Source: an optimization exercise on an open RTL-to-GDS flow (aim: small area). Production flows keep margins and buffers that such runs may drop. Only simulation tests tie the RTL to the original design; equivalence was not proved. Some runs may be left out. An edit can pass the tests and still lose a function that they never use. No activity file was given, so power comes from the tool's default toggle rates.

==> design/flow/design.v <==
module cpu (
    input           clk,
    input           rst,
    output          imem_en,
    output          imem_wen,
    output  [31:0]  imem_addr,
    output  [31:0]  imem_wdata,
    input   [31:0]  imem_rdata,
    output          dmem_en,
    output          dmem_wen,
    output  [31:0]  dmem_addr,
    output  [31:0]  dmem_wdata,
    input   [31:0]  dmem_rdata
);
    wire    [31:0]  pc;
    wire    [31:0]  inst;
    wire            branch_en;
    wire    [31:0]  branch_addr;
    wire    [31:0]  imm;
    wire            mem_read;
    wire            mem_write;
    wire            mem2reg;
    wire    [ 3:0]  aluop;
    wire    [ 1:0]  alu_src_a;
    wire    [ 1:0]  alu_src_b;
    wire    [31:0]  rf_qa;
    wire    [31:0]  rf_qb;
    wire    [31:0]  rf_di;
    wire    [31:0]  alu_do;
    wire    [31:0]  mem_do;
    PC u_PC (clk, rst, 32'h00001000, branch_en, branch_addr, pc);
    IF u_IF (pc, inst, imem_en, imem_wen, imem_addr, imem_wdata, imem_rdata);
    ID u_ID (clk, rst, pc, inst, imm, branch_en, branch_addr, mem_read, mem_write, mem2reg, aluop, alu_src_a, alu_src_b, rf_qa, rf_qb, rf_di);
    EX u_EX (pc, imm, rf_qa, rf_qb, aluop, alu_src_a, alu_src_b, alu_do);
    MA u_MA (alu_do, mem_read, mem_do, mem_write, rf_qb, dmem_en, dmem_wen, dmem_addr, dmem_wdata, dmem_rdata);
    WB u_WB (alu_do, mem_do, mem2reg, rf_di);
endmodule
module regfile (
    input           clk,
    input           rst,
    input   [ 4:0]  ra,
    input   [ 4:0]  rb,
    input           we,
    input   [ 4:0]  rd,
    input   [31:0]  di,
    output  [31:0]  qa,
    output  [31:0]  qb
);
    reg [31:0] rf [0:31];
    assign qa = ra == 0 ? 'h0 : rf[ra];
    assign qb = rb == 0 ? 'h0 : rf[rb];
    always @(posedge clk) begin
        if (!rst && we && rd != 0)
            rf[rd] <= di;
    end
endmodule
module PC (
    input           clk,
    input           rst_en,
    input   [31:0]  rst_addr,
    input           branch_en,
    input   [31:0]  branch_addr,
    output  [31:0]  pc
);
    reg [31:0] pcr;
    always @(posedge clk) begin
        if (rst_en)
            pcr <= rst_addr;
        else if (branch_en)
            pcr <= branch_addr;
        else
            pcr <= pcr + 'h4;
    end
    assign pc = pcr;
endmodule
module IF (
    input   [31:0]  pc,
    output  [31:0]  inst,
    output          imem_en,
    output          imem_wen,
    output  [31:0]  imem_addr,
    output  [31:0]  imem_wdata,
    input   [31:0]  imem_rdata
);
    assign  imem_en     = 1;
    assign  imem_wen    = 0;
    assign  imem_addr   = pc;
    assign  imem_wdata  = 'h0;
    assign  inst = { imem_rdata[7:0], imem_rdata[15:8], imem_rdata[23:16], imem_rdata[31:24] };
endmodule
module ID (
    input           clk,
    input           rst,
    input   [31:0]  pc,
    input   [31:0]  inst,
    output  [31:0]  imm,
    output          branch_en,
    output  [31:0]  branch_addr,
    output          mem_read,
    output          mem_write,
    output          mem2reg,
    output  [ 3:0]  aluop,
    output  [ 1:0]  alu_src_a,
    output  [ 1:0]  alu_src_b,
    output  [31:0]  rf_qa,
    output  [31:0]  rf_qb,
    input   [31:0]  rf_di
);
    wire [6:0] opcode = inst[6:0];
    wire [2:0] funct3 = inst[14:12];
    wire [6:0] funct7 = inst[31:25];
    wire lui    = opcode == 7'b0110111;
    wire auipc  = opcode == 7'b0010111;
    wire jal    = opcode == 7'b1101111;
    wire jalr   = opcode == 7'b1100111;
    wire beq    = opcode == 7'b1100011 && funct3 == 3'b000;
    wire bne    = opcode == 7'b1100011 && funct3 == 3'b001;
    wire blt    = opcode == 7'b1100011 && funct3 == 3'b100;
    wire bge    = opcode == 7'b1100011 && funct3 == 3'b101;
    wire bltu   = opcode == 7'b1100011 && funct3 == 3'b110;
    wire bgeu   = opcode == 7'b1100011 && funct3 == 3'b111;
    wire lw     = opcode == 7'b0000011 && funct3 == 3'b010;
    wire sw     = opcode == 7'b0100011 && funct3 == 3'b010;
    wire i_type = opcode == 7'b0010011;
    wire r_type = opcode == 7'b0110011;
    wire       rf_we = lui | auipc | jal | jalr | lw | i_type | r_type;
    wire [4:0] rf_ra = inst[19:15];
    wire [4:0] rf_rb = inst[24:20];
    wire [4:0] rf_rd = inst[11:7];
    regfile u_regfile (clk, rst, rf_ra, rf_rb, rf_we, rf_rd, rf_di, rf_qa, rf_qb);
    assign imm          =   lui | auipc                            ? { inst[31:12], 12'b0 }                                             :
                            jal                                    ? { {12{inst[31]}}, inst[31], inst[19:12], inst[20], inst[30:21] }   :
                            jalr | lw | i_type                     ? { {20{inst[31]}}, inst[31:20] }                                    :
                            beq | bne | blt | bge | bltu | bgeu    ? { {20{inst[31]}}, inst[31], inst[7], inst[30:25], inst[11:8] }     :
                            sw                                     ? { {20{inst[31]}}, inst[31:25], inst[11:7] }                        :
                            'h0;
    assign branch_en    =   jal | jalr |
                            (beq && rf_qa == rf_qb) |
                            (bne && rf_qa != rf_qb) |
                            (blt && $signed(rf_qa) <  $signed(rf_qb)) |
                            (bge && $signed(rf_qa) >= $signed(rf_qb)) |
                            (bltu && $unsigned(rf_qa) <  $unsigned(rf_qb)) |
                            (bgeu && $unsigned(rf_qa) >= $unsigned(rf_qb)) ;
    assign branch_addr  =   jal | beq | bne | blt | bge | bltu | bgeu   ? pc + (imm << 1)               :
                            jalr                                        ? (rf_qa + imm) & 32'hfffffffe  :
                            'h0;
    assign mem_read     =   lw;
    assign mem_write    =   sw;
    assign mem2reg      =   mem_read;
    assign aluop        =   lui | auipc | jal | jalr | lw | sw  ? 4'b0000                                   :
                            i_type                              ? { funct3 == 3'b101 & funct7[5] , funct3 } :
                            r_type                              ? { funct7[5], funct3 }                     :
                            4'b1111;
    assign alu_src_a    =   lw | sw | i_type | r_type        ? 2'b00 :    
                            lui                              ? 2'b10 :    
                            auipc | jal | jalr               ? 2'b01 :    
                            2'b11;
    assign alu_src_b    =   r_type                           ? 2'b00 :    
                            lui | auipc | lw | sw | i_type   ? 2'b01 :    
                            jal | jalr                       ? 2'b10 :    
                            2'b11;
endmodule
module EX (
    input   [31:0]  pc,
    input   [31:0]  imm,
    input   [31:0]  rf_qa,
    input   [31:0]  rf_qb,
    input   [ 3:0]  aluop,
    input   [ 1:0]  alu_src_a,
    input   [ 1:0]  alu_src_b,
    output  [31:0]  alu_do
);
    reg [31:0] at;
    reg [31:0] bt;
    reg [31:0] rt;
    always @(alu_src_a, pc, rf_qa) begin
        case (alu_src_a)
            2'b00: at = rf_qa; 
            2'b01: at = pc; 
            2'b10: at = 'h0; 
            default: at = 'h0;
        endcase
    end
    always @(alu_src_b, imm, rf_qb) begin
        case (alu_src_b)
            2'b00: bt = rf_qb;
            2'b01: bt = imm;
            2'b10: bt = 'h4; 
            default: bt = 'h0;
        endcase
    end
    always @(aluop, at, bt) begin
        case (aluop)
            4'b0000: rt = at + bt;
            4'b1000: rt = at - bt;
            4'b0001: rt = at << bt[4:0];
            4'b0010: rt = $signed(at) < $signed(bt) ? 'h1 : 'h0;
            4'b0011: rt = $unsigned(at) < $unsigned(bt) ? 'h1 : 'h0;
            4'b0100: rt = at ^ bt;
            4'b0101: rt = at >> bt[4:0];
            4'b1101: rt = $signed(at) >>> bt[4:0];
            4'b0110: rt = at | bt;
            4'b0111: rt = at & bt;
            default: rt = 'h0;
        endcase
    end
    assign alu_do = rt;
endmodule
module MA (
    input   [31:0]  alu_do,
    input           mem_read,
    output  [31:0]  mem_do,
    input           mem_write,
    input   [31:0]  rf_qb,
    output          dmem_en,
    output          dmem_wen,
    output  [31:0]  dmem_addr,
    output  [31:0]  dmem_wdata,
    input   [31:0]  dmem_rdata
);
    assign  dmem_en     = mem_read | mem_write;
    assign  dmem_wen    = mem_write;
    assign  dmem_addr   = dmem_en ? alu_do : 'h0;
    assign  dmem_wdata  = dmem_wen ? { rf_qb[7:0], rf_qb[15:8], rf_qb[23:16], rf_qb[31:24] } : 'h0;
    assign  mem_do = { dmem_rdata[7:0], dmem_rdata[15:8], dmem_rdata[23:16], dmem_rdata[31:24] };
endmodule
module WB (
    input   [31:0]  alu_do,
    input   [31:0]  mem_do,
    input           mem2reg,
    output  [31:0]  rf_di
);
    assign rf_di = mem2reg ? mem_do : alu_do;
endmodule
==> design/flow/run.sh <==
#!/bin/bash
# synth_recipe.tcl (not shown) runs the flow's synth.tcl, then flattens the netlist and writes it again
# the make line also repeats each setting of config.mk as NAME=value (left out here)
make -C /OpenROAD-flow-scripts/flow DESIGN_CONFIG=/design/flow/config.mk WORK_HOME=/design/flow/orfs CLKGATE_MAP_FILE= SYNTH_SCRIPT=/design/flow/synth_recipe.tcl finish
==> design/flow/config.mk <==
export PLATFORM = sky130hd
export DESIGN_NAME = cpu
export DESIGN_NICKNAME = cpu
export VERILOG_FILES = /design/flow/design.v
export SDC_FILE = /design/flow/constraint.sdc
export NUM_CORES = 4
export LEC_CHECK = 0
export CAP_MARGIN = 20
export CORE_MARGIN = 2
export CORE_UTILIZATION = 40
export SLEW_MARGIN = 20
==> design/flow/constraint.sdc <==
create_clock -name core_clock -period 13.0 [get_ports {clk}]
set_input_delay 2.6000 -clock core_clock [delete_from_list [all_inputs] [get_ports {clk}]]
set_output_delay 2.6000 -clock core_clock [all_outputs]
set_load 0.01 [all_outputs]
==> flow_summary.toml, run 1 <==
[sta]
tns_ps = 0
fmax_mhz = 78.5
fin_crit_ps = 12740
rsz0062_at_grt = "false"
finalSetupViolCount = 0
slew_violations = 0
fin_ws_ps = 256
hold_viol_final = 0
holdWs_ps = 692
slew_headroom = 0.189
fin_skew_ps = 77.9
min_period_over_period = 0.980

[floorplan]
core_sq_um = 160000
dieArea_sq_um = 165000
ioPinCount = 198
floorplan.initialDensity = 0.403
die_height_um = 406
rows = 147
taps = 2160
die_w_um = 406

[hold_path]
worstHoldPathCells = 2
worstHoldStart = "u_PC.pcr[1]"
min_to = "u_PC.pcr[1]"
hp-class = "reg2reg"

[synthesis]
synth.most_common_cell = "edfxtp_1"
synth_top_family_by_area = "multiplexers"
synthDistinctLibCells = 117
synth_mux_area_frac = 0.227
synth-compound-area-share = 0.125
synth_common_cells = "1024 x edfxtp_1, 434 x mux4_2, 411 x mux2i_1, 340 x nor2_1"
syn-cell-area_sq_um = 64600
synth_edf_count = 1024
yosysSeqAreaShare = 0.486
yosysTopAreaCell = "edfxtp_1"
synthFlopType = "edfxtp_1"
synthAdderAreaFrac = 0.0384
netlist.area_leader.share = 0.476
synth-xor-area-share = 0.0122
synthSimpleGateAreaFrac = 0.0729
synth.area.top_cells = "edfxtp_1 48%, mux4_2 15%, mux2i_1 6.4%"
syn_area_per_cell_sq_um = 13.2
synth_warnings = 3

[pwr]
combPwrFrac = 0.109
ir_drop_v = 0.000114
p_seq_frac = 0.476
pg_clk_mw = 3.22
p_clk_frac = 0.414
maxPowerGroup = "sequential cells"
leakagePower_nw = 27.1
power_switching_mw = 1.96
p_comb_uw = 850
p_seq_mw = 3.70

[finish]
fin_util = 0.457
dominant-cell-class = "flip-flops and latches"
multi_input_area_sq_um = 31400
final_cell_count_no_fill = 7361
seq_cell_count = 1055
clock_area_frac = 0.0498
nNonClkBuffers = 419
inverters = 138
largest-register = "u_ID.u_regfile.rf"
clock_buffer_count = 126
sh_seq_area = 0.428
nonClkBufAreaFrac = 0.0509
layout_commonest_cell = "edfxtp_1"
largestRegisters = "u_ID.u_regfile.rf (1024), u_PC.pcr (31)"
stdcell_area_sq_um = 73400
drive_above_1_share = 0.205
nNetsFinal = 5365
largest_reg_flops = 1024

[clock_network]
cts-root-buf = "clkbuf_16"
cts_tree = "yes"
cts_setup_buffers = 0
cts_resized = 0
clk_path_buf_depth = 3
clkTransAtPathRegs_ps = 70
holdBufCountCts = 0
cts_buffers = 111
cts-htree-levels = 3

[critical_path]
crit_path_top_delay_cell = "nor3_1"
r2r_cells = 17
end_kind = "output pin"
path_depth = 22
path_max_fanout = 12
worst_path_largest_cell_delay_ps = 800
start_kind = "input port"
crit_chain = "clkdlybuf4s50_1 > or2_2 > buf_4 > nor4_2 > or3_1 > nor3_1 > inv_1 > ha_1 > fa_1 > o21bai_1 > a21oi_1 > o211ai_1 > a31oi_1 > o31ai_1 > xnor2_1 > o221ai_1 > a211oi_1 > buf_4 > o211ai_1 > o32ai_1 > nor2_1 > clkdlybuf4s50_1"
r2r_start = "u_ID.u_regfile.rf[6][10]"
crit_buf_inv = 5
regToRegSetupSlack_ps = 6090
crit_path_end = "dmem_addr[10]"
r2r-end = "u_ID.u_regfile.rf[23][19]"
cp_top_family = "compound AO/OA/AOI/OAI gates"
crit_start = "imem_rdata[11]"
critPathKind = "in2out"
critPathArrivalTime_ps = 10140

[global_route]
grt_max_degree = 67
grt.overflow.total = 0
use_met1 = 0.432
grtUsageTotal = 0.314
grt_pass1_wl_mm = 364
antenna_found_initial = 5
gr-usage-met2 = 0.477
top_usage_layer = "met2"

[drt]
drt_pass1_iterations = 6
drt_iter0_markers = 6981
drt_drc_violations_left = 0
routed_wl_mm = 263
wl_per_cell_um = 35.7
met1_length_mm = 104
via_count = 48900
ant_nets = 0
met2WireLength_mm = 117
viasPerCell = 6.65
route.met3.wl_mm = 27.0
topRoutingLayerUsed = "met5"

[placement]
gp_congestion = 1.02
placed_cells = 7149
dpl-instance-area_sq_um = 69700
post-dp-hpwl_mm = 176
port_buffers = 162

[status]
status = "timing/DRC/antenna clean"

[job]
max-cap-violations = 0
Figure 1. Layout detail (run 1).
Window x 284 to 324, y 284 to 324 um. Cells in grey, sequential cells in the stronger grey; small squares are vias.
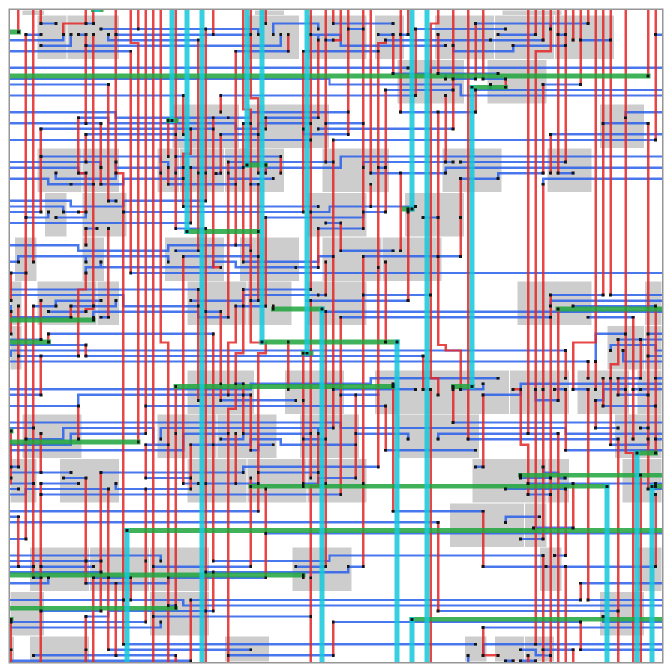
Blue marks met1. Green marks met3. Red marks met2. Cyan marks met4.
Most frequent: mux2i_1 (32), nor2_1 (6), buf_4 (5). 76 logic cells have their middle in the window. Sequential cells in the window: 0.

Figure 2. Sequential cells coloured by netlist name (run 1).
Bar = 100 um. Other cells in grey.
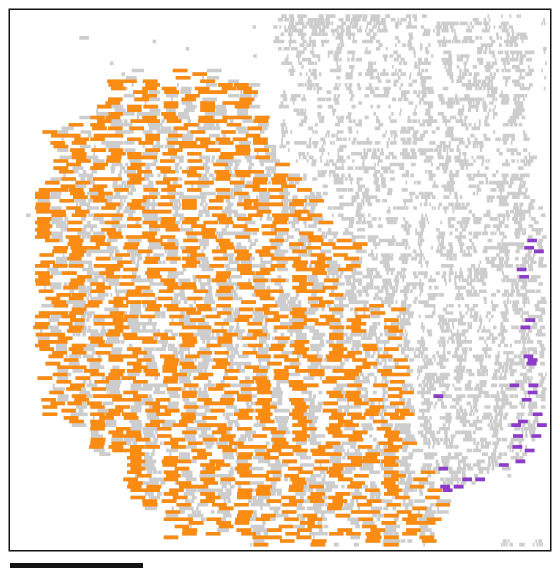
Purple marks u_PC.pcr, sequential cells 31. Orange marks u_ID.u_regfile.rf, sequential cells 1024.

Figure 3. Static IR drop (run 1).
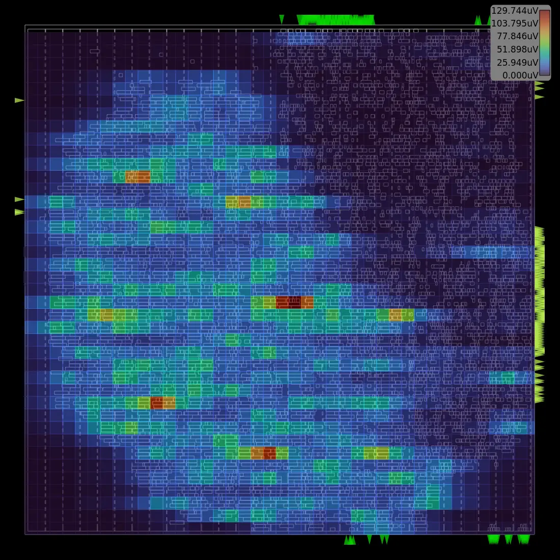
PwrDens: 106 nW/um^2
total power draw: 7.77 mW
cell internal pwr: 5.81 mW

==> run 2: a larger rewrite; changed files in full <==
==> design/flow/design.v <==
module cpu (
    input           clk,
    input           rst,
    output          imem_en,
    output          imem_wen,
    output  [31:0]  imem_addr,
    output  [31:0]  imem_wdata,
    input   [31:0]  imem_rdata,
    output          dmem_en,
    output          dmem_wen,
    output  [31:0]  dmem_addr,
    output  [31:0]  dmem_wdata,
    input   [31:0]  dmem_rdata
);
    reg  [2:0]  ph;          
    reg         r2;          
    reg  [31:2] pc;
    reg  [31:0] T;           
    reg  [31:0] D;           
    reg         c;           
    reg         ic;          
    reg         nz;          
    reg         flag;        
    reg  [4:0]  s;           
    reg         sgn;         
    wire [31:0] inst = { imem_rdata[7:0], imem_rdata[15:8], imem_rdata[23:16], imem_rdata[31:24] };
    wire [4:0]  opc  = inst[6:2];
    wire [2:0]  f3   = inst[14:12];
    wire i_lui   = opc == 5'b01101;
    wire i_auipc = opc == 5'b00101;
    wire i_jal   = opc == 5'b11011;
    wire i_jalr  = opc == 5'b11001;
    wire i_br    = opc == 5'b11000;
    wire i_ld    = opc == 5'b00000;
    wire i_st    = opc == 5'b01000;
    wire i_opi   = opc == 5'b00100;
    wire i_op    = opc == 5'b01100;
    wire i_alu   = i_op | i_opi;
    wire i_sh    = i_alu & (f3[1:0] == 2'b01);
    wire i_slt   = i_alu & (f3[2:1] == 2'b01);
    wire [4:0] rs1 = inst[19:15];
    wire [4:0] rs2 = inst[24:20];
    wire [4:0] rd  = inst[11:7];
    wire [31:0] immI = { {20{inst[31]}}, inst[31:20] };
    wire [31:0] immS = { {20{inst[31]}}, inst[31:25], inst[11:7] };
    wire [31:0] immB = { {19{inst[31]}}, inst[31], inst[7], inst[30:25], inst[11:8], 1'b0 };
    wire [31:0] immU = { inst[31:12], 12'b0 };
    wire [31:0] immJ = { {11{inst[31]}}, inst[31], inst[19:12], inst[20], inst[30:21], 1'b0 };
    wire [31:0] imm  = (i_lui | i_auipc) ? immU :
                       i_jal             ? immJ :
                       i_br              ? immB :
                       i_st              ? immS : immI;
    wire [3:0]  imm_n = imm[4*ph +: 4];
    wire [31:0] pcw  = { pc, 2'b00 };
    wire [3:0]  pc_n = pcw[4*ph +: 4];
    wire [3:0] tail [0:31];
    wire [3:0] wd;
    wire       rf_we;
    assign tail[0] = 4'b0;
    genvar g;
    generate
        for (g = 1; g < 32; g = g + 1) begin : R
            reg [31:0] q;
            always @(posedge clk)
                q <= { (rf_we && rd == g) ? wd : q[3:0], q[31:4] };
            assign tail[g] = q[3:0];
        end
    endgenerate
    reg [3:0] ra, rb;
    integer i;
    always @* begin
        ra = 4'b0;
        rb = 4'b0;
        for (i = 1; i < 32; i = i + 1) begin
            ra = ra | (tail[i] & {4{rs1 == i}});
            rb = rb | (tail[i] & {4{rs2 == i}});
        end
    end
    wire first = ph == 3'd0;
    wire last  = ph == 3'd7;
    wire       use_pc = i_auipc | i_jal | (i_br & r2);
    wire [3:0] a      = i_lui ? 4'b0 : use_pc ? pc_n : ra;
    wire [3:0] b      = (i_op | (i_br & ~r2)) ? rb : imm_n;
    wire       sub    = (i_op & inst[30] & (f3 == 3'b000)) | i_slt | (i_br & ~r2);
    wire       cin    = first ? sub : c;
    wire [4:0] sum    = {1'b0, a} + {1'b0, b ^ {4{sub}}} + {4'b0, cin};
    wire [3:0] res    = ~i_alu          ? sum[3:0] :
                        f3 == 3'b100    ? a ^ b :
                        f3 == 3'b110    ? a | b :
                        f3 == 3'b111    ? a & b : sum[3:0];
    wire ltu = ~sum[4];
    wire lt  = (a[3] ^ b[3]) ? a[3] : ltu;
    wire eq  = ~nz & (a == b);
    wire taken = (f3[2] ? (f3[1] ? ltu : lt) : eq) ^ f3[0];
    wire [4:0] inc = {1'b0, pc_n} + {2'b0, first, 2'b0} + {4'b0, ~first & ic};
    wire       left = ~f3[2];
    wire [4:0] t    = left ? (~s + 5'd1) : s;
    wire [63:0] DD  = { D, D };
    wire [7:0] win  = DD[4*t[4:2] +: 8];
    wire [3:0] rot  = win[t[1:0] +: 4];
    wire       fill = ~left & inst[30] & sgn;
    reg  [3:0] sh_n;
    integer j;
    always @* begin
        for (j = 0; j < 4; j = j + 1) begin
            if ((left ? {ph, j[1:0]} : ~{ph, j[1:0]}) < s)
                sh_n[j] = left ? 1'b0 : fill;
            else
                sh_n[j] = rot[j];
        end
    end
    wire [31:0] ldv = { dmem_rdata[7:0], dmem_rdata[15:8], dmem_rdata[23:16], dmem_rdata[31:24] };
    assign wd = ~r2             ? ((i_jal | i_jalr) ? inc[3:0] : res) :
                i_ld            ? (first ? ldv[3:0] : D[3:0]) :
                i_slt           ? {3'b0, first & flag} :
                                  sh_n;
    assign rf_we = r2 ? (i_ld | i_sh | i_slt)
                      : ((i_alu & ~i_sh & ~i_slt) | i_lui | i_auipc | i_jal | i_jalr);
    wire t_main = r2 ? i_br : (i_jal | i_jalr | i_ld | i_st);
    wire [3:0] t_in = t_main ? sum[3:0] : inc[3:0];
    wire [31:0] tn = { t_in, T[31:4] };
    wire done = r2 | ~(i_ld | i_st | i_sh | i_slt | (i_br & taken));
    always @(posedge clk) begin
        T  <= tn;
        c  <= sum[4];
        ic <= inc[4];
        nz <= (~first & nz) | (a != b);
        if (last & ~r2) flag <= f3[0] ? ltu : lt;
        if (~r2 & first) s[3:0] <= b;
        if (~r2 & (ph == 3'd1)) s[4] <= b[0];
        if (~r2 & last) sgn <= ra[3];
        if (r2 & i_ld & first)
            D <= { ldv[3:0], ldv[31:4] };
        else
            D <= { r2 ? D[3:0] : i_st ? rb : ra, D[31:4] };
        if (rst) begin
            ph <= 3'd0;
            r2 <= 1'b0;
            pc <= 30'h400;
        end else begin
            ph <= ph + 3'd1;
            if (last) begin
                r2 <= ~done;
                if (done) pc <= tn[31:2];
            end
        end
    end
    assign imem_en    = 1'b1;
    assign imem_wen   = 1'b0;
    assign imem_addr  = pcw;
    assign imem_wdata = 32'h0;
    wire mem = r2 & first & (i_ld | i_st);
    assign dmem_en    = mem;
    assign dmem_wen   = mem & i_st;
    assign dmem_addr  = { T[31:2], 2'b00 };
    assign dmem_wdata = { D[7:0], D[15:8], D[23:16], D[31:24] };
endmodule
==> design/flow/config.mk <==
export PLATFORM = sky130hd
export DESIGN_NAME = cpu
export DESIGN_NICKNAME = cpu
export VERILOG_FILES = /design/flow/design.v
export SDC_FILE = /design/flow/constraint.sdc
export NUM_CORES = 4
export LEC_CHECK = 0
export ABC_AREA = 1
export CAP_MARGIN = 20
export CORE_MARGIN = 2
export CORE_UTILIZATION = 65
export SLEW_MARGIN = 20
Figure 4. Layout detail (run 2).
Window x 147 to 187, y 147 to 187 um. Cells in grey, sequential cells in the stronger grey; small squares are vias.
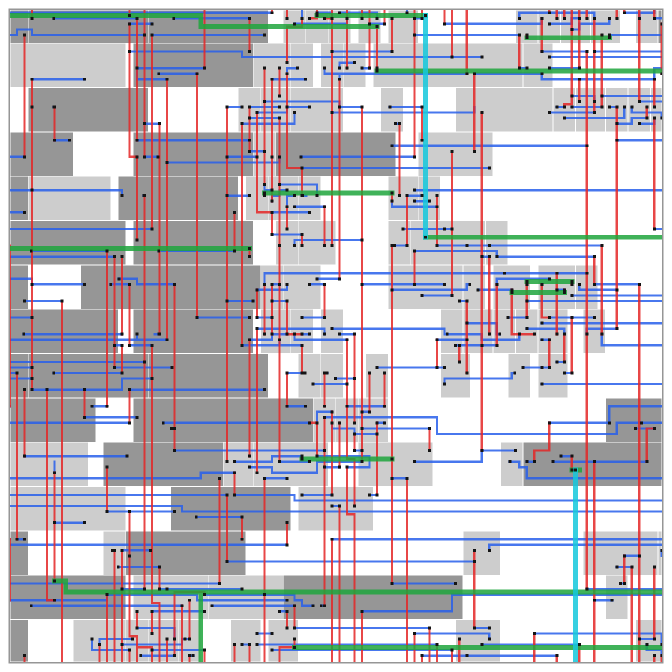
Red marks met2. Green marks met3. Cyan marks met4. Blue marks met1.
107 logic cells have their middle in the window. Most frequent: nand2_1 (24), dfxtp_1 (19), inv_1 (14). Netlist names of flops here include R.q (18), s (4). Sequential cells in the window: 23.

Figure 5. Sequential cells coloured by netlist name (run 2).
Bar = 50 um. Other sequential cells in the stronger grey, the rest of the logic in the fainter grey.
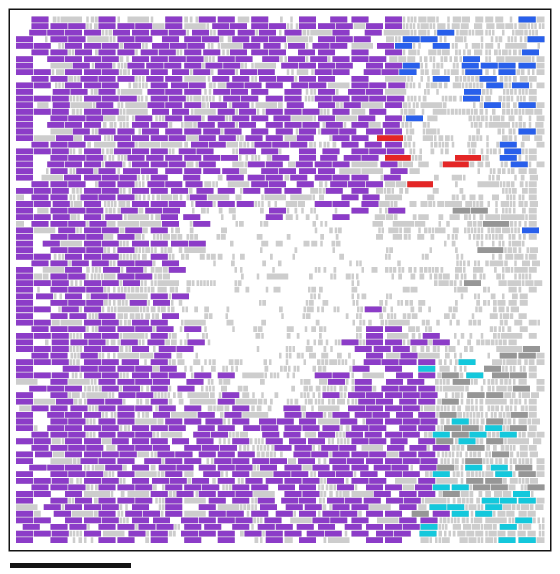
Cyan marks T, sequential cells 30, where bottom right. Blue marks D, sequential cells 32, where top right. Red marks s, sequential cells 5, where top right. Purple marks R.q, sequential cells 992, where spread over the die.
Another 39 sequential cells are not coloured.

==> run 2 against run 1 <==
- core utilization rose by 31 points
- largest cell class unchanged
- non-clock buffer count down 251
- synthesized cell count decreased by 38%
- setup slack improved by 4000 ps
- cell area shrank 51%
- combinational power fell by 42%
- critical path depth is 4 higher
- still clean on timing, DRC and antenna
==> flow_summary.toml, run 2 <==
[hold_path]
worstHoldPathCells = 0
hp-class = "reg2reg"
worstHoldStart = "R[5].q[27]"
min_to = "R[5].q[23]"

[clock_network]
clkTransAtPathRegs_ps = 70
cts_buffers = 94
clk_path_buf_depth = 3
cts-htree-levels = 3
cts_resized = 0
insertion_delay_ps = 680
holdBufCountCts = 0
cts-root-buf = "clkbuf_16"
cts_setup_buffers = 0
cts_tree = "yes"

[placement]
dpl-instance-area_sq_um = 33000
gp_congestion = 1.01
post-dp-hpwl_mm = 66.6
port_buffers = 157
placed_cells = 3748

[synthesis]
synthAdderAreaFrac = 0.0109
synth_common_cells = "1091 x dfxtp_1, 695 x nand2_1, 285 x inv_1, 217 x nor2_1, 208 x nand3_1"
synth_mux_area_frac = 0.000321
synth_warnings = 1
synth_edf_count = 7
yosysSeqAreaShare = 0.708
synth.most_common_cell = "dfxtp_1"
async_reset_ff_frac = 0
syn-cell-area_sq_um = 31100
synthFlopType = "dfxtp_1"
yosysTopAreaCell = "dfxtp_1"
synth-xor-area-share = 0.00362
synth_top_family_by_area = "simple AND/OR/NAND/NOR gates"
netlist.area_leader.share = 0.701
synth.area.top_cells = "dfxtp_1 70%, nand2_1 8.4%, inv_1 3.4%"
synth-compound-area-share = 0.0548
synthSimpleGateAreaFrac = 0.163
postSynthCellCount = 3042
synthDistinctLibCells = 56
syn_area_per_cell_sq_um = 10.2
synth_seq_cells = 1098

[pwr]
finalPower_mw = 7.00
p_seq_mw = 3.55
p_int_mw = 5.26
combPwrFrac = 0.070
p_per_area_nw_per_um2 = 193
p_comb_uw = 492
ir_drop_v = 0.000193
p_sw_frac = 0.249
power_switching_mw = 1.74
maxPowerGroup = "sequential cells"
p_clk_frac = 0.422
pg_clk_mw = 2.95
leakagePower_nw = 15.3
p_seq_frac = 0.508

[sta]
min_period_over_period = 0.671
slew_headroom = 0.225
fmax_mhz = 115
fin_ws_ps = 4270
holdWs_ps = 310
rsz0062_at_grt = "false"
tns_ps = 0
fin_crit_ps = 8730
hold_viol_final = 0
slew_violations = 0
tightest_slew_ps = 1160
fin_skew_ps = 33.7
finalSetupViolCount = 0

[finish]
fin_util = 0.763
regArea_sq_um = 22100
multi_input_area_sq_um = 7420
nNonClkBuffers = 168
multi_input_area_share = 0.205
final_cell_mix = "1091 x dfxtp_1, 689 x nand2_1, 285 x inv_1, 216 x nor2_1, 208 x nand3_1"
clock_buffer_count = 137
inverters = 302
sh_seq_area = 0.608
dominant-cell-class = "flip-flops and latches"
multi_input_gates = 1565
fillers = 2722
drive_above_1_share = 0.0695
nNetsFinal = 3321
stdcell_area_sq_um = 36300
clock_area_frac = 0.0888
largestRegisters = "R.q (992), D (32)"
layout_commonest_cell = "dfxtp_1"
largest_reg_flops = 992
final_cell_count_no_fill = 3925
largest-register = "R.q"
nonClkBufAreaFrac = 0.0456
area_delta_synth_final_pct = 16.4
seq_cell_count = 1098

[critical_path]
crit_path_top_delay_cell = "clkdlybuf4s50_1"
r2r-end = "pc[13]"
path_depth = 26
regToRegSetupSlack_ps = 7510
critPathKind = "in2reg"
crit_path_end = "pc[13]"
crit_start = "imem_rdata[0]"
start_kind = "input port"
r2r_start = "ph[0]"
cp_top_family = "simple AND/OR/NAND/NOR gates"
critPathArrivalTime_ps = 9260
end_kind = "flip-flop"
worst_path_largest_cell_delay_ps = 1140
crit_top_cell = "nand2_1"
path_max_fanout = 61
cp.required_ps = 13530
crit_buf_inv = 5
r2r_cells = 22

[drt]
topRoutingLayerUsed = "met5"
met2WireLength_mm = 47.3
drt_drc_violations_left = 0
route.met3.wl_mm = 10.7
met1_length_mm = 36.5
ant_nets = 0
viasPerCell = 5.85
via_count = 23000
routed_wl_mm = 103
wl_per_cell_um = 26.3
drt_iter0_markers = 3210
drt_pass1_iterations = 8

[floorplan]
die_w_um = 223
die_height_um = 223
ioPinCount = 198
dieArea_sq_um = 49700
rows = 80
taps = 615
core_sq_um = 47500
floorplan.initialDensity = 0.655

[global_route]
grtUsageTotal = 0.412
use_met1 = 0.481
grt_pass1_wl_mm = 149
grt.overflow.total = 0
globalRouteMet3Util = 0.104
gr-usage-met2 = 0.669
top_usage_layer = "met2"
grt_max_degree = 62
antenna_found_initial = 3

[status]
status = "timing/DRC/antenna clean"

[job]
max-cap-violations = 0
==> run 3: a larger rewrite; changed files in full <==
removed: design/flow/run.sh
==> design/flow/design.v <==
module cpu (
    input           clk,
    input           rst,
    output          imem_en,
    output          imem_wen,
    output  [31:0]  imem_addr,
    output  [31:0]  imem_wdata,
    input   [31:0]  imem_rdata,
    output          dmem_en,
    output          dmem_wen,
    output  [31:0]  dmem_addr,
    output  [31:0]  dmem_wdata,
    input   [31:0]  dmem_rdata
);
    reg  [2:0]  ph;          
    reg         r2;          
    reg  [31:2] pc;
    reg  [31:0] T;           
    reg  [31:0] D;           
    reg         c;           
    reg         ic;          
    reg         nz;          
    reg         flag;        
    reg  [4:0]  s;           
    reg         sgn;         
    reg  [3:0]  pv1, pv2;    
    wire [31:0] inst = { imem_rdata[7:0], imem_rdata[15:8], imem_rdata[23:16], imem_rdata[31:24] };
    wire [2:0]  f3   = inst[14:12];
    wire o6 = inst[6], o5 = inst[5], o4 = inst[4], o3 = inst[3], o2 = inst[2];
    wire i_br    =  o6 & ~o2;
    wire i_jalr  =  o6 &  o2 & ~o3;
    wire i_jal   =  o6 &  o3;
    wire i_ld    = ~o6 & ~o5 & ~o4;
    wire i_st    = ~o6 &  o5 & ~o4;
    wire i_opi   = ~o6 & ~o5 &  o4 & ~o2;
    wire i_auipc = ~o6 & ~o5 &  o4 &  o2;
    wire i_op    = ~o6 &  o5 &  o4 & ~o2;
    wire i_lui   = ~o6 &  o5 &  o4 &  o2;
    wire i_alu   = i_op | i_opi;
    wire i_sh    = i_alu & (f3[1:0] == 2'b01);
    wire i_slt   = i_alu & (f3[2:1] == 2'b01);
    wire [4:0] rs1 = inst[19:15];
    wire [4:0] rs2 = inst[24:20];
    wire [4:0] rd  = inst[11:7];
    wire [31:0] immI = { {20{inst[31]}}, inst[31:20] };
    wire [31:0] immS = { {20{inst[31]}}, inst[31:25], inst[11:7] };
    wire [31:0] immB = { {19{inst[31]}}, inst[31], inst[7], inst[30:25], inst[11:8], 1'b0 };
    wire [31:0] immU = { inst[31:12], 12'b0 };
    wire [31:0] immJ = { {11{inst[31]}}, inst[31], inst[19:12], inst[20], inst[30:21], 1'b0 };
    wire [31:0] imm  = (i_lui | i_auipc) ? immU :
                       i_jal             ? immJ :
                       i_br              ? immB :
                       i_st              ? immS : immI;
    wire [3:0]  imm_n = imm[4*ph +: 4];
    wire [31:0] pcw  = { pc, 2'b00 };
    wire [3:0]  pc_n = pcw[4*ph +: 4];
    wire [3:0] tail [0:31];
    wire [3:0] wd;
    wire       rf_we;
    assign tail[0] = 4'b0;
    genvar g;
    generate
        for (g = 1; g < 32; g = g + 1) begin : R
            reg [31:0] q;
            always @(posedge clk)
                q <= { (rf_we && rd == g) ? wd : q[3:0], q[31:4] };
            assign tail[g] = q[3:0];
        end
    endgenerate
    reg [3:0] ra, rb;
    integer i;
    always @* begin
        ra = 4'b0;
        rb = 4'b0;
        for (i = 1; i < 32; i = i + 1) begin
            ra = ra | (tail[i] & {4{rs1 == i}});
            rb = rb | (tail[i] & {4{rs2 == i}});
        end
    end
    wire first = ph == 3'd0;
    wire last  = ph == 3'd7;
    wire       use_pc = i_auipc | i_jal | (i_br & r2);
    wire [3:0] a      = i_lui ? 4'b0 : use_pc ? pc_n : ra;
    wire [3:0] b      = (i_op | (i_br & ~r2)) ? rb : imm_n;
    wire       sub    = (i_op & inst[30] & (f3 == 3'b000)) | i_slt | (i_br & ~r2);
    wire       cin    = first ? sub : c;
    wire [4:0] sum    = {1'b0, a} + {1'b0, b ^ {4{sub}}} + {4'b0, cin};
    wire [3:0] res    = ~i_alu          ? sum[3:0] :
                        f3 == 3'b100    ? a ^ b :
                        f3 == 3'b110    ? a | b :
                        f3 == 3'b111    ? a & b : sum[3:0];
    wire ltu = ~sum[4];
    wire lt  = (a[3] ^ b[3]) ? a[3] : ltu;
    wire eq  = ~nz & (a == b);
    wire taken = (f3[2] ? (f3[1] ? ltu : lt) : eq) ^ f3[0];
    wire [4:0] inc = {1'b0, pc_n} + {2'b0, first, 2'b0} + {4'b0, ~first & ic};
    wire       left    = ~f3[2];
    wire       fill    = inst[30] & sgn;
    wire       big     = |s[4:3];
    wire       sh_last = ~big | (s == 5'd8);
    wire [11:0] win    = left ? { D[3:0], first ? 4'b0 : pv1, (ph[2:1] == 2'b00) ? 4'b0 : pv2 }
                              : { (ph[2:1] == 2'b11) ? {4{fill}} : D[11:8], last ? {4{fill}} : D[7:4], D[3:0] };
    wire [3:0] o       = left ? (big ? 4'd0 : 4'd8 - {1'b0, s[2:0]})
                              : (big ? 4'd8 : {1'b0, s[2:0]});
    reg  [3:0] sh_n;
    always @* begin
        case (o)
            4'd0: sh_n = win[3:0];
            4'd1: sh_n = win[4:1];
            4'd2: sh_n = win[5:2];
            4'd3: sh_n = win[6:3];
            4'd4: sh_n = win[7:4];
            4'd5: sh_n = win[8:5];
            4'd6: sh_n = win[9:6];
            4'd7: sh_n = win[10:7];
            default: sh_n = win[11:8];
        endcase
    end
    wire [31:0] ldv = { dmem_rdata[7:0], dmem_rdata[15:8], dmem_rdata[23:16], dmem_rdata[31:24] };
    assign wd = ~r2             ? ((i_jal | i_jalr) ? inc[3:0] : res) :
                i_ld            ? (first ? ldv[3:0] : D[3:0]) :
                i_slt           ? {3'b0, first & flag} :
                                  sh_n;
    assign rf_we = r2 ? (i_ld | (i_sh & sh_last) | i_slt)
                      : ((i_alu & ~i_sh & ~i_slt) | i_lui | i_auipc | i_jal | i_jalr);
    wire t_main = r2 ? i_br : (i_jal | i_jalr | i_ld | i_st);
    wire [3:0] t_in = t_main ? sum[3:0] : inc[3:0];
    wire [31:0] tn = { t_in, T[31:4] };
    wire done = r2 ? ~(i_sh & ~sh_last) : ~(i_ld | i_st | i_sh | i_slt | (i_br & taken));
    always @(posedge clk) begin
        T  <= tn;
        c  <= sum[4];
        ic <= inc[4];
        nz <= (~first & nz) | (a != b);
        if (last & ~r2) flag <= f3[0] ? ltu : lt;
        if (~r2 & first) s[3:0] <= b;
        if (~r2 & (ph == 3'd1)) s[4] <= b[0];
        if (~r2 & last) sgn <= ra[3];
        if (r2 & last & ~sh_last) s[4:3] <= s[4:3] - 2'd1;
        pv1 <= D[3:0];
        pv2 <= pv1;
        if (r2 & i_ld & first)
            D <= { ldv[3:0], ldv[31:4] };
        else
            D <= { r2 ? sh_n : i_st ? rb : ra, D[31:4] };
        if (rst) begin
            ph <= 3'd0;
            r2 <= 1'b0;
            pc <= 30'h400;
        end else begin
            ph <= ph + 3'd1;
            if (last) begin
                r2 <= ~done;
                if (done) pc <= tn[31:2];
            end
        end
    end
    assign imem_en    = 1'b1;
    assign imem_wen   = 1'b0;
    assign imem_addr  = pcw;
    assign imem_wdata = 32'h0;
    wire mem = r2 & first & (i_ld | i_st);
    assign dmem_en    = mem;
    assign dmem_wen   = mem & i_st;
    assign dmem_addr  = { T[31:2], 2'b00 };
    assign dmem_wdata = { D[7:0], D[15:8], D[23:16], D[31:24] };
endmodule
==> design/flow/flow/run.sh <==
#!/bin/bash
# The standard layout (standard.sh: ORFS with the standard synthesis),
# with two changes:
#  - ports are buffered with buf_1 instead of the default buffer cell;
#  - clock tree: sink clusters of up to 30 flops within 60 um, no dummy loads.
set -euo pipefail
cd "$(dirname "$0")/.."
export BUFFER_PORTS_ARGS="-buffer_cell sky130_fd_sc_hd__buf_1"
export CTS_ARGS="-sink_clustering_enable -repair_clock_nets -sink_clustering_size 30 -sink_clustering_max_diameter 60 -dont_use_dummy_load"
bash standard.sh finish > flow_standard.log 2>&1
==> design/flow/standard.sh <==
#!/bin/bash
# synth_recipe.tcl (not shown) runs the flow's synth.tcl, then flattens the netlist and writes it again
# the make line also repeats each setting of config.mk as NAME=value (left out here)
make -C /OpenROAD-flow-scripts/flow DESIGN_CONFIG=/design/flow/config.mk WORK_HOME=/design/flow/orfs CLKGATE_MAP_FILE= SYNTH_SCRIPT=/design/flow/synth_recipe.tcl "${@:-finish}"
Figure 6. Nets reached from selected ports (run 3).
Bar = 50 um.
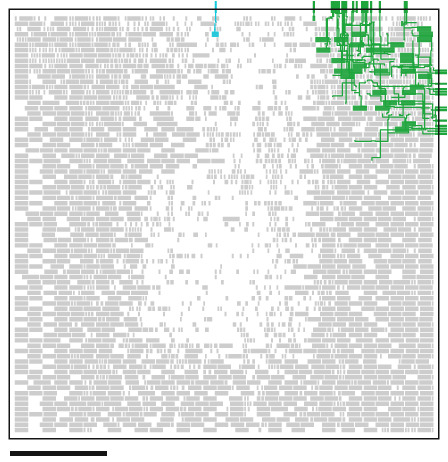
Green marks imem_addr, direction output, end cells 32, buffers 30, wire 1460 um. Cyan marks dmem_en, direction output, end cells 1, buffers 1, wire 11.3 um.
io pins: 198
input/output buffers: 157

Figure 7. Layout detail (run 3).
Window x 145 to 185, y 145 to 185 um. Cells in grey, sequential cells in the stronger grey; small squares are vias.
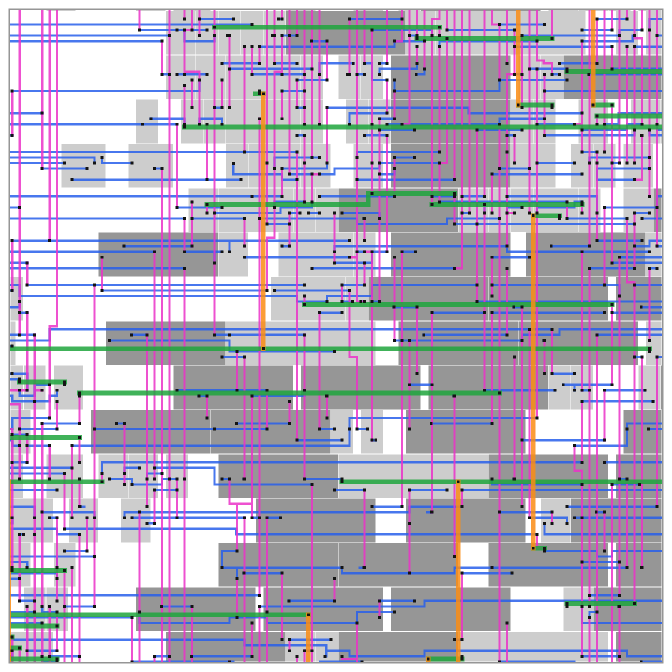
Orange marks met4. Green marks met3. Blue marks met1. Magenta marks met2.
116 logic cells have their middle in the window. Netlist names of flops here include R.q (26), ph (3), T (2). Most frequent: dfxtp_1 (34), nand2_1 (17), inv_1 (11). Sequential cells in the window: 34.

==> run 3 against run 2 <==
- sequential share of layout area rose by 7.2 points
- sequential power rose by 8.2%
- first-iteration DRC count fell by 25%
- synthesized area fell by 2.1%
- register-to-register slack got worse by 280 ps
- clock-buffer cell count fell by 88
- global-route usage fell by 5.8 points
- largest cell class unchanged
- largest power group unchanged
- highest routed layer is now met4
==> flow_summary.toml, run 3 <==
[finish]
fillers = 3054
dominant-cell-class = "flip-flops and latches"
drive_above_1_share = 0.0372
nNetsFinal = 3098
nNonClkBuffers = 168
final_cell_count_no_fill = 3619
inverters = 274
largest-register = "R.q"
largestRegisters = "R.q (992), D (32)"
area_delta_synth_final_pct = 7.18
clock_area_frac = 0.0375
final_cell_mix = "1099 x dfxtp_1, 534 x nand2_1, 263 x inv_1, 216 x nor2_1, 157 x buf_1"
sh_seq_area = 0.680
stdcell_area_sq_um = 32700
largest_reg_flops = 992
multi_input_gates = 1411
multi_input_area_sq_um = 6770
seq_cell_count = 1106
regArea_sq_um = 22200

[synthesis]
synth-xor-area-share = 0.00230
synth.most_common_cell = "dfxtp_1"
synth.area.top_cells = "dfxtp_1 72%, nand2_1 6.6%, inv_1 3.2%"
synth-compound-area-share = 0.0701
synth_seq_cells = 1106
synth_mux_area_frac = 0
synthSimpleGateAreaFrac = 0.135
syn_area_per_cell_sq_um = 10.7
synth_warnings = 1
synth_common_cells = "1099 x dfxtp_1, 536 x nand2_1, 263 x inv_1, 216 x nor2_1, 151 x nand3_1"
postSynthCellCount = 2859
synth_top_family_by_area = "simple AND/OR/NAND/NOR gates"
synth_edf_count = 7
yosysSeqAreaShare = 0.728
syn-cell-area_sq_um = 30500
yosysTopAreaCell = "dfxtp_1"
synthAdderAreaFrac = 0.00952
async_reset_ff_frac = 0
netlist.area_leader.share = 0.722

[floorplan]
core_sq_um = 46500
dieArea_sq_um = 48700
taps = 607
die_w_um = 221
rows = 79
die_height_um = 221
floorplan.initialDensity = 0.656

[global_route]
top_usage_layer = "met2"
grt_max_degree = 62
antenna_found_initial = 4
grtUsageTotal = 0.354
gr-usage-met2 = 0.573
use_met1 = 0.467
globalRouteMet3Util = 0.0625
grt.overflow.total = 0

[critical_path]
end_kind = "flip-flop"
cp.required_ps = 13520
r2r_start = "ph[0]"
regToRegSetupSlack_ps = 7230
crit_top_cell = "nand2_1"
critPathArrivalTime_ps = 8530
critPathKind = "in2reg"
crit_buf_inv = 6
cp_top_family = "simple AND/OR/NAND/NOR gates"
worst_path_largest_cell_delay_ps = 660
path_max_fanout = 61
crit_path_end = "pc[4]"
path_depth = 28

[placement]
gp_congestion = 1.00
placed_cells = 3566
dpl-instance-area_sq_um = 31400

[hold_path]
worstHoldStart = "R[1].q[26]"
hp-class = "reg2reg"
worstHoldPathCells = 0

[pwr]
p_seq_mw = 3.84
ir_drop_v = 0.000264
combPwrFrac = 0.099
finalPower_mw = 6.07
p_seq_frac = 0.632
pg_clk_mw = 1.64
p_int_mw = 4.52

[clock_network]
cts_setup_buffers = 0
cts_tree = "yes"
cts_resized = 0
insertion_delay_ps = 640
clkTransAtPathRegs_ps = 100
clk_path_buf_depth = 3
cts-root-buf = "clkbuf_16"

[drt]
via_count = 20700
topRoutingLayerUsed = "met4"
routed_wl_mm = 87.1
wl_per_cell_um = 24.1
drt_drc_violations_left = 0
met2WireLength_mm = 40.2
met1_length_mm = 35.4

[sta]
slew_violations = 0
fin_crit_ps = 8010
hold_viol_final = 0
fmax_mhz = 125
tns_ps = 0
rsz0062_at_grt = "false"

[status]
status = "timing/DRC/antenna clean"

[job]
max-cap-violations = 0
==> run 3 -> run 4 <==
--- a/design/flow/design.v
+++ b/design/flow/design.v
@@ -20,7 +20,6 @@
     reg         c;           
     reg         ic;          
     reg         nz;          
-    reg         flag;        
     reg  [4:0]  s;           
     reg         sgn;         
     reg  [3:0]  pv1, pv2;    
@@ -84,15 +83,17 @@
     wire [3:0] b      = (i_op | (i_br & ~r2)) ? rb : imm_n;
     wire       sub    = (i_op & inst[30] & (f3 == 3'b000)) | i_slt | (i_br & ~r2);
     wire       cin    = first ? sub : c;
-    wire [4:0] sum    = {1'b0, a} + {1'b0, b ^ {4{sub}}} + {4'b0, cin};
+    wire       sgnd   = (i_slt | (i_br & ~r2)) & (f3[2] ? ~f3[1] : ~f3[0]) & last;
+    wire [3:0] ac     = { a[3] ^ sgnd, a[2:0] };
+    wire [3:0] bc     = { b[3] ^ sgnd, b[2:0] } ^ {4{sub}};
+    wire [4:0] sum    = {1'b0, ac} + {1'b0, bc} + {4'b0, cin};
     wire [3:0] res    = ~i_alu          ? sum[3:0] :
                         f3 == 3'b100    ? a ^ b :
                         f3 == 3'b110    ? a | b :
                         f3 == 3'b111    ? a & b : sum[3:0];
-    wire ltu = ~sum[4];
-    wire lt  = (a[3] ^ b[3]) ? a[3] : ltu;
+    wire lt  = ~sum[4];
     wire eq  = ~nz & (a == b);
-    wire taken = (f3[2] ? (f3[1] ? ltu : lt) : eq) ^ f3[0];
+    wire taken = (f3[2] ? lt : eq) ^ f3[0];
     wire [4:0] inc = {1'b0, pc_n} + {2'b0, first, 2'b0} + {4'b0, ~first & ic};
     wire       left    = ~f3[2];
     wire       fill    = inst[30] & sgn;
@@ -119,7 +120,7 @@
     wire [31:0] ldv = { dmem_rdata[7:0], dmem_rdata[15:8], dmem_rdata[23:16], dmem_rdata[31:24] };
     assign wd = ~r2             ? ((i_jal | i_jalr) ? inc[3:0] : res) :
                 i_ld            ? (first ? ldv[3:0] : D[3:0]) :
-                i_slt           ? {3'b0, first & flag} :
+                i_slt           ? {3'b0, first & ~c} :
                                   sh_n;
     assign rf_we = r2 ? (i_ld | (i_sh & sh_last) | i_slt)
                       : ((i_alu & ~i_sh & ~i_slt) | i_lui | i_auipc | i_jal | i_jalr);
@@ -132,7 +133,6 @@
         c  <= sum[4];
         ic <= inc[4];
         nz <= (~first & nz) | (a != b);
-        if (last & ~r2) flag <= f3[0] ? ltu : lt;
         if (~r2 & first) s[3:0] <= b;
         if (~r2 & (ph == 3'd1)) s[4] <= b[0];
         if (~r2 & last) sgn <= ra[3];
==> design/flow/flow/run.sh (replaced) <==
#!/bin/bash
# The standard layout (standard.sh) with these changes:
#  - after the standard synthesis, its combinational logic is mapped again
#    by ABC with an area-oriented script (flow/resyn.ys.in); flip-flops keep
#    their cells and names;
#  - ports are buffered with buf_1 instead of the default buffer cell;
#  - clock tree: sink clusters of up to 30 flops within 60 um, no dummy loads.
set -euo pipefail
cd "$(dirname "$0")/.."
W=$(pwd)
R=$W/orfs/results/sky130hd/cpu/base
LIB=$FLOW_HOME/platforms/sky130hd/lib/sky130_fd_sc_hd__tt_025C_1v80.lib
YOSYS=$FLOW_HOME/../tools/install/yosys/bin/yosys
[ -x "$YOSYS" ] || YOSYS=yosys
export BUFFER_PORTS_ARGS="-buffer_cell sky130_fd_sc_hd__buf_1"
export CTS_ARGS="-sink_clustering_enable -repair_clock_nets -sink_clustering_size 30 -sink_clustering_max_diameter 60 -dont_use_dummy_load"

bash standard.sh synth > flow_synth.log 2>&1
cp $R/1_2_yosys.v $W/std_synth.v
sed -e "s#@LIB@#$LIB#g" -e "s#@IN@#$W/std_synth.v#g" -e "s#@OUT@#$W/resyn.v#g" flow/resyn.ys.in > resyn.ys
$YOSYS -l resyn.log -s resyn.ys > /dev/null 2>&1
# same flip-flops, same names
diff <(grep -E '^ *sky130_fd_sc_hd__[a-z]*df[a-z]*_[0-9] ' std_synth.v | sort) \
     <(grep -E '^ *sky130_fd_sc_hd__[a-z]*df[a-z]*_[0-9] ' resyn.v | sort) > resyn_flops.diff
sleep 1
cp resyn.v $R/1_2_yosys.v
bash standard.sh finish > flow_standard.log 2>&1
==> design/flow/flow/resyn.ys.in (new file) <==
# Re-map the combinational logic of the standard synthesis netlist with a
# stronger ABC script. Flip-flops (and their instance names) are kept as
# they are: their cell modules are kept as hierarchy while the rest is
# flattened into logic and mapped again.
read_liberty -ignore_miss_func @LIB@
read_verilog @IN@
hierarchy -top cpu
setattr -mod -set keep_hierarchy 1 sky130_fd_sc_hd__dfxtp_1 sky130_fd_sc_hd__edfxtp_1 sky130_fd_sc_hd__dfrtp_1 sky130_fd_sc_hd__dfstp_1 sky130_fd_sc_hd__dfxtp_2 sky130_fd_sc_hd__dfxtp_4
flatten
opt_clean
abc -liberty @LIB@ -dont_use sky130_fd_sc_hd__lpflow_bleeder_1 -dont_use sky130_fd_sc_hd__lpflow_clkbufkapwr_1 -dont_use sky130_fd_sc_hd__lpflow_clkbufkapwr_16 -dont_use sky130_fd_sc_hd__lpflow_clkbufkapwr_2 -dont_use sky130_fd_sc_hd__lpflow_clkbufkapwr_4 -dont_use sky130_fd_sc_hd__lpflow_clkbufkapwr_8 -dont_use sky130_fd_sc_hd__lpflow_clkinvkapwr_1 -dont_use sky130_fd_sc_hd__lpflow_clkinvkapwr_16 -dont_use sky130_fd_sc_hd__lpflow_clkinvkapwr_2 -dont_use sky130_fd_sc_hd__lpflow_clkinvkapwr_4 -dont_use sky130_fd_sc_hd__lpflow_clkinvkapwr_8 -dont_use sky130_fd_sc_hd__lpflow_decapkapwr_12 -dont_use sky130_fd_sc_hd__lpflow_decapkapwr_3 -dont_use sky130_fd_sc_hd__lpflow_decapkapwr_4 -dont_use sky130_fd_sc_hd__lpflow_decapkapwr_6 -dont_use sky130_fd_sc_hd__lpflow_decapkapwr_8 -dont_use sky130_fd_sc_hd__lpflow_inputiso0n_1 -dont_use sky130_fd_sc_hd__lpflow_inputiso0p_1 -dont_use sky130_fd_sc_hd__lpflow_inputiso1n_1 -dont_use sky130_fd_sc_hd__lpflow_inputiso1p_1 -dont_use sky130_fd_sc_hd__lpflow_inputisolatch_1 -dont_use sky130_fd_sc_hd__lpflow_isobufsrc_1 -dont_use sky130_fd_sc_hd__lpflow_isobufsrc_16 -dont_use sky130_fd_sc_hd__lpflow_isobufsrc_2 -dont_use sky130_fd_sc_hd__lpflow_isobufsrc_4 -dont_use sky130_fd_sc_hd__lpflow_isobufsrc_8 -dont_use sky130_fd_sc_hd__lpflow_isobufsrckapwr_16 -dont_use sky130_fd_sc_hd__lpflow_lsbuf_lh_hl_isowell_tap_1 -dont_use sky130_fd_sc_hd__lpflow_lsbuf_lh_hl_isowell_tap_2 -dont_use sky130_fd_sc_hd__lpflow_lsbuf_lh_hl_isowell_tap_4 -dont_use sky130_fd_sc_hd__lpflow_lsbuf_lh_isowell_4 -dont_use sky130_fd_sc_hd__lpflow_lsbuf_lh_isowell_tap_1 -dont_use sky130_fd_sc_hd__lpflow_lsbuf_lh_isowell_tap_2 -dont_use sky130_fd_sc_hd__lpflow_lsbuf_lh_isowell_tap_4 -dont_use sky130_fd_sc_hd__probe_p_8 -dont_use sky130_fd_sc_hd__probec_p_8  -script "+strash; &get -n; &dch -f; &nf -R 1000; &put"
opt_clean -purge
hilomap -singleton -hicell sky130_fd_sc_hd__conb_1 HI -locell sky130_fd_sc_hd__conb_1 LO
insbuf -buf sky130_fd_sc_hd__buf_4 A X
splitnets
opt_clean -purge
stat -liberty @LIB@
select cpu
write_verilog -noattr -noexpr -nohex -nodec -selected @OUT@
Figure 8. Placement by cell class (run 4).
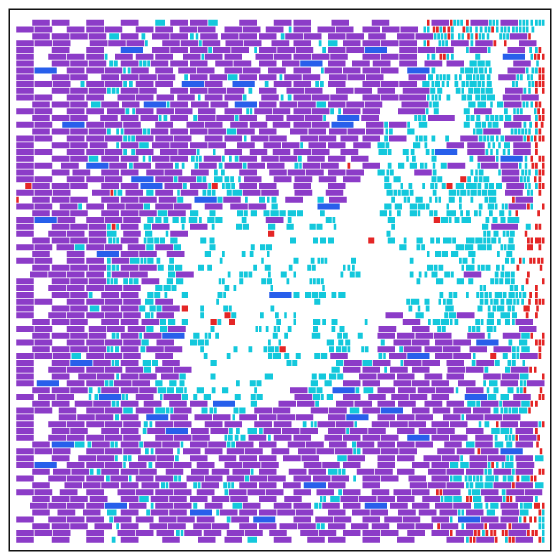
Purple marks flops, cells 1105. Blue marks cells driving clock nets, cells 46. Cyan marks all other logic, cells 1111. Red marks other buffers and delay cells, cells 175.

Figure 9. Layout detail (run 4).
Window x 142 to 182, y 142 to 182 um. Cells in grey, sequential cells in the stronger grey; small squares are vias.
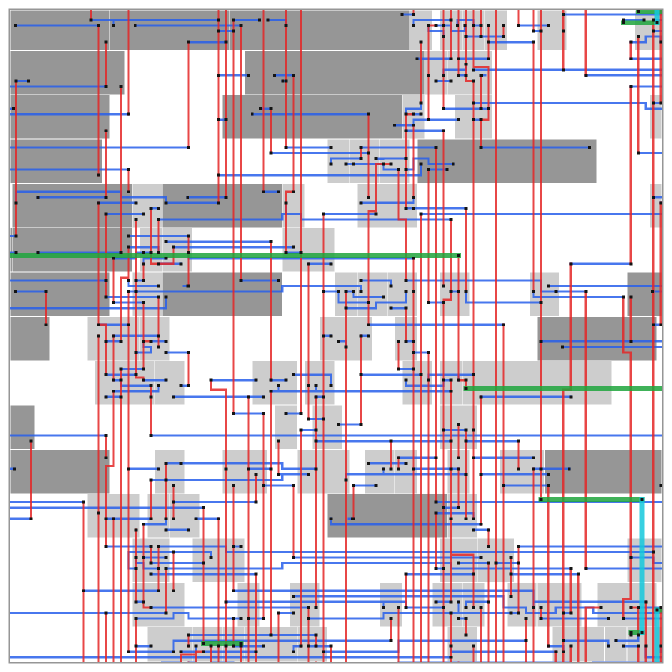
Blue marks met1. Red marks met2. Green marks met3. Cyan marks met4.
91 logic cells have their middle in the window. Most frequent: dfxtp_1 (14), nand2_1 (10), a21oi_1 (8). Netlist names of flops here include R.q (11), s (4). Sequential cells in the window: 18.

==> run 4 against run 3 <==
- non-clock buffer count grew 7
- clock power shrank 3%
- maximum frequency shrank 4.6%
- core utilization shrank 0.33 points
- setup slack lost 380 ps
- register-to-register slack gained 60 ps
- highest routed layer is now met5
==> flow_summary.toml, run 4 <==
[sta]
slew_headroom = 0.200
tns_ps = 0
fmax_mhz = 119
fin_crit_ps = 8400
rsz0062_at_grt = "false"
tightest_slew_ps = 1200
slew_violations = 0
holdWs_ps = 289
hold_viol_final = 0

[finish]
largest_reg_flops = 992
inverters = 12
drive_above_1_share = 0.0295
clock_area_frac = 0.0371
seq_cell_count = 1105
area_delta_synth_final_pct = 6.30
final_cell_mix = "1099 x dfxtp_1, 228 x nor2_1, 160 x nand2_1, 157 x buf_1, 112 x o21ai_0"
nNonClkBuffers = 175
clock_buffer_count = 46
final_cell_count_no_fill = 3029
sh_seq_area = 0.715
largest-register = "R.q"
stdcell_area_sq_um = 31000
multi_input_area_sq_um = 6190
regArea_sq_um = 22200
multi_input_gates = 1099
fillers = 2863
dominant-cell-class = "flip-flops and latches"

[floorplan]
die_height_um = 216
ioPinCount = 198
die_w_um = 216
rows = 77
core_sq_um = 44300
taps = 592
floorplan.initialDensity = 0.659
dieArea_sq_um = 46600

[pwr]
finalPower_mw = 5.78
combPwrFrac = 0.067
pg_clk_mw = 1.59
ir_drop_v = 0.000174
p_seq_mw = 3.80

[drt]
drt_pass1_iterations = 8
drt_drc_violations_left = 0
topRoutingLayerUsed = "met5"
route.met3.wl_mm = 5.51
wl_per_cell_um = 25.3
routed_wl_mm = 76.7
met1_length_mm = 30.7

[clock_network]
clkTransAtPathRegs_ps = 100
clk_path_buf_depth = 3
cts_resized = 0
insertion_delay_ps = 620
cts_tree = "yes"
cts-root-buf = "clkbuf_16"
cts_setup_buffers = 0

[global_route]
globalRouteMet3Util = 0.0493
grt_max_degree = 35
top_usage_layer = "met2"
use_met1 = 0.418
antenna_found_initial = 3
grtUsageTotal = 0.326
gr-usage-met2 = 0.544
grt.overflow.total = 0

[critical_path]
cp_top_family = "compound AO/OA/AOI/OAI gates"
regToRegSetupSlack_ps = 7290
crit_top_cell = "nor2_1"
r2r_start = "ph[0]"
cp.required_ps = 13480
crit_path_end = "pc[9]"
crit_chain = "buf_1 > buf_4 > clkinv_1 > nand2_1 > nor2_1 > a222oi_1 > nand4_1 > or3_1 > a32oi_1 > xnor2_1 > maj3_1 > o22ai_1 > a221oi_1 > nor2_1 > a21o_1 > xnor2_1 > a21oi_1 > o221a_2 > mux2i_1 > nor2_1"
end_kind = "flip-flop"
worst_path_largest_cell_delay_ps = 900
critPathKind = "in2reg"
path_depth = 20
path_max_fanout = 32

[status]
status = "timing/DRC/antenna clean"

[job]
max-cap-violations = 0

[synthesis]
postSynthCellCount = 2306
synth_warnings = 1
syn_area_per_cell_sq_um = 12.7

[hold_path]
hp-class = "reg2reg"
min_to = "R[24].q[4]"
worstHoldStart = "R[24].q[8]"

[placement]
port_buffers = 157
placed_cells = 2983
gp_congestion = 0.993
dpl-instance-area_sq_um = 29900
==> run 4 -> run 5 <==
--- a/design/flow/design.v
+++ b/design/flow/design.v
@@ -41,16 +41,29 @@
     wire [4:0] rs1 = inst[19:15];
     wire [4:0] rs2 = inst[24:20];
     wire [4:0] rd  = inst[11:7];
-    wire [31:0] immI = { {20{inst[31]}}, inst[31:20] };
-    wire [31:0] immS = { {20{inst[31]}}, inst[31:25], inst[11:7] };
-    wire [31:0] immB = { {19{inst[31]}}, inst[31], inst[7], inst[30:25], inst[11:8], 1'b0 };
-    wire [31:0] immU = { inst[31:12], 12'b0 };
-    wire [31:0] immJ = { {11{inst[31]}}, inst[31], inst[19:12], inst[20], inst[30:21], 1'b0 };
-    wire [31:0] imm  = (i_lui | i_auipc) ? immU :
-                       i_jal             ? immJ :
-                       i_br              ? immB :
-                       i_st              ? immS : immI;
-    wire [3:0]  imm_n = imm[4*ph +: 4];
+    wire fU  = i_lui | i_auipc;
+    wire fSB = i_st | i_br;
+    wire sx  = inst[31];
+    wire [3:0] n0 = { fSB ? inst[10:8] : fU ? 3'b0 : inst[23:21],
+                      i_st ? inst[7] : (fU | i_br | i_jal) ? 1'b0 : inst[20] };
+    wire [3:0] n1 = { fU ? 3'b0 : inst[27:25],
+                      fSB ? inst[11] : fU ? 1'b0 : inst[24] };
+    wire [3:0] n2 = { i_br ? inst[7] : i_jal ? inst[20] : fU ? 1'b0 : sx,
+                      fU ? 3'b0 : inst[30:28] };
+    wire       uj = fU | i_jal;
+    reg  [3:0] imm_n;
+    always @* begin
+        case (ph)
+            3'd0: imm_n = n0;
+            3'd1: imm_n = n1;
+            3'd2: imm_n = n2;
+            3'd3: imm_n = uj ? inst[15:12] : {4{sx}};
+            3'd4: imm_n = uj ? inst[19:16] : {4{sx}};
+            3'd5: imm_n = fU ? inst[23:20] : {4{sx}};
+            3'd6: imm_n = fU ? inst[27:24] : {4{sx}};
+            default: imm_n = fU ? inst[31:28] : {4{sx}};
+        endcase
+    end
     wire [31:0] pcw  = { pc, 2'b00 };
     wire [3:0]  pc_n = pcw[4*ph +: 4];
     wire [3:0] tail [0:31];
--- a/design/flow/flow/run.sh
+++ b/design/flow/flow/run.sh
@@ -4,7 +4,8 @@
 #    by ABC with an area-oriented script (flow/resyn.ys.in); flip-flops keep
 #    their cells and names;
 #  - ports are buffered with buf_1 instead of the default buffer cell;
-#  - clock tree: sink clusters of up to 30 flops within 60 um, no dummy loads.
+#  - clock tree: clkbuf_8 only, sink clusters of up to 18 flops within 80 um,
+#    no dummy loads.
 set -euo pipefail
 cd "$(dirname "$0")/.."
 W=$(pwd)
@@ -13,7 +14,7 @@
 YOSYS=$FLOW_HOME/../tools/install/yosys/bin/yosys
 [ -x "$YOSYS" ] || YOSYS=yosys
 export BUFFER_PORTS_ARGS="-buffer_cell sky130_fd_sc_hd__buf_1"
-export CTS_ARGS="-sink_clustering_enable -repair_clock_nets -sink_clustering_size 30 -sink_clustering_max_diameter 60 -dont_use_dummy_load"
+export CTS_ARGS="-sink_clustering_enable -repair_clock_nets -sink_clustering_size 18 -sink_clustering_max_diameter 80 -buf_list sky130_fd_sc_hd__clkbuf_8 -dont_use_dummy_load"
 
 bash standard.sh synth > flow_synth.log 2>&1
 cp $R/1_2_yosys.v $W/std_synth.v
==> design/flow/flow/resyn.ys.in (replaced) <==
# Re-map the combinational logic of the standard synthesis netlist with a
# stronger ABC script. Flip-flops (and their instance names) are kept as
# they are: their cell modules are kept as hierarchy while the rest is
# flattened into logic and mapped again.
read_liberty -ignore_miss_func @LIB@
read_verilog @IN@
hierarchy -top cpu
setattr -mod -set keep_hierarchy 1 sky130_fd_sc_hd__dfxtp_1 sky130_fd_sc_hd__edfxtp_1 sky130_fd_sc_hd__dfrtp_1 sky130_fd_sc_hd__dfstp_1 sky130_fd_sc_hd__dfxtp_2 sky130_fd_sc_hd__dfxtp_4
flatten
opt_clean
abc -liberty @LIB@ -dont_use sky130_fd_sc_hd__lpflow_bleeder_1 -dont_use sky130_fd_sc_hd__lpflow_clkbufkapwr_1 -dont_use sky130_fd_sc_hd__lpflow_clkbufkapwr_16 -dont_use sky130_fd_sc_hd__lpflow_clkbufkapwr_2 -dont_use sky130_fd_sc_hd__lpflow_clkbufkapwr_4 -dont_use sky130_fd_sc_hd__lpflow_clkbufkapwr_8 -dont_use sky130_fd_sc_hd__lpflow_clkinvkapwr_1 -dont_use sky130_fd_sc_hd__lpflow_clkinvkapwr_16 -dont_use sky130_fd_sc_hd__lpflow_clkinvkapwr_2 -dont_use sky130_fd_sc_hd__lpflow_clkinvkapwr_4 -dont_use sky130_fd_sc_hd__lpflow_clkinvkapwr_8 -dont_use sky130_fd_sc_hd__lpflow_decapkapwr_12 -dont_use sky130_fd_sc_hd__lpflow_decapkapwr_3 -dont_use sky130_fd_sc_hd__lpflow_decapkapwr_4 -dont_use sky130_fd_sc_hd__lpflow_decapkapwr_6 -dont_use sky130_fd_sc_hd__lpflow_decapkapwr_8 -dont_use sky130_fd_sc_hd__lpflow_inputiso0n_1 -dont_use sky130_fd_sc_hd__lpflow_inputiso0p_1 -dont_use sky130_fd_sc_hd__lpflow_inputiso1n_1 -dont_use sky130_fd_sc_hd__lpflow_inputiso1p_1 -dont_use sky130_fd_sc_hd__lpflow_inputisolatch_1 -dont_use sky130_fd_sc_hd__lpflow_isobufsrc_1 -dont_use sky130_fd_sc_hd__lpflow_isobufsrc_16 -dont_use sky130_fd_sc_hd__lpflow_isobufsrc_2 -dont_use sky130_fd_sc_hd__lpflow_isobufsrc_4 -dont_use sky130_fd_sc_hd__lpflow_isobufsrc_8 -dont_use sky130_fd_sc_hd__lpflow_isobufsrckapwr_16 -dont_use sky130_fd_sc_hd__lpflow_lsbuf_lh_hl_isowell_tap_1 -dont_use sky130_fd_sc_hd__lpflow_lsbuf_lh_hl_isowell_tap_2 -dont_use sky130_fd_sc_hd__lpflow_lsbuf_lh_hl_isowell_tap_4 -dont_use sky130_fd_sc_hd__lpflow_lsbuf_lh_isowell_4 -dont_use sky130_fd_sc_hd__lpflow_lsbuf_lh_isowell_tap_1 -dont_use sky130_fd_sc_hd__lpflow_lsbuf_lh_isowell_tap_2 -dont_use sky130_fd_sc_hd__lpflow_lsbuf_lh_isowell_tap_4 -dont_use sky130_fd_sc_hd__probe_p_8 -dont_use sky130_fd_sc_hd__probec_p_8  -script "+strash; &get -n; &deepsyn -T 60; &put; strash; &get -n; &deepsyn -T 60; &dch -f; &nf -R 1000; &put"
opt_clean -purge
hilomap -singleton -hicell sky130_fd_sc_hd__conb_1 HI -locell sky130_fd_sc_hd__conb_1 LO
insbuf -buf sky130_fd_sc_hd__buf_4 A X
splitnets
opt_clean -purge
stat -liberty @LIB@
select cpu
write_verilog -noattr -noexpr -nohex -nodec -selected @OUT@
Figure 10. Nets reached from selected ports (run 5).
Bar = 50 um.
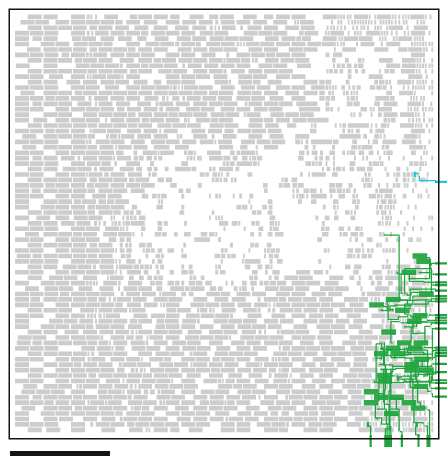
Cyan marks dmem_en, direction output, end cells 1, buffers 1, wire 13.6 um. Green marks imem_addr, direction output, end cells 32, buffers 30, wire 1180 um.

Figure 11. Sequential cells coloured by netlist name (run 5).
Bar = 50 um. Other sequential cells in the stronger grey, the rest of the logic in the fainter grey.
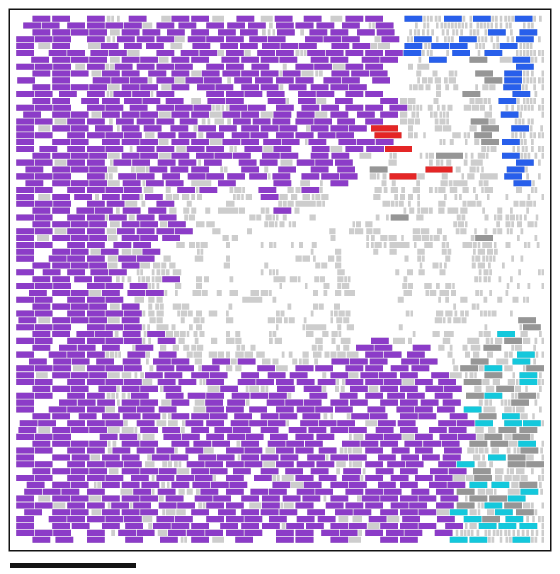
Purple marks R.q, sequential cells 992, where spread over the die. Blue marks D, sequential cells 32, where top right. Red marks s, sequential cells 5, where top right. Cyan marks T, sequential cells 30, where bottom right.
Another 46 sequential cells are not coloured.
sequential share of cell area: 0.727
Reg area: 22200 sq um
Seq group: 3.81 mW

==> run 5 against run 4 <==
- sequential power hardly changed
- still clean
- global-route usage down 3.6 points
- register-to-register slack got worse by 890 ps
- via count fell by 8.9%
- maximum frequency shrank 1.6%
- wire length fell by 13%
- worst hold slack improved by 9.4 ps
- critical path depth decreased by 2
- synthesized area shrank 1.6%
- clock power is 11% lower
- cell area is 1.7% lower
- sequential cell count is the same
==> flow_summary.toml, run 5 <==
[status]
status = "timing/DRC/antenna clean"

[floorplan]
dieArea_sq_um = 45900
rows = 77
ioPinCount = 198
die_w_um = 214
die_height_um = 214
core_sq_um = 43900
floorplan.initialDensity = 0.654
taps = 592

[drt]
drt_pass1_iterations = 7
routed_wl_mm = 66.7
met1_length_mm = 27.9
topRoutingLayerUsed = "met4"
ant_nets = 0
drt_drc_violations_left = 0
route.met3.wl_mm = 5.11
wl_per_cell_um = 22.9
viasPerCell = 5.58
met2WireLength_mm = 30.7

[critical_path]
end_kind = "flip-flop"
crit_path_end = "pc[12]"
r2r_cells = 17
start_kind = "input port"
crit_path_top_delay_cell = "a221oi_1"
regToRegSetupSlack_ps = 6400
r2r_start = "ph[1]"
crit_top_cell = "a21oi_1"
cp.required_ps = 13520
crit_buf_inv = 1
worst_path_largest_cell_delay_ps = 880
path_max_fanout = 31
crit_start = "imem_rdata[12]"
critPathKind = "in2reg"
crit_chain = "buf_1 > and3b_1 > a222oi_1 > a21oi_1 > a21oi_1 > nand2_1 > nor4_1 > a221oi_1 > xnor2_1 > maj3_1 > maj3_1 > nor3_1 > o31ai_1 > a21oi_1 > xnor2_1 > o31ai_1 > nor2b_4 > a22oi_1"
critPathArrivalTime_ps = 9050
cp_top_family = "compound AO/OA/AOI/OAI gates"
path_depth = 18

[placement]
placed_cells = 2837
port_buffers = 157
gp_congestion = 0.966
dpl-instance-area_sq_um = 29500
place_ws_ps = 3660

[global_route]
use_met1 = 0.382
grt_pass1_vias = 15900
globalRouteMet3Util = 0.0590
top_usage_layer = "met2"
grtUsageTotal = 0.290
grt.overflow.total = 0
grt_max_degree = 36
gr-usage-met2 = 0.464
antenna_found_initial = 0

[sta]
slew_headroom = 0.263
tightest_slew_ps = 1110
slew_violations = 0
rsz0062_at_grt = "false"
hold_viol_final = 0
tns_ps = 0
fmax_mhz = 117
fin_ws_ps = 4470
holdWs_ps = 298
fin_crit_ps = 8530
fin_skew_ps = 41.5

[finish]
multi_input_area_sq_um = 5720
clock_area_frac = 0.0320
largest_reg_flops = 992
antenna_cells = 0
drive_above_1_share = 0.0488
largest-register = "R.q"
multi_input_gates = 937
area_delta_synth_final_pct = 6.12
seq_cell_count = 1105
stdcell_area_sq_um = 30500
multi_input_area_share = 0.188
final_cell_count_no_fill = 2909
dominant-cell-class = "flip-flops and latches"
inverters = 19
fillers = 2945
nNetsFinal = 2385
clock_buffer_count = 71
largestRegisters = "R.q (992), D (32)"
nNonClkBuffers = 185
final_cell_mix = "1099 x dfxtp_1, 180 x nor2_1, 157 x buf_1, 131 x nand2_1, 71 x clkbuf_8"

[pwr]
p_comb_uw = 384
pg_clk_mw = 1.41
p_int_mw = 4.28
p_sw_frac = 0.237
finalPower_mw = 5.60
power_switching_mw = 1.33
p_clk_frac = 0.251
p_per_area_nw_per_um2 = 184
p_seq_frac = 0.680
combPwrFrac = 0.069
leakagePower_nw = 11.9
ir_drop_v = 0.000178

[clock_network]
clk_path_buf_depth = 3
cts-root-buf = "clkbuf_8"
clkTransAtPathRegs_ps = 110
clock-sinks = 1105
insertion_delay_ps = 670
cts_setup_buffers = 0
cts_tree = "yes"
cts_resized = 0

[hold_path]
min_to = "R[13].q[3]"
hp-class = "reg2reg"
worstHoldStart = "R[13].q[7]"

[synthesis]
postSynthCellCount = 2151
synth_warnings = 1
syn_area_per_cell_sq_um = 13.4

[job]
max-cap-violations = 0
==> run 5 -> run 6 <==
--- a/design/flow/design.v
+++ b/design/flow/design.v
@@ -14,6 +14,7 @@
 );
     reg  [2:0]  ph;          
     reg         r2;          
+    reg         boot;        
     reg  [31:2] pc;
     reg  [31:0] T;           
     reg  [31:0] D;           
@@ -135,12 +136,12 @@
                 i_ld            ? (first ? ldv[3:0] : D[3:0]) :
                 i_slt           ? {3'b0, first & ~c} :
                                   sh_n;
-    assign rf_we = r2 ? (i_ld | (i_sh & sh_last) | i_slt)
-                      : ((i_alu & ~i_sh & ~i_slt) | i_lui | i_auipc | i_jal | i_jalr);
+    assign rf_we = ~boot & (r2 ? (i_ld | (i_sh & sh_last) | i_slt)
+                               : ((i_alu & ~i_sh & ~i_slt) | i_lui | i_auipc | i_jal | i_jalr));
     wire t_main = r2 ? i_br : (i_jal | i_jalr | i_ld | i_st);
-    wire [3:0] t_in = t_main ? sum[3:0] : inc[3:0];
+    wire [3:0] t_in = boot ? {3'b0, ph == 3'd3} : t_main ? sum[3:0] : inc[3:0];
     wire [31:0] tn = { t_in, T[31:4] };
-    wire done = r2 ? ~(i_sh & ~sh_last) : ~(i_ld | i_st | i_sh | i_slt | (i_br & taken));
+    wire done = boot | (r2 ? ~(i_sh & ~sh_last) : ~(i_ld | i_st | i_sh | i_slt | (i_br & taken)));
     always @(posedge clk) begin
         T  <= tn;
         c  <= sum[4];
@@ -159,10 +160,11 @@
         if (rst) begin
             ph <= 3'd0;
             r2 <= 1'b0;
-            pc <= 30'h400;
+            boot <= 1'b1;
         end else begin
             ph <= ph + 3'd1;
             if (last) begin
+                boot <= 1'b0;
                 r2 <= ~done;
                 if (done) pc <= tn[31:2];
             end
@@ -172,7 +174,7 @@
     assign imem_wen   = 1'b0;
     assign imem_addr  = pcw;
     assign imem_wdata = 32'h0;
-    wire mem = r2 & first & (i_ld | i_st);
+    wire mem = ~boot & r2 & first & (i_ld | i_st);
     assign dmem_en    = mem;
     assign dmem_wen   = mem & i_st;
     assign dmem_addr  = { T[31:2], 2'b00 };
==> design/flow/flow/run.sh (replaced) <==
#!/bin/bash
# The standard layout (standard.sh) with these changes:
#  - after the standard synthesis, its combinational logic is mapped again
#    by ABC (flow/resyn.ys.in) with four area-oriented scripts, and the
#    smallest result is kept; flip-flops keep their cells and names;
#  - ports are buffered with buf_1 instead of the default buffer cell;
#  - clock tree: clkbuf_8 only, sink clusters of up to 18 flops within 80 um,
#    no dummy loads.
set -euo pipefail
cd "$(dirname "$0")/.."
W=$(pwd)
R=$W/orfs/results/sky130hd/cpu/base
LIB=$FLOW_HOME/platforms/sky130hd/lib/sky130_fd_sc_hd__tt_025C_1v80.lib
YOSYS=$FLOW_HOME/../tools/install/yosys/bin/yosys
[ -x "$YOSYS" ] || YOSYS=yosys
export BUFFER_PORTS_ARGS="-buffer_cell sky130_fd_sc_hd__buf_1"
export CTS_ARGS="-sink_clustering_enable -repair_clock_nets -sink_clustering_size 18 -sink_clustering_max_diameter 80 -buf_list sky130_fd_sc_hd__clkbuf_8 -dont_use_dummy_load"

bash standard.sh synth > flow_synth.log 2>&1
cp $R/1_2_yosys.v $W/std_synth.v

SCRIPTS=(
  "+strash; &get -n; &dch -f; &nf -R 1000; &put"
  "+strash; &get -n; &deepsyn -T 60 -S 1; &put; strash; &get -n; &deepsyn -T 60 -S 2; &dch -f; &nf -R 1000; &put"
  "+strash; &get -n; &deepsyn -T 60 -S 7; &put; strash; &get -n; &deepsyn -T 60 -S 3; &dch -f; &nf -R 1000; &put"
  "+strash; &get -n; &deepsyn -T 60 -S 5; &put; strash; &get -n; &deepsyn -T 60 -S 11; &dch -f; &nf -R 1000; &put"
)
flops() { grep -E '^ *sky130_fd_sc_hd__[a-z]*df[a-z]*_[0-9] ' "$1" | sort; }
flops std_synth.v > std_flops.txt
for i in "${!SCRIPTS[@]}"; do
  sed -e "s#@LIB@#$LIB#g" -e "s#@IN@#$W/std_synth.v#g" -e "s#@OUT@#$W/resyn_$i.v#g" \
      -e "s#@SCRIPT@#${SCRIPTS[$i]//&/\\&}#g" flow/resyn.ys.in > resyn_$i.ys
  ( $YOSYS -l resyn_$i.log -s resyn_$i.ys > /dev/null 2>&1 || true ) &
done
wait
best=""; best_area=""
for i in "${!SCRIPTS[@]}"; do
  [ -s resyn_$i.v ] || continue
  flops resyn_$i.v | cmp -s - std_flops.txt || continue
  a=$(grep 'Chip area for top module' resyn_$i.log | awk '{print $NF}')
  [ -n "$a" ] || continue
  echo "candidate $i area $a" >> resyn_choice.log
  if [ -z "$best" ] || awk "BEGIN{exit !($a < $best_area)}"; then best=$i; best_area=$a; fi
done
echo "chosen ${best:-none} $best_area" >> resyn_choice.log
if [ -n "$best" ]; then
  sleep 1
  cp resyn_$best.v $R/1_2_yosys.v
fi
bash standard.sh finish > flow_standard.log 2>&1
==> design/flow/flow/resyn.ys.in (replaced) <==
# Re-map the combinational logic of the standard synthesis netlist with a
# stronger ABC script (@SCRIPT@, filled in by run.sh). Flip-flops (and their instance names) are kept as
# they are: their cell modules are kept as hierarchy while the rest is
# flattened into logic and mapped again.
read_liberty -ignore_miss_func @LIB@
read_verilog @IN@
hierarchy -top cpu
setattr -mod -set keep_hierarchy 1 sky130_fd_sc_hd__dfxtp_1 sky130_fd_sc_hd__edfxtp_1 sky130_fd_sc_hd__dfrtp_1 sky130_fd_sc_hd__dfstp_1 sky130_fd_sc_hd__dfxtp_2 sky130_fd_sc_hd__dfxtp_4
flatten
opt_clean
abc -liberty @LIB@ -dont_use sky130_fd_sc_hd__lpflow_bleeder_1 -dont_use sky130_fd_sc_hd__lpflow_clkbufkapwr_1 -dont_use sky130_fd_sc_hd__lpflow_clkbufkapwr_16 -dont_use sky130_fd_sc_hd__lpflow_clkbufkapwr_2 -dont_use sky130_fd_sc_hd__lpflow_clkbufkapwr_4 -dont_use sky130_fd_sc_hd__lpflow_clkbufkapwr_8 -dont_use sky130_fd_sc_hd__lpflow_clkinvkapwr_1 -dont_use sky130_fd_sc_hd__lpflow_clkinvkapwr_16 -dont_use sky130_fd_sc_hd__lpflow_clkinvkapwr_2 -dont_use sky130_fd_sc_hd__lpflow_clkinvkapwr_4 -dont_use sky130_fd_sc_hd__lpflow_clkinvkapwr_8 -dont_use sky130_fd_sc_hd__lpflow_decapkapwr_12 -dont_use sky130_fd_sc_hd__lpflow_decapkapwr_3 -dont_use sky130_fd_sc_hd__lpflow_decapkapwr_4 -dont_use sky130_fd_sc_hd__lpflow_decapkapwr_6 -dont_use sky130_fd_sc_hd__lpflow_decapkapwr_8 -dont_use sky130_fd_sc_hd__lpflow_inputiso0n_1 -dont_use sky130_fd_sc_hd__lpflow_inputiso0p_1 -dont_use sky130_fd_sc_hd__lpflow_inputiso1n_1 -dont_use sky130_fd_sc_hd__lpflow_inputiso1p_1 -dont_use sky130_fd_sc_hd__lpflow_inputisolatch_1 -dont_use sky130_fd_sc_hd__lpflow_isobufsrc_1 -dont_use sky130_fd_sc_hd__lpflow_isobufsrc_16 -dont_use sky130_fd_sc_hd__lpflow_isobufsrc_2 -dont_use sky130_fd_sc_hd__lpflow_isobufsrc_4 -dont_use sky130_fd_sc_hd__lpflow_isobufsrc_8 -dont_use sky130_fd_sc_hd__lpflow_isobufsrckapwr_16 -dont_use sky130_fd_sc_hd__lpflow_lsbuf_lh_hl_isowell_tap_1 -dont_use sky130_fd_sc_hd__lpflow_lsbuf_lh_hl_isowell_tap_2 -dont_use sky130_fd_sc_hd__lpflow_lsbuf_lh_hl_isowell_tap_4 -dont_use sky130_fd_sc_hd__lpflow_lsbuf_lh_isowell_4 -dont_use sky130_fd_sc_hd__lpflow_lsbuf_lh_isowell_tap_1 -dont_use sky130_fd_sc_hd__lpflow_lsbuf_lh_isowell_tap_2 -dont_use sky130_fd_sc_hd__lpflow_lsbuf_lh_isowell_tap_4 -dont_use sky130_fd_sc_hd__probe_p_8 -dont_use sky130_fd_sc_hd__probec_p_8  -script "@SCRIPT@"
opt_clean -purge
hilomap -singleton -hicell sky130_fd_sc_hd__conb_1 HI -locell sky130_fd_sc_hd__conb_1 LO
insbuf -buf sky130_fd_sc_hd__buf_1 A X
splitnets
opt_clean -purge
stat -liberty @LIB@
select cpu
write_verilog -noattr -noexpr -nohex -nodec -selected @OUT@
Figure 12. Layout detail (run 6).
Window x 139 to 179, y 139 to 179 um. Cells in grey, sequential cells in the stronger grey; small squares are vias.
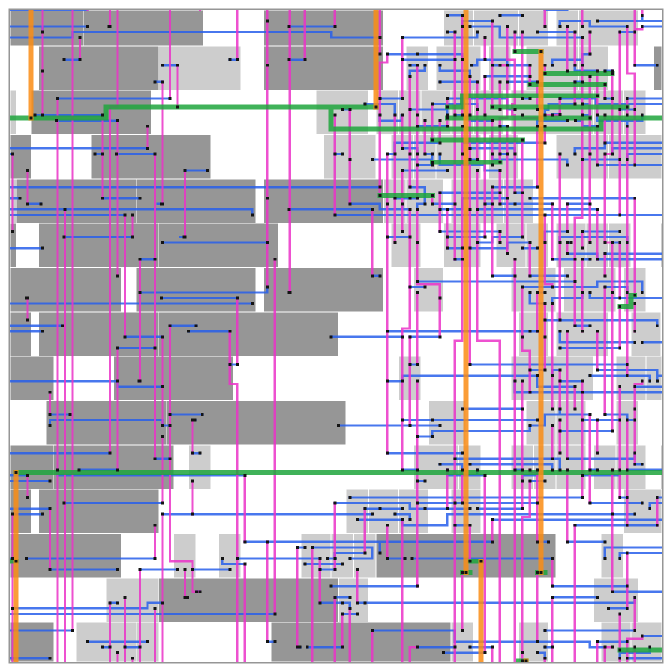
Magenta marks met2. Green marks met3. Orange marks met4. Blue marks met1.
Netlist names of flops here include R.q (21), s (5). Most frequent: dfxtp_1 (21), nor2_1 (13), o21ai_0 (12). Sequential cells in the window: 26. 108 logic cells have their middle in the window.

Figure 13. Nets reached from selected ports (run 6).
Bar = 50 um.
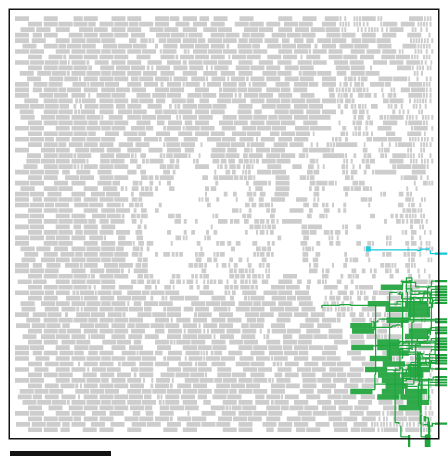
Green marks imem_addr, direction output, end cells 32, buffers 30, wire 1100 um. Cyan marks dmem_en, direction output, end cells 1, buffers 1, wire 37.5 um.

==> run 6 against run 5 <==
- sequential share of layout area up 1.1 points
- cell count down 0.69%
- first-iteration DRC count down 1.4%
- total power down 8.1%
- setup slack worse by 46 ps
- worst hold slack better by 8.4 ps
- critical endpoint is now pc[3]
- wire length down 4.0%
- still clean on timing, DRC and antenna
- synthesized cell count down 1.4%
==> flow_summary.toml, run 6 <==
[status]
status = "timing/DRC/antenna clean"

[sta]
rsz0062_at_grt = "false"
tightest_slew_ps = 1070
fin_skew_ps = 46.5
hold_viol_final = 0
fmax_mhz = 117
slew_headroom = 0.280

[clock_network]
clkTransAtPathRegs_ps = 100
clock-sinks = 1106
insertion_delay_ps = 650
cts_setup_buffers = 0
cts_resized = 0

[global_route]
grt_pass1_vias = 15600
globalRouteMet3Util = 0.0510
top_usage_layer = "met2"
gr-usage-met2 = 0.450
use_met1 = 0.385
antenna_found_initial = 0
grtUsageTotal = 0.284

[critical_path]
r2r_cells = 19
r2r_start = "ph[1]"
critPathArrivalTime_ps = 8880
path_max_fanout = 30
crit_start = "imem_rdata[13]"
crit_top_cell = "maj3_1"
critPathKind = "in2reg"
worst_path_largest_cell_delay_ps = 590

[floorplan]
dieArea_sq_um = 45100
taps = 585
floorplan.initialDensity = 0.657

[finish]
area_delta_synth_final_pct = 8.03
sh_seq_area = 0.738
multi_input_area_sq_um = 5460
final_cell_count_no_fill = 2889
clock_area_frac = 0.0321
dominant-cell-class = "flip-flops and latches"
largest_reg_flops = 992
largestRegisters = "R.q (992), D (32)"
multi_input_area_share = 0.179
clock_buffer_count = 71
nNetsFinal = 2372
antenna_cells = 0
inverters = 15

[pwr]
p_per_area_nw_per_um2 = 169
power_switching_mw = 1.15
ir_drop_v = 0.000147
finalPower_mw = 5.15
p_seq_mw = 3.45
leakagePower_nw = 11.7
p_sw_frac = 0.224
p_clk_frac = 0.275

[drt]
met2WireLength_mm = 28.6
routed_wl_mm = 64.1
topRoutingLayerUsed = "met4"
met1_length_mm = 28.2
route.met3.wl_mm = 4.43

[placement]
port_buffers = 157
dpl-instance-area_sq_um = 29500
placed_cells = 2817
place_ws_ps = 3940
gp_congestion = 0.938

[synthesis]
syn_area_per_cell_sq_um = 13.3
postSynthCellCount = 2120

[hold_path]
hp-class = "reg2reg"
==> run 6 -> run 7 <==
--- a/design/flow/flow/run.sh
+++ b/design/flow/flow/run.sh
@@ -4,6 +4,8 @@
 #    by ABC (flow/resyn.ys.in) with four area-oriented scripts, and the
 #    smallest result is kept; flip-flops keep their cells and names;
 #  - ports are buffered with buf_1 instead of the default buffer cell;
+#  - constant outputs share the synthesis's single tie cell (no tie fanout
+#    repair);
 #  - clock tree: clkbuf_8 only, sink clusters of up to 18 flops within 80 um,
 #    no dummy loads.
 set -euo pipefail
@@ -14,6 +16,7 @@
 YOSYS=$FLOW_HOME/../tools/install/yosys/bin/yosys
 [ -x "$YOSYS" ] || YOSYS=yosys
 export BUFFER_PORTS_ARGS="-buffer_cell sky130_fd_sc_hd__buf_1"
+export SKIP_REPAIR_TIE_FANOUT=1
 export CTS_ARGS="-sink_clustering_enable -repair_clock_nets -sink_clustering_size 18 -sink_clustering_max_diameter 80 -buf_list sky130_fd_sc_hd__clkbuf_8 -dont_use_dummy_load"
 
 bash standard.sh synth > flow_synth.log 2>&1
Figure 14. Static IR drop (run 7).
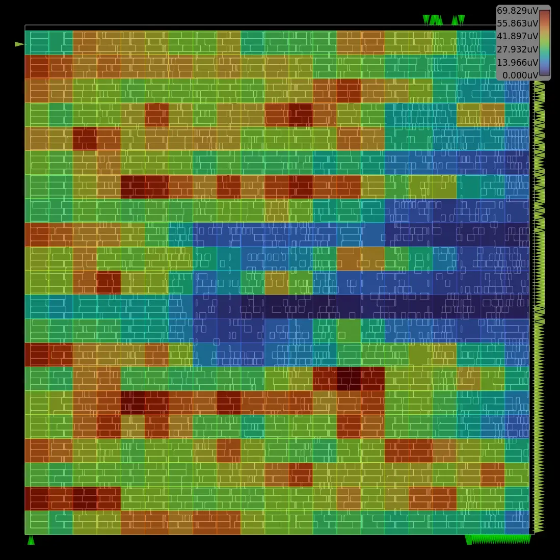
Psw: 1.16 mW
PwrDens: 170 nW/um^2

Figure 15. Placement by cell class (run 7).
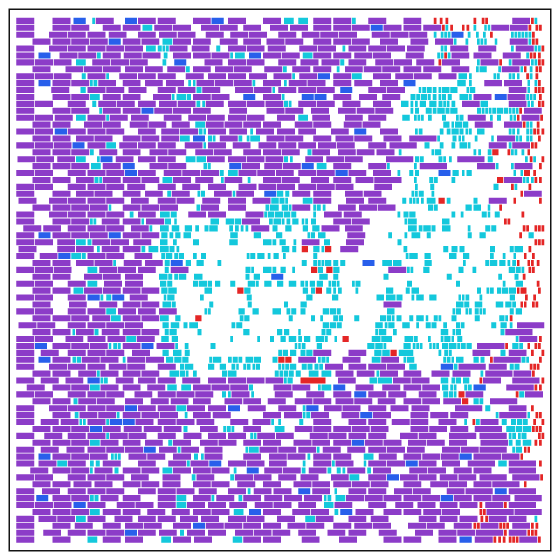
Blue marks cells driving clock nets, cells 71. Purple marks flops, cells 1106. Red marks other buffers and delay cells, cells 176. Cyan marks all other logic, cells 914.
post-layout util: 0.706
sequential share of cell area: 0.741
core region area: 43000 sq um

==> run 7 against run 6 <==
- maximum frequency decreased by 3.5%
- clock power about the same
- first-iteration DRC count increased by 7.7%
- synthesized area unchanged
- sequential cell count unchanged
- cell count decreased by 1.2%
- clock skew decreased by 11 ps
- cell area decreased by 0.43%
- wire length increased by 3.9%
==> flow_summary.toml, run 7 <==
[sta]
fmax_mhz = 113
slew_headroom = 0.236
fin_skew_ps = 35.9
tightest_slew_ps = 1140
rsz0062_at_grt = "false"
hold_viol_final = 0
finalSetupViolCount = 0

[pwr]
ir_drop_v = 0.000139
leakagePower_nw = 11.6
p_comb_uw = 284
p_sw_frac = 0.225
p_seq_mw = 3.45
finalPower_mw = 5.16
p_clk_frac = 0.276

[clock_network]
cts_resized = 0
clock-sinks = 1106
clkTransAtPathRegs_ps = 100
cts-htree-levels = 3
insertion_delay_ps = 650

[global_route]
antenna_found_initial = 0
grtUsageTotal = 0.297
gr-usage-met2 = 0.482
grt_pass1_vias = 15800
use_met1 = 0.388
grt_pass1_wl_mm = 97.1
top_usage_layer = "met2"
globalRouteMet3Util = 0.0542

[critical_path]
critPathKind = "in2reg"
crit_top_cell = "maj3_1"
crit_start = "imem_rdata[13]"
r2r_start = "ph[0]"
end_kind = "flip-flop"
critPathArrivalTime_ps = 9180
worst_path_largest_cell_delay_ps = 610
r2r_cells = 19
path_max_fanout = 30

[drt]
routed_wl_mm = 66.5
met2WireLength_mm = 30.5
topRoutingLayerUsed = "met4"
route.met3.wl_mm = 4.73
met1_length_mm = 28.1

[finish]
area_delta_synth_final_pct = 7.56
multi_input_area_sq_um = 5330
nNetsFinal = 2335
largestRegisters = "R.q (992), D (32)"
final_cell_count_no_fill = 2853
clock_buffer_count = 71
dominant-cell-class = "flip-flops and latches"
inverters = 15
antenna_cells = 1
multi_input_area_share = 0.176
clock_area_frac = 0.0322
drive_above_1_share = 0.0428
largest_reg_flops = 992

[synthesis]
syn_area_per_cell_sq_um = 13.3
postSynthCellCount = 2120

[placement]
port_buffers = 157
dpl-instance-area_sq_um = 29300
gp_congestion = 0.966
place_ws_ps = 3700
placed_cells = 2779

[floorplan]
dieArea_sq_um = 45100
floorplan.initialDensity = 0.657

[hold_path]
hp-class = "reg2reg"

[status]
status = "timing/DRC/antenna clean"

## Gallery

Placement by cell class.
image #1
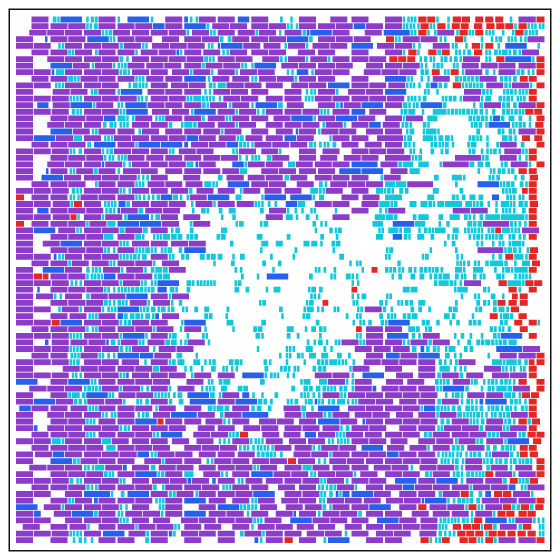
image #2
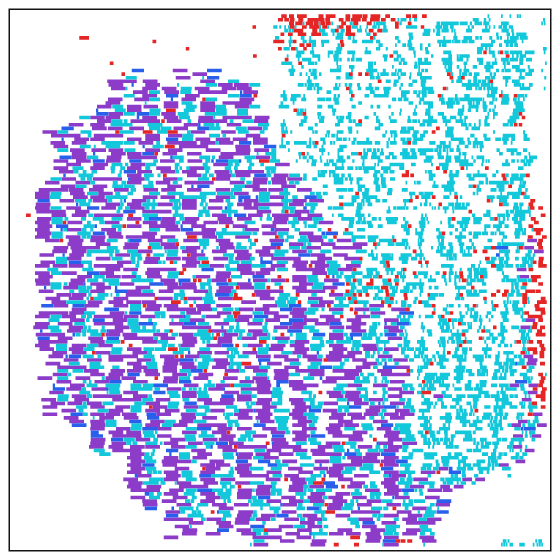
image #3
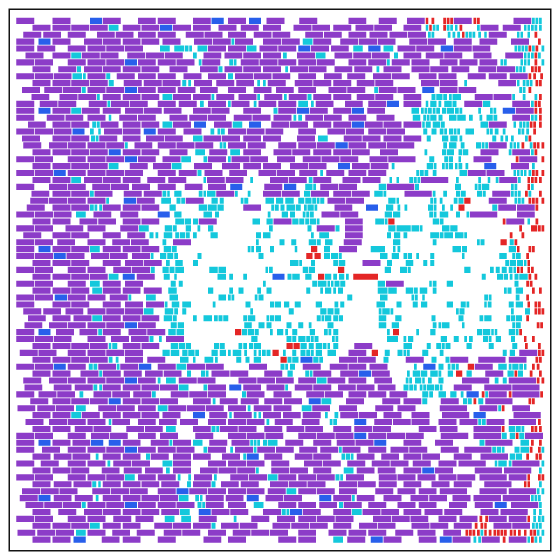
image #4
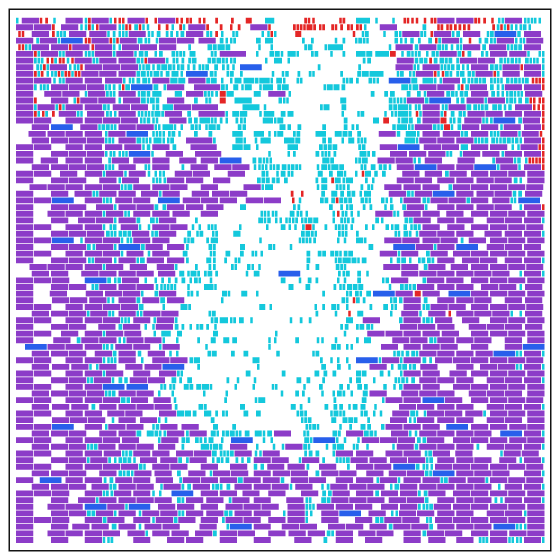
- most cells: image #2
- lowest utilization: image #2
| picture | from |
|---|---|
| image #1 | run 2 |
| image #2 | run 1 |
| image #4 | run 3 |
| image #3 | run 6 |


==> screenshots <==
Nets reached from selected ports.
shot_01.png
Bar = 100 um.
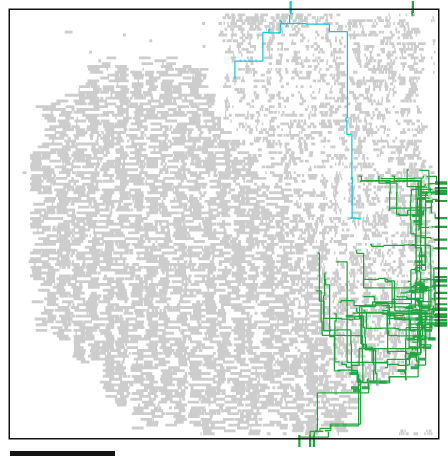
shot_02.png
Bar = 50 um.
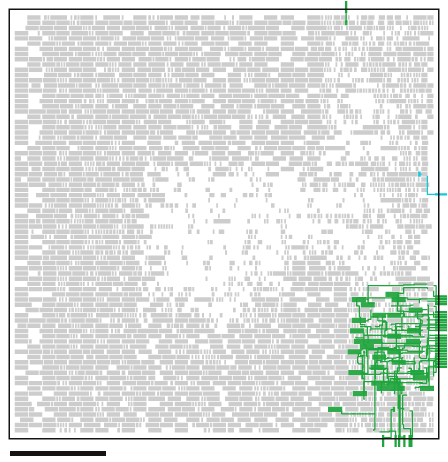
- most cells: shot_01.png
- largest die: shot_01.png
shot_01.png -> run 1
shot_02.png -> run 2

Key to shot_01.png:
Green marks imem_addr, direction output, end cells 32, buffers 31, wire 5140 um. Cyan marks dmem_en, direction output, end cells 1, buffers 1, wire 392 um.

-- what the ideal ports hide --
No port has a modelled driver above. Below, the same layouts with a new extraction and two added sets of constraints.
Step 1: set_driving_cell puts a clkbuf_16 on clk and a buf_2 on each other input, an assumption about the parent block.
Step 2 adds t to the input delays and takes it off the output delays; t is the mean of the earliest and latest rising clock arrival at the registers after step 1. Input paths then give back, and output paths get back, about the clock's delay inside the block.
Three values: ideal ports, drivers, drivers and shift; two values: the first two.
run	t (ns)	setup slack, ns	worst data-port slew with drivers (ns)	cell pins on the clock port's net
run 1	0.820	0.256 / 0.227 / 0.227	0.15	1
run 2	0.722	4.272 / 4.269 / 3.546	0.06	1
run 3	0.651	4.986 / 5.029 / 4.377	0.11	1
run 4	0.639	4.602 / 4.633 / 3.994	0.06	1
run 5	0.705	4.467 / 4.497 / 3.792	0.05	1
run 6	0.684	4.421 / 4.447 / 3.763	0.04	1
run 7	0.688	4.113 / 4.126 / 3.438	0.06	1
After both steps setup and hold are still met in every run listed. For run 2, which loses most, drivers alone change the setup slack by -0.003 ns; drivers and shift together by -0.726 ns.
